Source: an optimization exercise on an open RTL-to-GDS flow (aim: small area and a short achievable clock period). Production flows keep margins and buffers that such runs may drop.
Where RTL was checked, it was by simulation tests only, not by an equivalence proof against the original.
The series may have gaps, and a smaller design here may also do less where the tests do not look.
The RTL of run 3 was laid out without a check of its function.

[flow/config.mk]
export PLATFORM = sky130hd
export DESIGN_NAME = lock3
export DESIGN_NICKNAME = lock3
export VERILOG_FILES = /design/flow/design.v
export SDC_FILE = /design/flow/constraint.sdc
export NUM_CORES = 8
export LEC_CHECK = 0
export CAP_MARGIN = 20
export CORE_MARGIN = 2
export CORE_UTILIZATION = 50
export PLACE_DENSITY = 0.6
export SLEW_MARGIN = 20
[flow/constraint.sdc]
create_clock -name core_clock -period 110.0 [get_ports {CLK}]
set_input_delay 22.0000 -clock core_clock [delete_from_list [all_inputs] [get_ports {CLK}]]
set_output_delay 22.0000 -clock core_clock [all_outputs]
set_load 0.01 [all_outputs]
[flow/design.v]
`timescale 1ns / 1ps
module Metastable_Remover(
    input signal_in,
    output signal_out,
    input clk
    );
    parameter BARLEN=4;  
    reg [BARLEN-1:0] barieer; 
    always @(posedge clk) begin
        barieer<={signal_in,barieer[BARLEN-1:1]};
    end
    assign signal_out=barieer[0];
endmodule
`timescale 1ns / 1ps
module Bounce_Remover(
    si,
    so,
    clk,
    rst
    );
    input  wire si;
    output reg so;
    input  wire clk;
    input  wire rst;
    parameter WAITBW=4;  
    reg si0;
    always @(posedge clk) si0<=rst ? 1'b0 : si;
    wire si_rise, si_fall;
    assign si_rise = (~si0)&si;
    assign si_fall  = si0&(~si);
    reg [WAITBW-1:0] waitcount;
    wire [WAITBW-1:0] all0;
    assign all0=0;
    always @(posedge clk) 
    if (rst) begin
        so<=0;
        waitcount<=0;
    end else if (waitcount>0) begin
        waitcount<=waitcount-1;
    end else if (si_rise) begin
        so<=1;
        waitcount<=~all0;
    end else if (si_fall) begin
        so<=0;
        waitcount<=~all0;
    end 
endmodule
`timescale 1ns / 1ps
module Period_Measurer(si, so, init, clk, rst);
   input  wire si;
   output reg  so;
   input  wire init;
   input  wire clk;
   input  wire rst;
   localparam [2:0] S_IDLE = 3'd0, S_ACC = 3'd1, S_LAST = 3'd2, S_PRE = 3'd3, S_RUN = 3'd4;
   localparam [25:0] DIVIDEND = 26'd50000000;
   reg si0;
   always @(posedge clk) si0 <= rst ? 1'b0 : si;
   wire rise = ~si0 & si;
   wire fall = si0 & ~si;
   reg [2:0]  st;
   reg [31:0] sh, sl;
   reg [15:0] k;
   reg [19:0] r, q;
   reg [5:0]  n;
   reg [2:0]  ds;    
   wire last_fall = (st == S_ACC) & fall & (k == 16'd4095);
   wire lo_half   = (ds == 3'd3);
   wire busy      = (ds == 3'd1) | lo_half;
   wire div1      = (n < 6'd22);
   wire addst     = (n == 6'd22);
   wire [19:0] dvs = div1 ? (lo_half ? sl[31:12] : sh[31:12]) : q;
   wire dbit = div1 ? DIVIDEND[5'd21 - n[4:0]] : DIVIDEND[6'd38 - n];
   wire [20:0] trial = {r, dbit};
   wire [21:0] diff  = {1'b0, trial} - {2'b0, dvs};
   wire qb = ~diff[21];
   wire [19:0] rn = qb ? diff[19:0] : trial[19:0];
   always @(posedge clk) begin
      if (st == S_IDLE) begin
         ds <= 3'd0;
      end else if (ds == 3'd0) begin
         if (last_fall) begin
            ds <= 3'd1;
            n  <= 6'd0;
            r  <= 20'd11;
         end
      end else if (ds == 3'd2) begin
         if (st == S_PRE || st == S_RUN) begin
            ds <= 3'd3;
            n  <= 6'd0;
            r  <= 20'd11;
         end
      end else if (busy) begin
         n <= n + 6'd1;
         if (n == 6'd38) ds <= ds + 3'd1;
         if (addst) begin
            q <= q + 20'd1000;
            r <= 20'd762;
         end else begin
            r <= rn;
            if (div1) q <= {q[18:0], qb};
         end
      end
   end
   wire div2step = busy & ~div1 & ~addst;
   always @(posedge clk) begin
      if (st == S_IDLE) begin
         sh <= {31'd0, rise};
         sl <= 32'd0;
      end else begin
         if (st == S_ACC && si)
            sh <= sh + 32'd1;
         else if (div2step && !lo_half)
            sh[15:0] <= {sh[14:0], qb};
         if ((st == S_ACC || st == S_LAST) && !si)
            sl <= sl + 32'd1;
         else if (div2step && lo_half)
            sl[15:0] <= {sl[14:0], qb};
      end
   end
   wire hit = so ? ((ds >= 3'd2) & (k == sh[15:0])) : ((ds == 3'd4) & (k == sl[15:0]));
   always @(posedge clk) begin
      if (init | rst) st <= S_IDLE;
      else case (st)
         S_IDLE: if (rise) st <= S_ACC;
         S_ACC:  if (last_fall) st <= S_LAST;
         S_LAST: if (rise) st <= S_PRE;
         S_PRE:  if (k == 16'd0) st <= S_RUN;
         default: ;
      endcase
      if (rst) so <= 1'b0;
      else if (st == S_PRE) so <= (k == 16'd0);
      else if (st == S_RUN) so <= so ^ hit;
      else so <= 1'b0;
      case (st)
         S_IDLE: k <= 16'd0;
         S_ACC:  if (rise) k <= k + 16'd1;
         S_LAST: if (rise) k <= 16'hFFF6;
         S_PRE:  k <= k + 16'd1;
         default: k <= hit ? 16'd1 : k + 16'd1;
      endcase
   end
endmodule
`timescale 1ns / 1ps
`timescale 1ns / 1ps
module lock3(
        input CLK,
        input rst,
        input c1,
        input c2,
        input c3,
        input init,
        output Bounce_Remover_outc1,
        output Bounce_Remover_outc2,
        output Bounce_Remover_outc3,
        output so1,
        output so2,
        output so3
    );
    wire Metastable_Remover_outc1;
    wire Metastable_Remover_outc2;
    wire Metastable_Remover_outc3;
    Metastable_Remover Metastable_Remover_Sensor1(.signal_in(c1), .signal_out(Metastable_Remover_outc1), .clk(CLK));
    Bounce_Remover Bounce_Remover_Sensor1(.si(Metastable_Remover_outc1), .so(Bounce_Remover_outc1), .clk(CLK), .rst(rst));
    Period_Measurer Period_Measurer1(.si(Bounce_Remover_outc1), .so(so1), .init(init), .clk(CLK), .rst(rst));
    Metastable_Remover Metastable_Remover_Sensor2(.signal_in(c2), .signal_out(Metastable_Remover_outc2), .clk(CLK));
    Bounce_Remover Bounce_Remover_Sensor2(.si(Metastable_Remover_outc2), .so(Bounce_Remover_outc2), .clk(CLK), .rst(rst));
    Period_Measurer Period_Measurer2(.si(Bounce_Remover_outc2), .so(so2), .init(init), .clk(CLK), .rst(rst));
    Metastable_Remover Metastable_Remover_Sensor3(.signal_in(c3), .signal_out(Metastable_Remover_outc3), .clk(CLK));
    Bounce_Remover Bounce_Remover_Sensor3(.si(Metastable_Remover_outc3), .so(Bounce_Remover_outc3), .clk(CLK), .rst(rst));
    Period_Measurer Period_Measurer3(.si(Bounce_Remover_outc3), .so(so3), .init(init), .clk(CLK), .rst(rst));
endmodule
[flow/run.sh]
#!/bin/bash
# synth_recipe.tcl (not shown) runs the flow's synth.tcl, then flattens the netlist and writes it again
# the make line also repeats each setting of config.mk as NAME=value (left out here)
make -C /OpenROAD-flow-scripts/flow DESIGN_CONFIG=/design/flow/config.mk WORK_HOME=/design/flow/orfs CLKGATE_MAP_FILE= SYNTH_SCRIPT=/design/flow/synth_recipe.tcl finish
### Zoomed window, run 1

Bar = 10 um. Window x 160 to 200, y 40 to 80 um. Cells in grey, sequential cells in the stronger grey; small squares are vias.
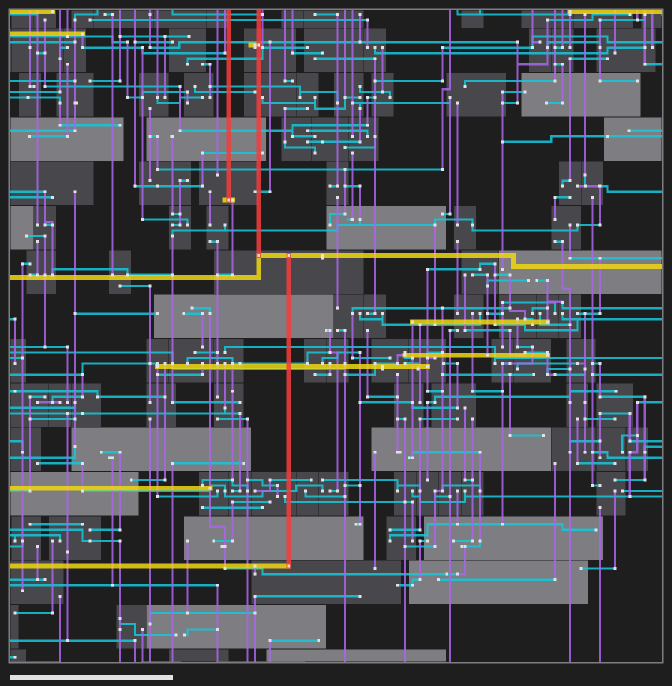
legend:
  red:
    layer: metal 4
  purple:
    layer: metal 2
  yellow:
    layer: metal 3
  cyan:
    layer: metal 1
netlist names of flops here include: Period_Measurer1.q (7), Period_Measurer1.sh (4), Period_Measurer1.r (2)
sequential cells in the window: 13
cells with their middle in the window: 94
most frequent: nor2_1 (18), a21oi_1 (13), nand2_1 (11)

### I/O nets highlighted, run 1

Bar = 50 um.
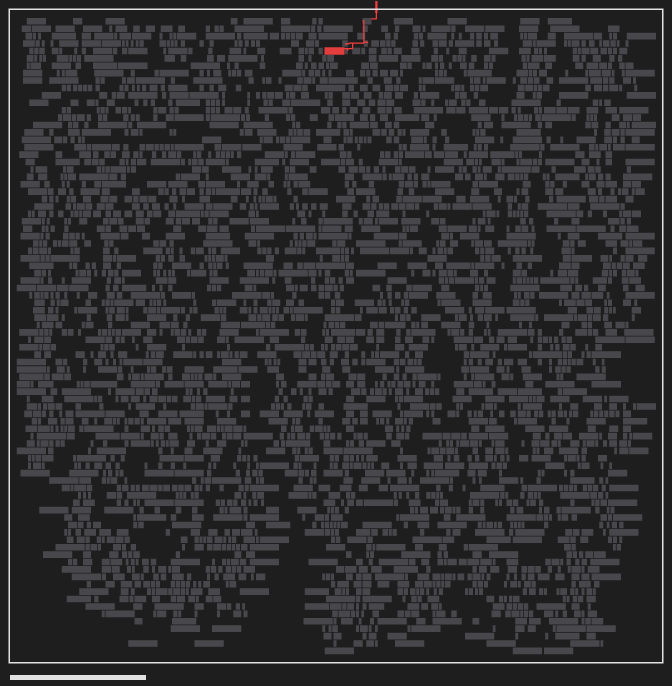
legend:
  red:
    port: so3
    bits: 1
    direction: output
    end_cells: 1
    buffers: 1
    wire: 28.2 um
PortBufs: 11
I/O pin count: 12

==> key figures, run 1 <==
Status
  – Status: no timing/DRC/antenna violations

Global route
  – GRT Total Usage: 0.233
  – Met2 GRT Util: 0.396
  – Largest net degree at the start of global routing: 68
  – Global route overflow: 0
  – First-pass GRT wire length: ~110 mm
  – Met1 Usage GRT: 0.305
  – Initial antenna violation count: 0

Clock network
  – CTS tree: yes
  – Worst-Skew Late Latency: 610 ps
  – Hold-fix buffers, CTS: 0
  – CTS HTree Levels: 2
  – Post_cts resized: 0
  – Max Root-Sink Buffers: 3
  – CTS Buf Count: slightly above 50
  – CTS clk-pin slew, worst paths: 60 ps
  – Sink Count: 432
  – CTS root buffer: clkbuf_16
  – Postcts setup bufs: 0

Synth
  – Yosys top cell area share: 0.205
  – YS warnings: 3
  – Post-synth ARST share: 0
  – Synth area leaders: edfxtp_1 (20%), dfxtp_1 (18%), nor2_1 (5.4%), a21oi_1 (5.1%), xor2_1 (5.1%)
  – Synth Net Count: around 3400
  – Syn Inst Count: around 3300
  – Number of synthesized flops with an enable pin: 189
  – Number of library cell types mapped by synthesis: 93
  – Synth area leader: edfxtp_1
  – Syn avg cell area: 8.42 um2
  – Primary FF master, synth: dfxtp_1
  – Synthesized area: ~0.028 mm2

Detailed routing
  – Number of routed nets with antenna violations: 0
  – Metal2 WL: 31.9 mm
  – DRC: 0
  – Met1 wire length: 30.7 mm
  – Drt pass-1 iters: 7
  – Total number of vias: 23400
  – Total routed wirelength: 67.3 mm
  – Drt wl/cell: 17.0 um
  – Met3 wire len: ~2.9 mm

Finish
  – FF/Latch Area: 0.0105 mm2
  – Multi-input gate count: 2575
  – Fraction of area in multi-input gates: 0.538
  – Clock buffers: 63
  – Clock network share of area: 0.0587
  – Ant diodes: 0
  – Non-clock buffering overhead: 0.0108
  – Final core occ: 0.545
  – Filler Cells Inserted: 5082
  – Commonest non-fill, non-tap cell in the layout: nor2_1
  – Top cell class by occupied area: multi-input gates
  – Area Overhead vs Synth: 8.22%
  – Nets@finish: approximately 3300
  – Share of cells above drive strength 1: 0.0578
  – Seq cells: 432
  – Nonclk inv count: 79
  – Highest-count cells in the layout ignoring fill and taps: nor2_1 (400), nand2_1 (302), a21oi_1 (282)
  – Area of the multi-input gates: 0.0161 mm2
  – Non-CTS buffers: 37

STA
  – Worst-margin pin slew: about 1100 ps
  – Highest clock rate: 42.0 MHz
  – PnR worst setup slack: 86200 ps
  – Fin crit period: 23800 ps
  – Setup TNS: 0 ps
  – Unrepaired setup endpoints after global routing: no
  – Slew HR: 0.290
  – Final setup fails: 0
  – Worst Skew: 25.5 ps
  – Final Hold Viols: 0
  – Fin crit share: 0.216

Setup path
  – CP max stage cell: clkdlybuf4s50_1
  – Setup crit end kind: output port
  – Critical path startpoint: Bounce_Remover_Sensor2.so$_SDFFE_PP0P_
  – Crit path DAT: 1800 ps
  – Critical path depth: 1
  – Worst reg2reg setup slack: between 100000 and 150000 ps
  – Crit path capture: Bounce_Remover_outc2
  – CP Max Fanout: 11
  – Critical path type: flop to output port
  – Top Family by Delay on Critical Path: buffers and inverters
  – Data required time of the worst path: 88000 ps
  – Crit path largest cell delay: 620 ps
  – R2r startpoint: Period_Measurer3.n[4]$_SDFFCE_PN0P_
  – Worst R2R Path Depth: 15

Die
  – Chip height: 239 um
  – Die Area: between 0.05 and 0.06 mm2
  – Tapcells: about 750
  – Initial Utilization: 0.504
  – Rows: 86

Place
  – Hpwl dp: 47.2 mm
  – Gpl congestion: roughly 0.9

Min path
  – Hold_sp: Metastable_Remover_Sensor1.barieer[3]$_DFF_P_
  – Min-Delay Endpoint: Metastable_Remover_Sensor1.barieer[2]$_DFF_P_

Run
  – Max cap viols: 0
### Placed cells, one colour a class, run 1

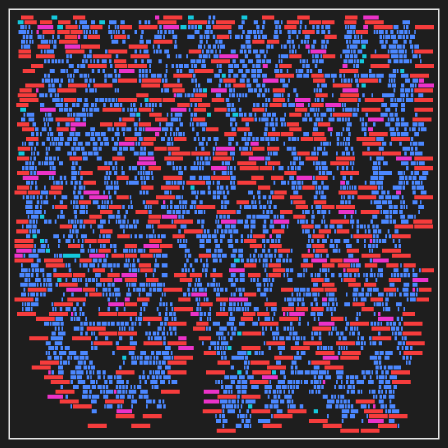
legend:
  red:
    class: sequential cells
    cells: 432
    share_of_their_area: 36%
  cyan:
    class: remaining buffers and delay cells
    cells: 37
    share_of_their_area: 1.1%
  magenta:
    class: clock drivers and dummy loads
    cells: 95
    share_of_their_area: 6.1%
  blue:
    class: combinational and other logic
    cells: 2654
    share_of_their_area: 57%
final instance area: 0.0300 mm2
fraction of area in registers: 0.351
core footprint: 0.0550 mm2

[run 1: stage by stage]
stage	instances	cell area, um2	hold WS, ps
6_report	3966	30000	325
3_3_place_gp	3870	28200	311
5_1_grt	3966	30000	332
3_5_place_dp	3870	28200	312
2_1_floorplan	3290	27700	310
4_1_cts	3965	30000	324
[run 1: cell families after synthesis]
family / synth area share
and+or+nand+nor: 0.228
AOI/OAI and AO/OA: 0.165
DFF: 0.380
xor gates and xnor gates: 0.0916
buffers and inverters: 0.0404
muxes: 0.0422
adders and majority gates: 0.0523
[run 1: state kept, by name (all words and copies together) (netlist names), 20 cells and up]
register             count
Period_Measurer1.sl     32
Period_Measurer2.q      20
Period_Measurer2.r      20
Period_Measurer1.sh     32
Period_Measurer3.sh     32
Period_Measurer2.sl     32
Period_Measurer1.q      20
Period_Measurer3.r      20
Period_Measurer3.q      20
Period_Measurer2.sh     32
Period_Measurer1.r      20
Period_Measurer3.sl     32
--- run 2 (changed files replaced; the others as in run 1) ---
==> flow/design.v <==
`timescale 1ns / 1ps
module Metastable_Remover(
    input signal_in,
    output signal_out,
    input clk
    );
    parameter BARLEN=4;  
    reg [BARLEN-1:0] barieer; 
    always @(posedge clk) begin
        barieer<={signal_in,barieer[BARLEN-1:1]};
    end
    assign signal_out=barieer[0];
endmodule
`timescale 1ns / 1ps
module Bounce_Remover(
    si,
    so,
    clk,
    rst
    );
    input  wire si;
    output reg so;
    input  wire clk;
    input  wire rst;
    parameter WAITBW=4;  
    reg si0;
    always @(posedge clk) si0<=rst ? 1'b0 : si;
    wire si_rise, si_fall;
    assign si_rise = (~si0)&si;
    assign si_fall  = si0&(~si);
    reg [WAITBW-1:0] waitcount;
    wire [WAITBW-1:0] all0;
    assign all0=0;
    always @(posedge clk) 
    if (rst) begin
        so<=0;
        waitcount<=0;
    end else if (waitcount>0) begin
        waitcount<=waitcount-1;
    end else if (si_rise) begin
        so<=1;
        waitcount<=~all0;
    end else if (si_fall) begin
        so<=0;
        waitcount<=~all0;
    end 
endmodule
`timescale 1ns / 1ps
module Period_Measurer(si, so, init, clk, rst, ph, pl, hrdy, lrdy, qb, hsh, lsh, hfin, lfin);
   input  wire si;
   output reg  so;
   input  wire init;
   input  wire clk;
   input  wire rst;
   output wire [19:0] ph, pl;
   output wire hrdy, lrdy;
   input  wire [1:0] qb;
   input  wire hsh, lsh, hfin, lfin;
   localparam [2:0] S_IDLE = 3'd0, S_ACC = 3'd1, S_LAST = 3'd2, S_PRE = 3'd3, S_RUN = 3'd4;
   reg si0;
   always @(posedge clk) si0 <= rst ? 1'b0 : si;
   wire rise = ~si0 & si;
   wire fall = si0 & ~si;
   reg [2:0]  st;
   reg [31:0] sh, sl;
   reg [15:0] k;
   reg hdone, ldone;
   wire last_fall = (st == S_ACC) & fall & (k == 16'd4095);
   wire locked = (st == S_PRE) | (st == S_RUN);
   assign ph = sh[31:12];
   assign pl = sl[31:12];
   assign hrdy = (locked | (st == S_LAST)) & ~hdone;
   assign lrdy = locked & ~ldone;
   always @(posedge clk) begin
      if (st == S_IDLE) begin
         hdone <= 1'b0;
         ldone <= 1'b0;
      end else begin
         if (hfin) hdone <= 1'b1;
         if (lfin) ldone <= 1'b1;
      end
   end
   always @(posedge clk) begin
      if (st == S_IDLE) begin
         sh <= {31'd0, rise};
         sl <= 32'd0;
      end else begin
         if (st == S_ACC && si)
            sh <= sh + 32'd1;
         else if (hsh)
            sh[15:0] <= {sh[13:0], qb};
         if ((st == S_ACC || st == S_LAST) && !si)
            sl <= sl + 32'd1;
         else if (lsh)
            sl[15:0] <= {sl[13:0], qb};
      end
   end
   wire hit = so ? (hdone & (k == sh[15:0])) : (ldone & (k == sl[15:0]));
   always @(posedge clk) begin
      if (init | rst) st <= S_IDLE;
      else case (st)
         S_IDLE: if (rise) st <= S_ACC;
         S_ACC:  if (last_fall) st <= S_LAST;
         S_LAST: if (rise) st <= S_PRE;
         S_PRE:  if (k == 16'd0) st <= S_RUN;
         default: ;
      endcase
      if (rst) so <= 1'b0;
      else if (st == S_PRE) so <= (k == 16'd0);
      else if (st == S_RUN) so <= so ^ hit;
      else so <= 1'b0;
      case (st)
         S_IDLE: k <= 16'd0;
         S_ACC:  if (rise) k <= k + 16'd1;
         S_LAST: if (rise) k <= 16'hFFF6;
         S_PRE:  k <= k + 16'd1;
         default: k <= hit ? 16'd1 : k + 16'd1;
      endcase
   end
endmodule
module Divider(clk, abort, ph1, pl1, ph2, pl2, ph3, pl3, hrdy, lrdy, qb, hsh, lsh, hfin, lfin);
   input  wire clk, abort;
   input  wire [19:0] ph1, pl1, ph2, pl2, ph3, pl3;
   input  wire [2:0] hrdy, lrdy;
   output wire [1:0] qb;
   output wire [2:0] hsh, lsh, hfin, lfin;
   localparam [25:0] DIVIDEND = 26'd50000000;
   reg busy;
   reg [1:0] ch;
   reg half;           
   reg [4:0] n;
   reg [19:0] r, q;
   wire [2:0] cur = busy ? (3'd1 << ch) : 3'd0;
   wire [2:0] hreq = hrdy & ~(half ? 3'd0 : cur);
   wire [2:0] lreq = lrdy & ~(half ? cur : 3'd0);
   wire last = busy & (n == 5'd18);
   wire div1 = (n < 5'd11);
   reg [19:0] p;
   always @(*) begin
      case ({half, ch})
         3'b000: p = ph1;
         3'b001: p = ph2;
         3'b010: p = ph3;
         3'b100: p = pl1;
         3'b101: p = pl2;
         default: p = pl3;
      endcase
   end
   wire [19:0] dvs = div1 ? p : q + 20'd1000;
   wire [5:0] bi = div1 ? (6'd21 - {n, 1'b0}) : (6'd37 - {n, 1'b0});
   wire b0 = DIVIDEND[bi];
   wire b1 = DIVIDEND[bi - 6'd1];
   wire [20:0] t0 = {r, b0};
   wire [21:0] d0 = {1'b0, t0} - {2'b0, dvs};
   wire q0 = ~d0[21];
   wire [19:0] r0 = q0 ? d0[19:0] : t0[19:0];
   wire [20:0] t1 = {r0, b1};
   wire [21:0] d1 = {1'b0, t1} - {2'b0, dvs};
   wire q1 = ~d1[21];
   wire [19:0] r1 = q1 ? d1[19:0] : t1[19:0];
   assign qb = {q0, q1};
   wire wr2 = busy & ~div1;
   assign hsh  = (wr2 & ~half) ? cur : 3'd0;
   assign lsh  = (wr2 &  half) ? cur : 3'd0;
   assign hfin = (last & ~half) ? cur : 3'd0;
   assign lfin = (last &  half) ? cur : 3'd0;
   wire start = ~busy | last;
   always @(posedge clk) begin
      if (abort) begin
         busy <= 1'b0;
      end else if (start && (hreq != 3'd0 || lreq != 3'd0)) begin
         busy <= 1'b1;
         n <= 5'd0;
         r <= 20'd11;
         if (hreq[0])      begin half <= 1'b0; ch <= 2'd0; end
         else if (hreq[1]) begin half <= 1'b0; ch <= 2'd1; end
         else if (hreq[2]) begin half <= 1'b0; ch <= 2'd2; end
         else if (lreq[0]) begin half <= 1'b1; ch <= 2'd0; end
         else if (lreq[1]) begin half <= 1'b1; ch <= 2'd1; end
         else              begin half <= 1'b1; ch <= 2'd2; end
      end else if (last) begin
         busy <= 1'b0;
      end else if (busy) begin
         n <= n + 5'd1;
         if (n == 5'd10) r <= 20'd762;
         else r <= r1;
         if (div1) q <= {q[17:0], q0, q1};
      end
   end
endmodule
`timescale 1ns / 1ps
`timescale 1ns / 1ps
module lock3(
        input CLK,
        input rst,
        input c1,
        input c2,
        input c3,
        input init,
        output Bounce_Remover_outc1,
        output Bounce_Remover_outc2,
        output Bounce_Remover_outc3,
        output so1,
        output so2,
        output so3
    );
    wire Metastable_Remover_outc1;
    wire Metastable_Remover_outc2;
    wire Metastable_Remover_outc3;
    wire [19:0] ph1, pl1, ph2, pl2, ph3, pl3;
    wire [2:0] hrdy, lrdy, hsh, lsh, hfin, lfin;
    wire [1:0] qb;
    Metastable_Remover Metastable_Remover_Sensor1(.signal_in(c1), .signal_out(Metastable_Remover_outc1), .clk(CLK));
    Bounce_Remover Bounce_Remover_Sensor1(.si(Metastable_Remover_outc1), .so(Bounce_Remover_outc1), .clk(CLK), .rst(rst));
    Period_Measurer Period_Measurer1(.si(Bounce_Remover_outc1), .so(so1), .init(init), .clk(CLK), .rst(rst),
        .ph(ph1), .pl(pl1), .hrdy(hrdy[0]), .lrdy(lrdy[0]), .qb(qb), .hsh(hsh[0]), .lsh(lsh[0]), .hfin(hfin[0]), .lfin(lfin[0]));
    Metastable_Remover Metastable_Remover_Sensor2(.signal_in(c2), .signal_out(Metastable_Remover_outc2), .clk(CLK));
    Bounce_Remover Bounce_Remover_Sensor2(.si(Metastable_Remover_outc2), .so(Bounce_Remover_outc2), .clk(CLK), .rst(rst));
    Period_Measurer Period_Measurer2(.si(Bounce_Remover_outc2), .so(so2), .init(init), .clk(CLK), .rst(rst),
        .ph(ph2), .pl(pl2), .hrdy(hrdy[1]), .lrdy(lrdy[1]), .qb(qb), .hsh(hsh[1]), .lsh(lsh[1]), .hfin(hfin[1]), .lfin(lfin[1]));
    Metastable_Remover Metastable_Remover_Sensor3(.signal_in(c3), .signal_out(Metastable_Remover_outc3), .clk(CLK));
    Bounce_Remover Bounce_Remover_Sensor3(.si(Metastable_Remover_outc3), .so(Bounce_Remover_outc3), .clk(CLK), .rst(rst));
    Period_Measurer Period_Measurer3(.si(Bounce_Remover_outc3), .so(so3), .init(init), .clk(CLK), .rst(rst),
        .ph(ph3), .pl(pl3), .hrdy(hrdy[2]), .lrdy(lrdy[2]), .qb(qb), .hsh(hsh[2]), .lsh(lsh[2]), .hfin(hfin[2]), .lfin(lfin[2]));
    Divider Divider0(.clk(CLK), .abort(init | rst),
        .ph1(ph1), .pl1(pl1), .ph2(ph2), .pl2(pl2), .ph3(ph3), .pl3(pl3),
        .hrdy(hrdy), .lrdy(lrdy), .qb(qb), .hsh(hsh), .lsh(lsh), .hfin(hfin), .lfin(lfin));
endmodule
### Zoomed window, run 2

Bar = 10 um. Window x 138 to 178, y 33 to 73 um. Cells in grey, sequential cells in the stronger grey; small squares are vias.
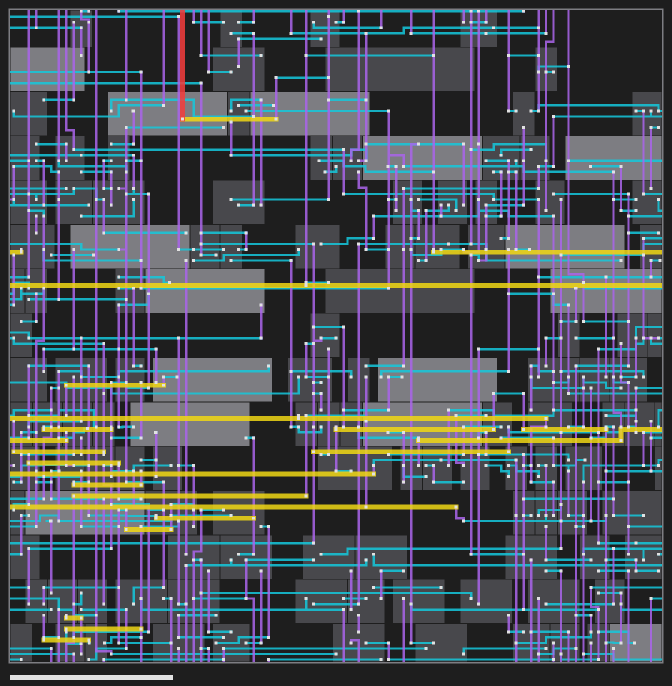
legend:
  red:
    layer: metal 4
  yellow:
    layer: metal 3
  cyan:
    layer: metal 1
  purple:
    layer: metal 2
most frequent: nor2_1 (17), dfxtp_1 (14), a21oi_1 (13)
sequential cells in the window: 14
cells with their middle in the window: 119
netlist names of flops here include: Period_Measurer1.sh (7), Period_Measurer1.sl (7)

### Placed cells, one colour a class, run 2

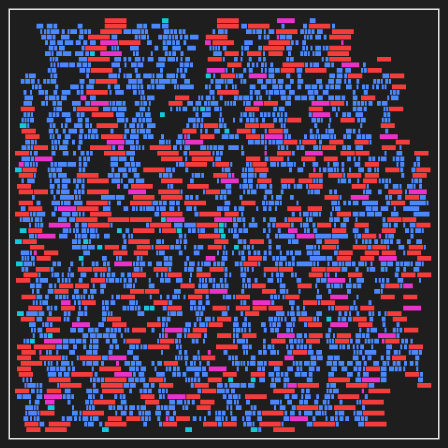
legend:
  blue:
    class: combinational and other logic
    cells: 2070
    share_of_their_area: 58%
  cyan:
    class: remaining buffers and delay cells
    cells: 33
    share_of_their_area: 1.2%
  magenta:
    class: clock drivers and dummy loads
    cells: 74
    share_of_their_area: 6.1%
  red:
    class: sequential cells
    cells: 340
    share_of_their_area: 35%
final core occ: 0.546
core footprint: 0.0420 mm2
final instance area: 0.0229 mm2
fraction of area in registers: 0.340

==> key figures, run 2 <==
Detailed routing
  – Vias/cell: 6.16
  – Number of routed nets with antenna violations: 0 (unchanged)
  – Metal2 WL: 26.9 mm (-16%)
  – Drt wl/cell: 19.6 um (+16%)
  – Met1 wire length: 27.5 mm (-10%)
  – Total number of vias: 18800 (-20%)
  – DRC: 0 (unchanged)
  – Total routed wirelength: 60.0 mm (-11%)
  – Drt pass-1 iters: 6 (-1)
  – Met3 wire len: 4.27 mm (+45%)

Synth
  – Syn Inst Count: 2576 (-22%)
  – Synth area leader: dfxtp_1
  – Synth area leaders: dfxtp_1 (23%), edfxtp_1 (14%), xnor2_1 (5.6%), nor2_1 (5.4%), xor2_1 (5.2%)
  – Yosys reg bits: 340
  – YS warnings: 4 (+1)
  – Number of library cell types mapped by synthesis: 101 (+8.6%)
  – Yosys top cell area share: 0.226 (+0.0214)
  – Post-synth ARST share: 0 (unchanged)
  – Most numerous cell in the Yosys netlist: nor2_1
  – Number of synthesized flops with an enable pin: 99 (-48%)
  – Primary FF master, synth: dfxtp_1
  – Syn avg cell area: 8.28 um2 (-1.7%)
  – Synth Net Count: 2650 (-22%)
  – Synthesized area: 0.0213 mm2 (-23%)

STA
  – Fin Hold WS: 325 ps (+0.389 ps)
  – Worst Skew: 16.6 ps (-8.93 ps)
  – Fin crit share: 0.217 (+0.00103)
  – Fin crit period: 23910 ps (+113 ps)
  – Setup TNS: 0 ps (unchanged)
  – Worst-margin pin slew: 1030 ps (-38.9 ps)
  – Final Hold Viols: 0 (unchanged)
  – Highest clock rate: 41.8 MHz (-0.47%)
  – Slew HR: 0.313 (+0.0234)
  – Final setup fails: 0 (unchanged)
  – Unrepaired setup endpoints after global routing: no
  – PnR worst setup slack: 86090 ps (-113 ps)

Clock network
  – Worst-Skew Late Latency: 570 ps (-40 ps)
  – CTS root buffer: clkbuf_16
  – Max Root-Sink Buffers: 3 (unchanged)
  – CTS Buf Count: 41 (-20%)
  – CTS tree: yes
  – CTS HTree Levels: 2 (unchanged)
  – Post_cts resized: 0 (unchanged)
  – CTS clk-pin slew, worst paths: 60 ps (about the same)
  – Sink Count: 340 (-21%)
  – Postcts setup bufs: 0 (unchanged)
  – Hold-fix buffers, CTS: 0 (unchanged)

Global route
  – Vias in the first global route: 17700
  – Global routing usage on met3: 0.0408
  – Top Usage Layer GRT: met2
  – Initial antenna violation count: 1 (+1)
  – GRT Total Usage: 0.271 (+0.0383)
  – Met1 Usage GRT: 0.386 (+0.0812)
  – Largest net degree at the start of global routing: 63 (-7.4%)
  – First-pass GRT wire length: 96.8 mm (-13%)
  – Met2 GRT Util: 0.426 (+0.0293)
  – Global route overflow: 0 (unchanged)

Setup path
  – CP most frequent cell: buf_4
  – Crit path largest cell delay: 760 ps (+140 ps)
  – Data required time of the worst path: 110250 ps (+22250 ps)
  – Critical path startpoint: rst
  – CP Max Fanout: 20 (+9)
  – Top Family by Delay on Critical Path: buffers and inverters
  – Cell chain of the critical path: clkdlybuf4s50_1, buf_4, or2_2, nor3b_2, buf_4
  – R2r startpoint: Divider0.ch[0]$_SDFFCE_PP0P_
  – Setup crit end kind: flop
  – Worst setup SP type: input pin
  – CP max stage cell: clkdlybuf4s50_1
  – Critical path type: input pin to flop
  – Crit path DAT: 24160 ps (+22360 ps)

Place
  – Hpwl dp: 43.8 mm (-7.1%)
  – Gpl congestion: 0.915 (+1.9%)
  – PortBufs: 11 (unchanged)
  – Dpl ws: 85530 ps
  – Area after DPL: 0.0216 mm2 (-23%)
  – Placed insts: 2982 (-23%)

Die
  – Initial Utilization: 0.507 (+0.00333)
  – Die Area: 0.0443 mm2 (-23%)
  – I/O pin count: 12 (unchanged)
  – Rows: 75 (-13%)
  – Chip height: 211 um (-12%)

Finish
  – Highest-count cells in the layout ignoring fill and taps: nor2_1 (306), dfxtp_1 (241), nand2_1 (230)
  – Share of cells above drive strength 1: 0.0652 (+0.00736)
  – Commonest non-fill, non-tap cell in the layout: nor2_1
  – Ant diodes: 0 (unchanged)
  – Nets@finish: 2560 (-22%)
  – Filler Cells Inserted: 3933 (-23%)
  – Area Overhead vs Synth: 7.57%
  – Cell Count, Final, Fillers Out: 3056 (-23%)

Status
  – Status: no timing/DRC/antenna violations

Min path
  – Hold Crit Class: flop to flop
  – Hold_sp: Metastable_Remover_Sensor3.barieer[2]$_DFF_P_

Run
  – Max cap viols: 0 (unchanged)
==> run 2: path summary, 6_finish.rpt <==
check,endpoint,slack (ps),cells past startpoint
worst max-delay path,Divider0.q[12]$_DFFE_PP_,86090,5
worst min-delay path,Metastable_Remover_Sensor3.barieer[1]$_DFF_P_,330,0
worst max register to register,Divider0.r[15]$_SDFFCE_PP0P_,101550,24
worst min register to register,Metastable_Remover_Sensor3.barieer[1]$_DFF_P_,330,0
==> run 2: cells by family after synthesis <==
logic type,Yosys count,synth area share
mux,40,0.0250
fa+ha+maj,68,0.0406
xor+xnor,264,0.108
compound gates,593,0.173
flops,340,0.366
simple gates,1051,0.245
buf+inv,220,0.0429
==> run 2: final cells by class <==
cell class	count	area [um2]	share of cell area
clock buffer	60	1220	0.0532
clock inverter	14	133	0.00578
inverter	54	203	0.00883
multi-input combinational	2016	12600	0.551
sequential	340	7800	0.340
tap	539	674	0.0294
timing repair buffer	33	275	0.0120
==> run 3, diff against run 2 <==
--- a/flow/design.v
+++ b/flow/design.v
@@ -67,10 +67,15 @@
    reg hdone, ldone;
-   wire last_fall = (st == S_ACC) & fall & (k == 16'd4095);
-   wire locked = (st == S_PRE) | (st == S_RUN);
+   wire idle = (st == S_IDLE);
+   wire acc  = (st == S_ACC);
+   wire lst  = (st == S_LAST);
+   wire pre  = (st == S_PRE);
+   wire run  = (st == S_RUN);
+   wire last_fall = acc & fall & (k[11:0] == 12'hFFF);
+   wire locked = pre | run;
    assign ph = sh[31:12];
    assign pl = sl[31:12];
-   assign hrdy = (locked | (st == S_LAST)) & ~hdone;
+   assign hrdy = (locked | lst) & ~hdone;
    assign lrdy = locked & ~ldone;
    always @(posedge clk) begin
-      if (st == S_IDLE) begin
+      if (idle) begin
          hdone <= 1'b0;
@@ -82,4 +87,11 @@
    end
-   always @(posedge clk) begin
-      if (st == S_IDLE) begin
+   function [11:0] lfsr_next(input [11:0] s);
+      lfsr_next = {s[10:0], s[11] ^ s[5] ^ s[3] ^ s[0] ^ (s[10:0] == 11'd0)};
+   endfunction
+   wire hinc = acc & si;
+   wire linc = (acc | lst) & ~si;
+   wire hwrap = (sh[11:0] == 12'h800);
+   wire lwrap = (sl[11:0] == 12'h800);
+   always @(posedge clk) begin
+      if (idle) begin
          sh <= {31'd0, rise};
@@ -87,9 +99,11 @@
       end else begin
-         if (st == S_ACC && si)
-            sh <= sh + 32'd1;
-         else if (hsh)
+         if (hinc) begin
+            sh[11:0] <= lfsr_next(sh[11:0]);
+            if (hwrap) sh[31:12] <= sh[31:12] + 20'd1;
+         end else if (hsh)
             sh[15:0] <= {sh[13:0], qb};
-         if ((st == S_ACC || st == S_LAST) && !si)
-            sl <= sl + 32'd1;
-         else if (lsh)
+         if (linc) begin
+            sl[11:0] <= lfsr_next(sl[11:0]);
+            if (lwrap) sl[31:12] <= sl[31:12] + 20'd1;
+         end else if (lsh)
             sl[15:0] <= {sl[13:0], qb};
@@ -97,3 +111,5 @@
    end
-   wire hit = so ? (hdone & (k == sh[15:0])) : (ldone & (k == sl[15:0]));
+   wire [15:0] dsel = so ? sh[15:0] : sl[15:0];
+   wire hit = (so ? hdone : ldone) & (k == dsel);
+   wire go = pre & k[3] & k[1];
    always @(posedge clk) begin
@@ -104,3 +120,3 @@
          S_LAST: if (rise) st <= S_PRE;
-         S_PRE:  if (k == 16'd0) st <= S_RUN;
+         S_PRE:  if (go) st <= S_RUN;
          default: ;
@@ -108,12 +124,8 @@
       if (rst) so <= 1'b0;
-      else if (st == S_PRE) so <= (k == 16'd0);
-      else if (st == S_RUN) so <= so ^ hit;
+      else if (pre) so <= go;
+      else if (run) so <= so ^ hit;
       else so <= 1'b0;
-      case (st)
-         S_IDLE: k <= 16'd0;
-         S_ACC:  if (rise) k <= k + 16'd1;
-         S_LAST: if (rise) k <= 16'hFFF6;
-         S_PRE:  k <= k + 16'd1;
-         default: k <= hit ? 16'd1 : k + 16'd1;
-      endcase
+      if (idle) k <= 16'd0;
+      else if (go | (run & hit)) k <= 16'd1;
+      else if (((acc | lst) & rise) | locked) k <= k + 16'd1;
    end
@@ -126,3 +138,2 @@
    output wire [2:0] hsh, lsh, hfin, lfin;
-   localparam [25:0] DIVIDEND = 26'd50000000;
    reg busy;
@@ -132,22 +143,34 @@
    reg [19:0] r, q;
-   wire [2:0] cur = busy ? (3'd1 << ch) : 3'd0;
-   wire [2:0] hreq = hrdy & ~(half ? 3'd0 : cur);
-   wire [2:0] lreq = lrdy & ~(half ? cur : 3'd0);
+   wire [2:0] cur = busy ? {ch == 2'd2, ch == 2'd1, ch == 2'd0} : 3'd0;
+   wire [2:0] hcur = half ? 3'd0 : cur;
+   wire [2:0] lcur = half ? cur : 3'd0;
+   wire [2:0] hreq = hrdy & ~hcur;
+   wire [2:0] lreq = lrdy & ~lcur;
    wire last = busy & (n == 5'd18);
    wire div1 = (n < 5'd11);
-   reg [19:0] p;
+   wire [19:0] p = ({20{hcur[0]}} & ph1) | ({20{hcur[1]}} & ph2) | ({20{hcur[2]}} & ph3) |
+                   ({20{lcur[0]}} & pl1) | ({20{lcur[1]}} & pl2) | ({20{lcur[2]}} & pl3);
+   wire [19:0] dvs = div1 ? p : q + 20'd1000;
+   reg b0, b1;
    always @(*) begin
-      case ({half, ch})
-         3'b000: p = ph1;
-         3'b001: p = ph2;
-         3'b010: p = ph3;
-         3'b100: p = pl1;
-         3'b101: p = pl2;
-         default: p = pl3;
+      case (n)
+         5'd0:  {b0, b1} = 2'b11;
+         5'd1:  {b0, b1} = 2'b10;
+         5'd2:  {b0, b1} = 2'b10;
+         5'd3:  {b0, b1} = 2'b11;
+         5'd4:  {b0, b1} = 2'b11;
+         5'd5:  {b0, b1} = 2'b00;
+         5'd6:  {b0, b1} = 2'b00;
+         5'd7:  {b0, b1} = 2'b10;
+         5'd8:  {b0, b1} = 2'b00;
+         5'd9:  {b0, b1} = 2'b00;
+         5'd10: {b0, b1} = 2'b00;
+         5'd11: {b0, b1} = 2'b11;
+         5'd12: {b0, b1} = 2'b11;
+         5'd13: {b0, b1} = 2'b00;
+         5'd14: {b0, b1} = 2'b00;
+         5'd15: {b0, b1} = 2'b10;
+         default: {b0, b1} = 2'b00;
       endcase
    end
-   wire [19:0] dvs = div1 ? p : q + 20'd1000;
-   wire [5:0] bi = div1 ? (6'd21 - {n, 1'b0}) : (6'd37 - {n, 1'b0});
-   wire b0 = DIVIDEND[bi];
-   wire b1 = DIVIDEND[bi - 6'd1];
    wire [20:0] t0 = {r, b0};
@@ -161,15 +184,14 @@
    assign qb = {q0, q1};
-   wire wr2 = busy & ~div1;
-   assign hsh  = (wr2 & ~half) ? cur : 3'd0;
-   assign lsh  = (wr2 &  half) ? cur : 3'd0;
-   assign hfin = (last & ~half) ? cur : 3'd0;
-   assign lfin = (last &  half) ? cur : 3'd0;
-   wire start = ~busy | last;
-   always @(posedge clk) begin
-      if (abort) begin
-         busy <= 1'b0;
-      end else if (start && (hreq != 3'd0 || lreq != 3'd0)) begin
-         busy <= 1'b1;
-         n <= 5'd0;
-         r <= 20'd11;
+   wire wr2 = ~div1;
+   assign hsh  = wr2 ? hcur : 3'd0;
+   assign lsh  = wr2 ? lcur : 3'd0;
+   assign hfin = (n == 5'd18) ? hcur : 3'd0;
+   assign lfin = (n == 5'd18) ? lcur : 3'd0;
+   wire any = (hreq != 3'd0) | (lreq != 3'd0);
+   wire start = (~busy | last) & any;
+   always @(posedge clk) begin
+      if (abort) busy <= 1'b0;
+      else if (start) busy <= 1'b1;
+      else if (last) busy <= 1'b0;
+      if (start) begin
          if (hreq[0])      begin half <= 1'b0; ch <= 2'd0; end
@@ -180,10 +202,6 @@
          else              begin half <= 1'b1; ch <= 2'd2; end
-      end else if (last) begin
-         busy <= 1'b0;
-      end else if (busy) begin
-         n <= n + 5'd1;
-         if (n == 5'd10) r <= 20'd762;
-         else r <= r1;
-         if (div1) q <= {q[17:0], q0, q1};
       end
+      n <= start ? 5'd0 : n + 5'd1;
+      r <= start ? 20'd11 : (n == 5'd10) ? 20'd762 : r1;
+      if (busy & div1) q <= {q[17:0], q0, q1};
    end
--- a/flow/config.mk
+++ b/flow/config.mk
@@ -9,4 +9,5 @@
 export CORE_MARGIN = 2
-export CORE_UTILIZATION = 50
-export PLACE_DENSITY = 0.6
+export CORE_UTILIZATION = 70
+export CTS_BUF_LIST = sky130_fd_sc_hd__clkbuf_4 sky130_fd_sc_hd__clkbuf_8
+export PLACE_DENSITY = 0.8
 export SLEW_MARGIN = 20
### Hierarchy map of the flops, run 3

Other sequential cells in the stronger grey, the rest of the logic in the fainter grey.
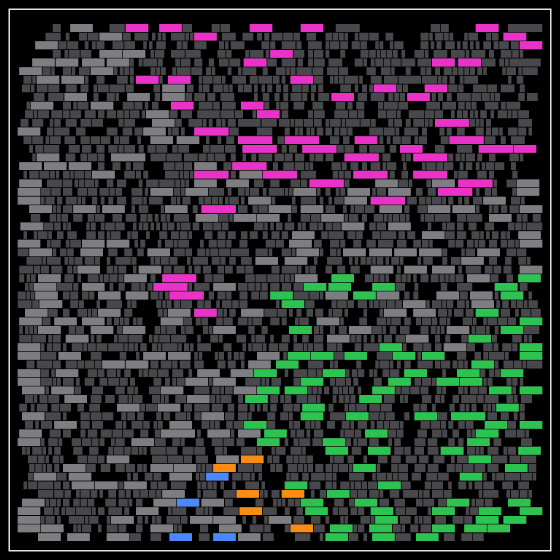
legend:
  blue:
    scope: Metastable_Remover_Sensor2
    placed_flops: 4
  orange:
    scope: Bounce_Remover_Sensor1
    placed_flops: 6
    where: bottom centre
  green:
    scope: Period_Measurer1
    placed_flops: 87
  magenta:
    scope: Divider0
    placed_flops: 49
not coloured: 196
final core occ: 0.773
Cell Count, Final, Fillers Out: 2645
Die Area: 0.0290 mm2

### Placed cells, one colour a class, run 3

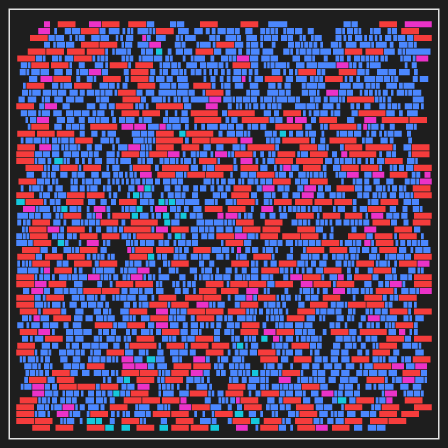
legend:
  red:
    class: sequential cells
    cells: 342
    share_of_their_area: 35%
  cyan:
    class: remaining buffers and delay cells
    cells: 33
    share_of_their_area: 1.3%
  blue:
    class: combinational and other logic
    cells: 1826
    share_of_their_area: 58%
  magenta:
    class: clock drivers and dummy loads
    cells: 103
    share_of_their_area: 6.2%
Rows: 60
fraction of area in registers: 0.340
core footprint: 0.0270 mm2
final instance area: 0.0209 mm2

==> key figures, run 3 <==
Synth
  – Dominant combinational cell family by area after synthesis: simple AND/OR/NAND/NOR gates
  – Synth Net Count: 2360 (-11%)
  – Yosys reg bits: 342 (+0.59%)
  – Syn Inst Count: 2290 (-11%)
  – Number of library cell types mapped by synthesis: 71 (-30%)
  – Synth area leaders: dfxtp_1 (33%), mux2i_1 (6.7%), nor2_1 (6.5%), xor2_1 (6.0%), xnor2_1 (5.5%)
  – Most numerous cell in the Yosys netlist: nor2_1
  – Syn avg cell area: 8.45 um2 (+2.0%)

Clock network
  – CTS clk-pin slew, worst paths: 70 ps (about the same)
  – Sink Count: 342 (+0.59%)
  – CTS root buffer: clkbuf_8
  – CTS Buf Count: 56 (+37%)

STA
  – Fin Hold WS: 327 ps (+1.26 ps)
  – Worst Skew: 19.9 ps (+3.39 ps)
  – Slew HR: 0.312 (-0.00109)
  – Worst-margin pin slew: 1030 ps (+4.03 ps)

Setup path
  – R2r endpoint: Period_Measurer3.sh[0]$_DFFE_PP_
  – CP max stage cell: dfxtp_1
  – R2r startpoint: Divider0.ch[1]$_SDFFCE_PP0P_
  – Crit path capture: so2
  – Data required time of the worst path: 88000 ps (-22250 ps)
  – Crit path largest cell delay: 1000 ps (+240 ps)
  – Worst setup SP type: flop
  – Critical path depth: 1 (-4)
  – Cell chain of the critical path: clkdlybuf4s50_1

Detailed routing
  – DRC: 0 (unchanged)
  – Met1 wire length: 21.3 mm (-22%)
  – Drt wl/cell: 18.2 um (-7.4%)

Finish
  – Clock buffers: 94 (+57%)
  – Area of the multi-input gates: 0.0116 mm2 (-7.9%)
  – Highest-count cells in the layout ignoring fill and taps: nor2_1 (332), dfxtp_1 (316), nand2_1 (157)
  – Non-clock buffering overhead: 0.0132 (+0.00118)
  – Ant diodes: 0 (unchanged)

Global route
  – Met1 Usage GRT: 0.450 (+0.0640)
  – Largest net degree at the start of global routing: 68 (+7.9%)
  – Initial antenna violation count: 0 (-1)
  – Global route overflow: 0 (unchanged)
  – Global routing usage on met3: 0.0481 (+0.00732)
  – Met2 GRT Util: 0.536 (+0.110)

Status
  – Status: no timing/DRC/antenna violations

Place
  – Placed insts: 2542 (-15%)
  – Dpl ws: 86300 ps (+773 ps)

Run
  – Max cap viols: 0 (unchanged)
[run 3: worst min-delay path by stage]
| stage | end | slack, ps | cells past startpoint | start |
|---|---|---|---|---|
| floorplan | Metastable_Remover_Sensor1.barieer[0]$_DFF_P_ | 310 | 0 | Metastable_Remover_Sensor1.barieer[1]$_DFF_P_ |
| global placement | Metastable_Remover_Sensor1.barieer[1]$_DFF_P_ | 310 | 0 | Metastable_Remover_Sensor1.barieer[2]$_DFF_P_ |
| detailed placement | Metastable_Remover_Sensor1.barieer[0]$_DFF_P_ | 310 | 0 | Metastable_Remover_Sensor1.barieer[1]$_DFF_P_ |
| CTS | Metastable_Remover_Sensor1.barieer[0]$_DFF_P_ | 330 | 0 | Metastable_Remover_Sensor1.barieer[1]$_DFF_P_ |
| global route | Metastable_Remover_Sensor1.barieer[0]$_DFF_P_ | 330 | 0 | Metastable_Remover_Sensor1.barieer[1]$_DFF_P_ |
| finish | Metastable_Remover_Sensor1.barieer[0]$_DFF_P_ | 330 | 0 | Metastable_Remover_Sensor1.barieer[1]$_DFF_P_ |
==> run 4, diff against run 3 <==
--- a/flow/design.v
+++ b/flow/design.v
@@ -17,2 +17,3 @@
     so,
+    so_n,
     clk,
@@ -22,2 +23,3 @@
     output reg so;
+    output reg so_n;  
     input  wire clk;
@@ -33,15 +35,20 @@
     assign all0=0;
-    always @(posedge clk) 
-    if (rst) begin
-        so<=0;
-        waitcount<=0;
-    end else if (waitcount>0) begin
-        waitcount<=waitcount-1;
-    end else if (si_rise) begin
-        so<=1;
-        waitcount<=~all0;
-    end else if (si_fall) begin
-        so<=0;
-        waitcount<=~all0;
-    end 
+    reg so_next;
+    always @(*)
+    if (rst) so_next=1'b0;
+    else if (waitcount>0) so_next=~so_n;
+    else if (si_rise) so_next=1'b1;
+    else if (si_fall) so_next=1'b0;
+    else so_next=~so_n;
+    always @(posedge clk) begin
+        so<=so_next;
+        so_n<=~so_next;
+        if (rst) begin
+            waitcount<=0;
+        end else if (waitcount>0) begin
+            waitcount<=waitcount-1;
+        end else if (si_rise|si_fall) begin
+            waitcount<=~all0;
+        end
+    end
 endmodule
@@ -90,2 +97,24 @@
    endfunction
+   function [19:0] inc20(input [19:0] a, input ci);
+      integer i;
+      reg c;
+      begin
+         c = ci;
+         for (i = 0; i < 20; i = i + 1) begin
+            inc20[i] = a[i] ^ c;
+            c = a[i] & c;
+         end
+      end
+   endfunction
+   function [15:0] inc16(input [15:0] a, input ci);
+      integer i;
+      reg c;
+      begin
+         c = ci;
+         for (i = 0; i < 16; i = i + 1) begin
+            inc16[i] = a[i] ^ c;
+            c = a[i] & c;
+         end
+      end
+   endfunction
    wire hinc = acc & si;
@@ -94,2 +123,4 @@
    wire lwrap = (sl[11:0] == 12'h800);
+   wire [19:0] shu = inc20(sh[31:12], hinc & hwrap);
+   wire [19:0] slu = inc20(sl[31:12], linc & lwrap);
    always @(posedge clk) begin
@@ -99,17 +130,23 @@
       end else begin
-         if (hinc) begin
-            sh[11:0] <= lfsr_next(sh[11:0]);
-            if (hwrap) sh[31:12] <= sh[31:12] + 20'd1;
-         end else if (hsh)
-            sh[15:0] <= {sh[13:0], qb};
-         if (linc) begin
-            sl[11:0] <= lfsr_next(sl[11:0]);
-            if (lwrap) sl[31:12] <= sl[31:12] + 20'd1;
-         end else if (lsh)
-            sl[15:0] <= {sl[13:0], qb};
-      end
-   end
-   wire [15:0] dsel = so ? sh[15:0] : sl[15:0];
-   wire hit = (so ? hdone : ldone) & (k == dsel);
+         sh[31:16] <= shu[19:4];
+         sl[31:16] <= slu[19:4];
+         if (hinc) sh[11:0] <= lfsr_next(sh[11:0]);
+         if (hsh) sh[15:0] <= {sh[13:0], qb};
+         else sh[15:12] <= shu[3:0];
+         if (linc) sl[11:0] <= lfsr_next(sl[11:0]);
+         if (lsh) sl[15:0] <= {sl[13:0], qb};
+         else sl[15:12] <= slu[3:0];
+      end
+   end
+   reg so_n;
+   wire [15:0] dsel = so_n ? sl[15:0] : sh[15:0];
+   wire hit = (so_n ? ldone : hdone) & (k == dsel);
    wire go = pre & k[3] & k[1];
+   reg so_next;
+   always @(*) begin
+      if (rst) so_next = 1'b0;
+      else if (pre) so_next = go;
+      else if (run) so_next = so_n ~^ hit;
+      else so_next = 1'b0;
+   end
    always @(posedge clk) begin
@@ -123,9 +160,7 @@
       endcase
-      if (rst) so <= 1'b0;
-      else if (pre) so <= go;
-      else if (run) so <= so ^ hit;
-      else so <= 1'b0;
+      so <= so_next;
+      so_n <= ~so_next;
       if (idle) k <= 16'd0;
       else if (go | (run & hit)) k <= 16'd1;
-      else if (((acc | lst) & rise) | locked) k <= k + 16'd1;
+      else k <= inc16(k, ((acc | lst) & rise) | locked);
    end
@@ -152,3 +187,29 @@
                    ({20{lcur[0]}} & pl1) | ({20{lcur[1]}} & pl2) | ({20{lcur[2]}} & pl3);
-   wire [19:0] dvs = div1 ? p : q + 20'd1000;
+   function [21:0] sub21(input [20:0] a, input [19:0] b);
+      integer i;
+      reg c, bi;
+      begin
+         c = 1'b1;
+         for (i = 0; i < 21; i = i + 1) begin
+            bi = (i < 20) ? ~b[i] : 1'b1;
+            sub21[i] = a[i] ^ bi ^ c;
+            c = (a[i] & bi) | (a[i] & c) | (bi & c);
+         end
+         sub21[21] = c;
+      end
+   endfunction
+   function [19:0] add1000(input [19:0] a);
+      integer i;
+      reg c;
+      reg [19:0] k;
+      begin
+         k = 20'd1000;
+         c = 1'b0;
+         for (i = 0; i < 20; i = i + 1) begin
+            add1000[i] = a[i] ^ k[i] ^ c;
+            c = (a[i] & k[i]) | (a[i] & c) | (k[i] & c);
+         end
+      end
+   endfunction
+   wire [19:0] dvs = div1 ? p : add1000(q);
    reg b0, b1;
@@ -176,8 +237,8 @@
    wire [20:0] t0 = {r, b0};
-   wire [21:0] d0 = {1'b0, t0} - {2'b0, dvs};
-   wire q0 = ~d0[21];
+   wire [21:0] d0 = sub21(t0, dvs);
+   wire q0 = d0[21];
    wire [19:0] r0 = q0 ? d0[19:0] : t0[19:0];
    wire [20:0] t1 = {r0, b1};
-   wire [21:0] d1 = {1'b0, t1} - {2'b0, dvs};
-   wire q1 = ~d1[21];
+   wire [21:0] d1 = sub21(t1, dvs);
+   wire q1 = d1[21];
    wire [19:0] r1 = q1 ? d1[19:0] : t1[19:0];
@@ -227,2 +288,3 @@
     wire Metastable_Remover_outc3;
+    wire debounced_n1, debounced_n2, debounced_n3;
     wire [19:0] ph1, pl1, ph2, pl2, ph3, pl3;
@@ -231,12 +293,12 @@
     Metastable_Remover Metastable_Remover_Sensor1(.signal_in(c1), .signal_out(Metastable_Remover_outc1), .clk(CLK));
-    Bounce_Remover Bounce_Remover_Sensor1(.si(Metastable_Remover_outc1), .so(Bounce_Remover_outc1), .clk(CLK), .rst(rst));
-    Period_Measurer Period_Measurer1(.si(Bounce_Remover_outc1), .so(so1), .init(init), .clk(CLK), .rst(rst),
+    Bounce_Remover Bounce_Remover_Sensor1(.si(Metastable_Remover_outc1), .so(Bounce_Remover_outc1), .so_n(debounced_n1), .clk(CLK), .rst(rst));
+    Period_Measurer Period_Measurer1(.si(~debounced_n1), .so(so1), .init(init), .clk(CLK), .rst(rst),
         .ph(ph1), .pl(pl1), .hrdy(hrdy[0]), .lrdy(lrdy[0]), .qb(qb), .hsh(hsh[0]), .lsh(lsh[0]), .hfin(hfin[0]), .lfin(lfin[0]));
     Metastable_Remover Metastable_Remover_Sensor2(.signal_in(c2), .signal_out(Metastable_Remover_outc2), .clk(CLK));
-    Bounce_Remover Bounce_Remover_Sensor2(.si(Metastable_Remover_outc2), .so(Bounce_Remover_outc2), .clk(CLK), .rst(rst));
-    Period_Measurer Period_Measurer2(.si(Bounce_Remover_outc2), .so(so2), .init(init), .clk(CLK), .rst(rst),
+    Bounce_Remover Bounce_Remover_Sensor2(.si(Metastable_Remover_outc2), .so(Bounce_Remover_outc2), .so_n(debounced_n2), .clk(CLK), .rst(rst));
+    Period_Measurer Period_Measurer2(.si(~debounced_n2), .so(so2), .init(init), .clk(CLK), .rst(rst),
         .ph(ph2), .pl(pl2), .hrdy(hrdy[1]), .lrdy(lrdy[1]), .qb(qb), .hsh(hsh[1]), .lsh(lsh[1]), .hfin(hfin[1]), .lfin(lfin[1]));
     Metastable_Remover Metastable_Remover_Sensor3(.signal_in(c3), .signal_out(Metastable_Remover_outc3), .clk(CLK));
-    Bounce_Remover Bounce_Remover_Sensor3(.si(Metastable_Remover_outc3), .so(Bounce_Remover_outc3), .clk(CLK), .rst(rst));
-    Period_Measurer Period_Measurer3(.si(Bounce_Remover_outc3), .so(so3), .init(init), .clk(CLK), .rst(rst),
+    Bounce_Remover Bounce_Remover_Sensor3(.si(Metastable_Remover_outc3), .so(Bounce_Remover_outc3), .so_n(debounced_n3), .clk(CLK), .rst(rst));
+    Period_Measurer Period_Measurer3(.si(~debounced_n3), .so(so3), .init(init), .clk(CLK), .rst(rst),
         .ph(ph3), .pl(pl3), .hrdy(hrdy[2]), .lrdy(lrdy[2]), .qb(qb), .hsh(hsh[2]), .lsh(lsh[2]), .hfin(hfin[2]), .lfin(lfin[2]));
--- a/flow/config.mk
+++ b/flow/config.mk
@@ -10,3 +10,5 @@
 export CORE_UTILIZATION = 70
-export CTS_BUF_LIST = sky130_fd_sc_hd__clkbuf_4 sky130_fd_sc_hd__clkbuf_8
+export CTS_BUF_LIST = sky130_fd_sc_hd__clkbuf_16
+export CTS_CLUSTER_DIAMETER = 100
+export CTS_CLUSTER_SIZE = 30
 export PLACE_DENSITY = 0.8
### Zoomed window, run 4

Bar = 10 um. Window x 104 to 144, y 21 to 61 um. Cells in grey, sequential cells in the stronger grey; small squares are vias.
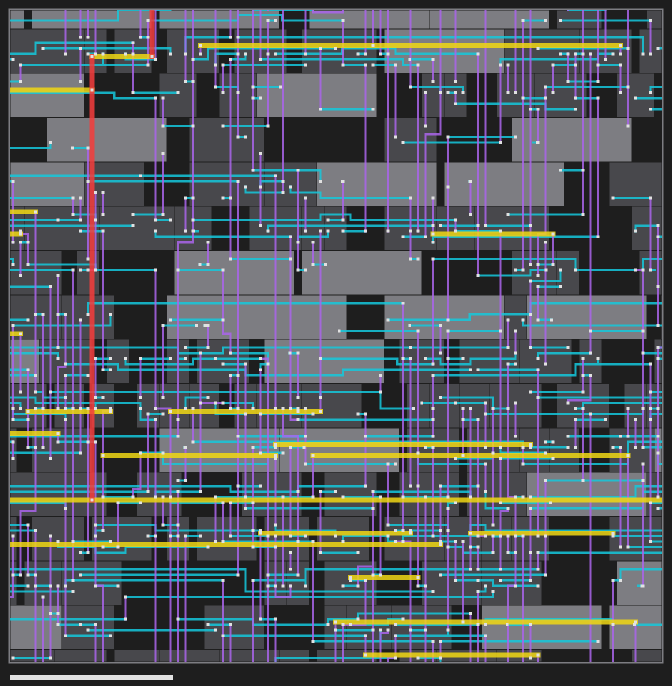
legend:
  yellow:
    layer: metal 3
  red:
    layer: metal 4
  cyan:
    layer: metal 1
  purple:
    layer: metal 2
sequential cells in the window: 18
cells with their middle in the window: 117
most frequent: nor2_1 (18), dfxtp_1 (17), mux2i_1 (17)
netlist names of flops here include: Period_Measurer2.sh (7), Period_Measurer2.sl (6), Period_Measurer3.sl (2)

### Placed cells, one colour a class, run 4

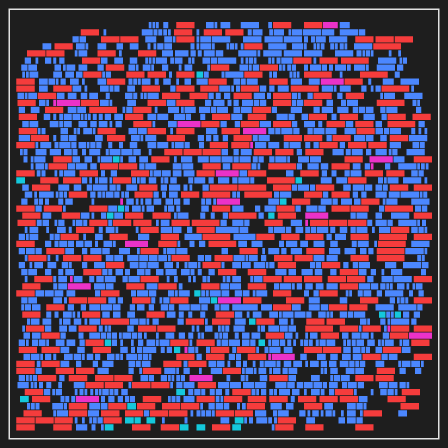
legend:
  cyan:
    class: remaining buffers and delay cells
    cells: 27
    share_of_their_area: 1.3%
  blue:
    class: combinational and other logic
    cells: 1359
    share_of_their_area: 57%
  magenta:
    class: clock drivers and dummy loads
    cells: 25
    share_of_their_area: 2.3%
  red:
    class: sequential cells
    cells: 348
    share_of_their_area: 39%
final core occ: 0.742
core footprint: 0.0253 mm2
final instance area: 0.0188 mm2
Rows: 58

==> key figures, run 4 <==
Finish
  – Cell Count, Final, Fillers Out: 2089 (-21%)
  – Clock buffers: 15 (-84%)
  – Clock network share of area: 0.0226
  – Non-clock buffering overhead: 0.0122 (-0.000930)
  – Ant diodes: 0 (unchanged)
  – Highest-count cells in the layout ignoring fill and taps: dfxtp_1 (322), nor2_1 (196), ha_1 (190)
  – Top cell class by occupied area: multi-input gates
  – Fraction of area in registers: 0.384 (+0.0443)

Min path
  – Hold_sp: Metastable_Remover_Sensor2.barieer[1]$_DFF_P_
  – Hold Crit Class: flop to flop

STA
  – Worst Skew: 24.3 ps (+4.37 ps)
  – Fin Hold WS: 320 ps (-6.79 ps)
  – Worst-margin pin slew: 1090 ps (+55.8 ps)
  – Slew HR: 0.275 (-0.0373)

Synth
  – Yosys reg bits: 348 (+1.8%)
  – Most numerous cell in the Yosys netlist: dfxtp_1
  – Post-synthesis sequential area ratio: 0.398
  – Dominant combinational cell family by area after synthesis: adder cells
  – Number of library cell types mapped by synthesis: 65 (-8.5%)
  – Syn avg cell area: 10.0 um2 (+19%)
  – Synth area leaders: dfxtp_1 (36%), ha_1 (13%), mux2i_1 (7.8%), edfxtp_1 (4.3%), fa_1 (4.1%)
  – Mux cell area share after synthesis: 0.0815
  – Synth Net Count: 2043 (-13%)

Run
  – Max cap viols: 0 (unchanged)

Setup path
  – Setup crit end kind: output port
  – Data required time of the worst path: 88000 ps (about the same)
  – R2r startpoint: Divider0.ch[0]$_SDFFCE_PP0P_
  – CP max stage cell: clkdlybuf4s50_1
  – Worst setup SP type: flop
  – Crit path largest cell delay: 540 ps (-460 ps)

Die
  – Die Area: 0.0272 mm2 (-6.1%)

Global route
  – Met2 GRT Util: 0.500 (-0.0362)
  – Global route overflow: 0 (unchanged)
  – Met1 Usage GRT: 0.388 (-0.0622)
  – Global routing usage on met3: 0.0294 (-0.0188)
  – Largest net degree at the start of global routing: 49 (-28%)

Clock network
  – Worst-Skew Late Latency: 520 ps
  – Postcts setup bufs: 0
  – Max Root-Sink Buffers: 3
  – CTS root buffer: clkbuf_16
  – CTS clk-pin slew, worst paths: 120 ps (+50 ps)
  – CTS Buf Count: 15 (-73%)
  – Sink Count: 348 (+1.8%)

Detailed routing
  – Drt wl/cell: 18.3 um (+0.79%)
  – DRC: 0 (unchanged)
  – Vias/cell: 6.08

Status
  – Status: no timing/DRC/antenna violations

Place
  – Placed insts: 2064 (-19%)
  – Dpl ws: 86460 ps (+160 ps)
run 4: final timing paths:
path / to / slack [ps] / cells after the start
hold / removal: Metastable_Remover_Sensor2.barieer[0]$_DFF_P_ / 320 / 0
setup reg to reg: Period_Measurer1.sh[0]$_DFFE_PP_ / 89840 / 57
hold reg to reg: Metastable_Remover_Sensor2.barieer[0]$_DFF_P_ / 320 / 0
setup / recovery: Bounce_Remover_outc2 / 86590 / 1
run 4: cells by family (layout without fill, tap and decap cells):
| logic type | count (synthesis) | count (layout) |
|---|---|---|
| buf+inv | 163 | 112 |
| fa+ha+maj | 229 | 229 |
| simple gates | 550 | 550 |
| compound gates | 283 | 283 |
| xor+xnor | 90 | 90 |
| flops | 348 | 348 |
| mux | 147 | 147 |
run 4: layer usage:
layer | wire, um | vias up
li1 | - | 6265
met1 | 17200 | 6135
met2 | 18700 | 250
met3 | 1570 | 53
met4 | 752 | 0
met5 | 0 | -
==> run 5, diff against run 4 <==
==> flow/flow/run.sh (new file) <==
#!/bin/bash
# Standard layout (standard.sh), with a faster port buffer and a
# clock tree of large buffers without dummy loads. Output goes to flow_make.log.
set -euo pipefail
bash standard.sh \
  "BUFFER_PORTS_ARGS=-buffer_cell sky130_fd_sc_hd__buf_2" \
  "CTS_ARGS=-sink_clustering_enable -repair_clock_nets -dont_use_dummy_load -sink_clustering_size 30 -sink_clustering_max_diameter 100 -buf_list sky130_fd_sc_hd__clkbuf_16" \
  finish > flow_make.log 2>&1
==> flow/standard.sh (new file) <==
#!/bin/bash
# synth_recipe.tcl (not shown) runs the flow's synth.tcl, then flattens the netlist and writes it again
# the make line also repeats each setting of config.mk as NAME=value (left out here)
make -C /OpenROAD-flow-scripts/flow DESIGN_CONFIG=/design/flow/config.mk WORK_HOME=/design/flow/orfs CLKGATE_MAP_FILE= SYNTH_SCRIPT=/design/flow/synth_recipe.tcl "${@:-finish}"
--- a/flow/config.mk
+++ b/flow/config.mk
@@ -10,5 +10,2 @@
 export CORE_UTILIZATION = 70
-export CTS_BUF_LIST = sky130_fd_sc_hd__clkbuf_16
-export CTS_CLUSTER_DIAMETER = 100
-export CTS_CLUSTER_SIZE = 30
 export PLACE_DENSITY = 0.8
removed: flow/run.sh
### Zoomed window, run 5

Bar = 10 um. Window x 104 to 144, y 21 to 61 um. Cells in grey, sequential cells in the stronger grey; small squares are vias.
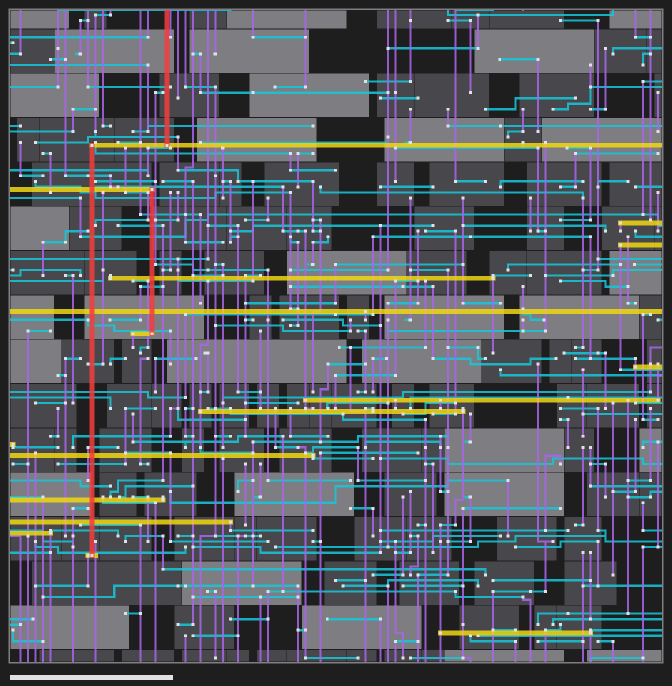
legend:
  cyan:
    layer: metal 1
  red:
    layer: metal 4
  purple:
    layer: metal 2
  yellow:
    layer: metal 3
most frequent: dfxtp_1 (20), mux2i_1 (20), nor2_1 (14)
cells with their middle in the window: 111
sequential cells in the window: 21
netlist names of flops here include: Period_Measurer2.sh (9), Period_Measurer2.sl (5), Period_Measurer1.sh (3)

### Hierarchy map of the flops, run 5

Other sequential cells in the stronger grey, the rest of the logic in the fainter grey.
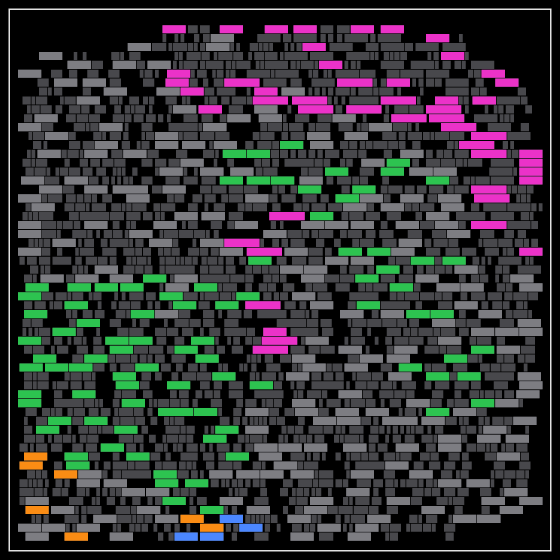
legend:
  orange:
    scope: Bounce_Remover_Sensor1
    placed_flops: 7
    where: lower left
  blue:
    scope: Metastable_Remover_Sensor2
    placed_flops: 4
    where: bottom centre
  magenta:
    scope: Divider0
    placed_flops: 49
  green:
    scope: Period_Measurer1
    placed_flops: 88
not coloured: 200
Cell Count, Final, Fillers Out: 2078
Die Area: 0.0272 mm2
final core occ: 0.738

==> key figures, run 5 <==
Status
  – Status: no timing/DRC/antenna violations

Clock network
  – CTS Buf Count: 15 (unchanged)
  – CTS clk-pin slew, worst paths: 120 ps (about the same)
  – Sink Count: 348 (unchanged)
  – Max Root-Sink Buffers: 3 (unchanged)
  – Worst-Skew Late Latency: 510 ps (about the same)

Setup path
  – CP max stage cell: dfxtp_1
  – Worst R2R Path Depth: 56 (-1.8%)
  – Crit path largest cell delay: 330 ps (-210 ps)
  – R2r startpoint: Divider0.ch[1]$_SDFFCE_PP0P_
  – Setup crit end kind: output port
  – Worst reg2reg setup slack: 89820 ps (-20 ps)
  – Data required time of the worst path: 88000 ps (about the same)

Synth
  – Synth Net Count: 2043 (unchanged)
  – Post-synthesis sequential area ratio: 0.398 (unchanged)
  – Number of library cell types mapped by synthesis: 65 (unchanged)

Min path
  – Min-Delay Endpoint: Metastable_Remover_Sensor2.barieer[1]$_DFF_P_
  – Hold Crit Depth: 0 (unchanged)
  – Hold Crit Class: flop to flop

Detailed routing
  – Drt wl/cell: 17.7 um (-3.3%)
  – Metal2 WL: 17.7 mm (-5.5%)
  – Vias/cell: 6.04 (-0.64%)
  – Met3 wire len: 1.38 mm (-12%)
  – Met1 wire length: 16.8 mm (-2.3%)
  – DRC: 0 (unchanged)

STA
  – Fin Hold WS: 328 ps (+8.29 ps)
  – Worst-margin pin slew: 1090 ps (+3.37 ps)
  – Slew HR: 0.272 (-0.00225)

Global route
  – Largest net degree at the start of global routing: 49 (unchanged)
  – Global routing usage on met3: 0.0254 (-0.00402)
  – Met2 GRT Util: 0.484 (-0.0165)

Finish
  – Final instance area: 0.0187 mm2 (-0.57%)
  – Ant diodes: 0 (unchanged)

Run
  – Max cap viols: 0 (unchanged)

Die
  – Rows: 58 (unchanged)
-- run 5: changes by cell type in the layout (fill, tap and decap cells not counted), sizes merged --
cell / previous run / this run
buf: 16 / 26
clkinv: 1 / 0
clkdlybuf4s50: 11 / 0
inv: 69 / 60
-- run 5: layout make-up --
| cell class | instances | area [um2] | share of cell area |
|---|---|---|---|
| multi-input combinational | 1299 | 10300 | 0.550 |
| sequential | 348 | 7230 | 0.387 |
| tap | 330 | 413 | 0.0221 |
| clock buffer | 15 | 375 | 0.0201 |
| inverter | 60 | 225 | 0.0120 |
| timing repair buffer | 26 | 168 | 0.00897 |
-- run 5: how the worst max path moves through the flow --
stage | from | end | cells past startpoint
2_1_floorplan | rst | Bounce_Remover_Sensor1.si0$_SDFF_PP0_ | 4
3_3_place_gp | rst | Period_Measurer3.so$_DFF_P_ | 5
3_5_place_dp | rst | Period_Measurer1.so$_DFF_P_ | 5
4_1_cts | Period_Measurer3.so$_DFF_P_ | so3 | 1
5_1_grt | Period_Measurer3.so$_DFF_P_ | so3 | 1
6_report | Period_Measurer3.so$_DFF_P_ | so3 | 1

[port drivers added, routing unchanged]
How much do the figures lean on ideal ports? The routed layouts below were timed once more, with nothing changed but the port constraints. Step 1 sets driving cells, clkbuf_16 on the clock port and buf_2 on the other inputs (assumed; they add their load-dependent delay and slew). Step 2 times the ports against the registers' clock, not the clock port: input delays grow and output delays shrink by t, the midpoint of the rising clock arrivals with the driver on. Slacks: ideal / step 1 / step 2; pairs: ideal / step 1.
run | t, ns | slack for setup (ns) | worst hold slack (ns) | worst setup path after step 2 | worst data-port slew with drivers (ns)
run 1 | 0.655 | 86.199 / 86.139 / 86.735 | 0.325 / 0.325 / 0.325 | input to register | 0.03
run 2 | 0.621 | 86.086 / 86.120 / 85.499 | 0.325 / 0.325 / 0.325 | input to register | 0.03
run 3 | 0.643 | 85.667 / 85.619 / 86.261 | 0.327 / 0.327 / 0.327 | register to output | 0.03
run 4 | 0.557 | 86.593 / 86.545 / 86.463 | 0.320 / 0.320 / 0.320 | input to register | 0.03
run 5 | 0.550 | 87.040 / 86.988 / 86.739 | 0.328 / 0.328 / 0.328 | input to register | 0.03
After both steps every run listed still meets setup and hold. The setup slack of run 2, which loses most, moves by +0.034 ns with the drivers and by -0.587 ns with both steps.
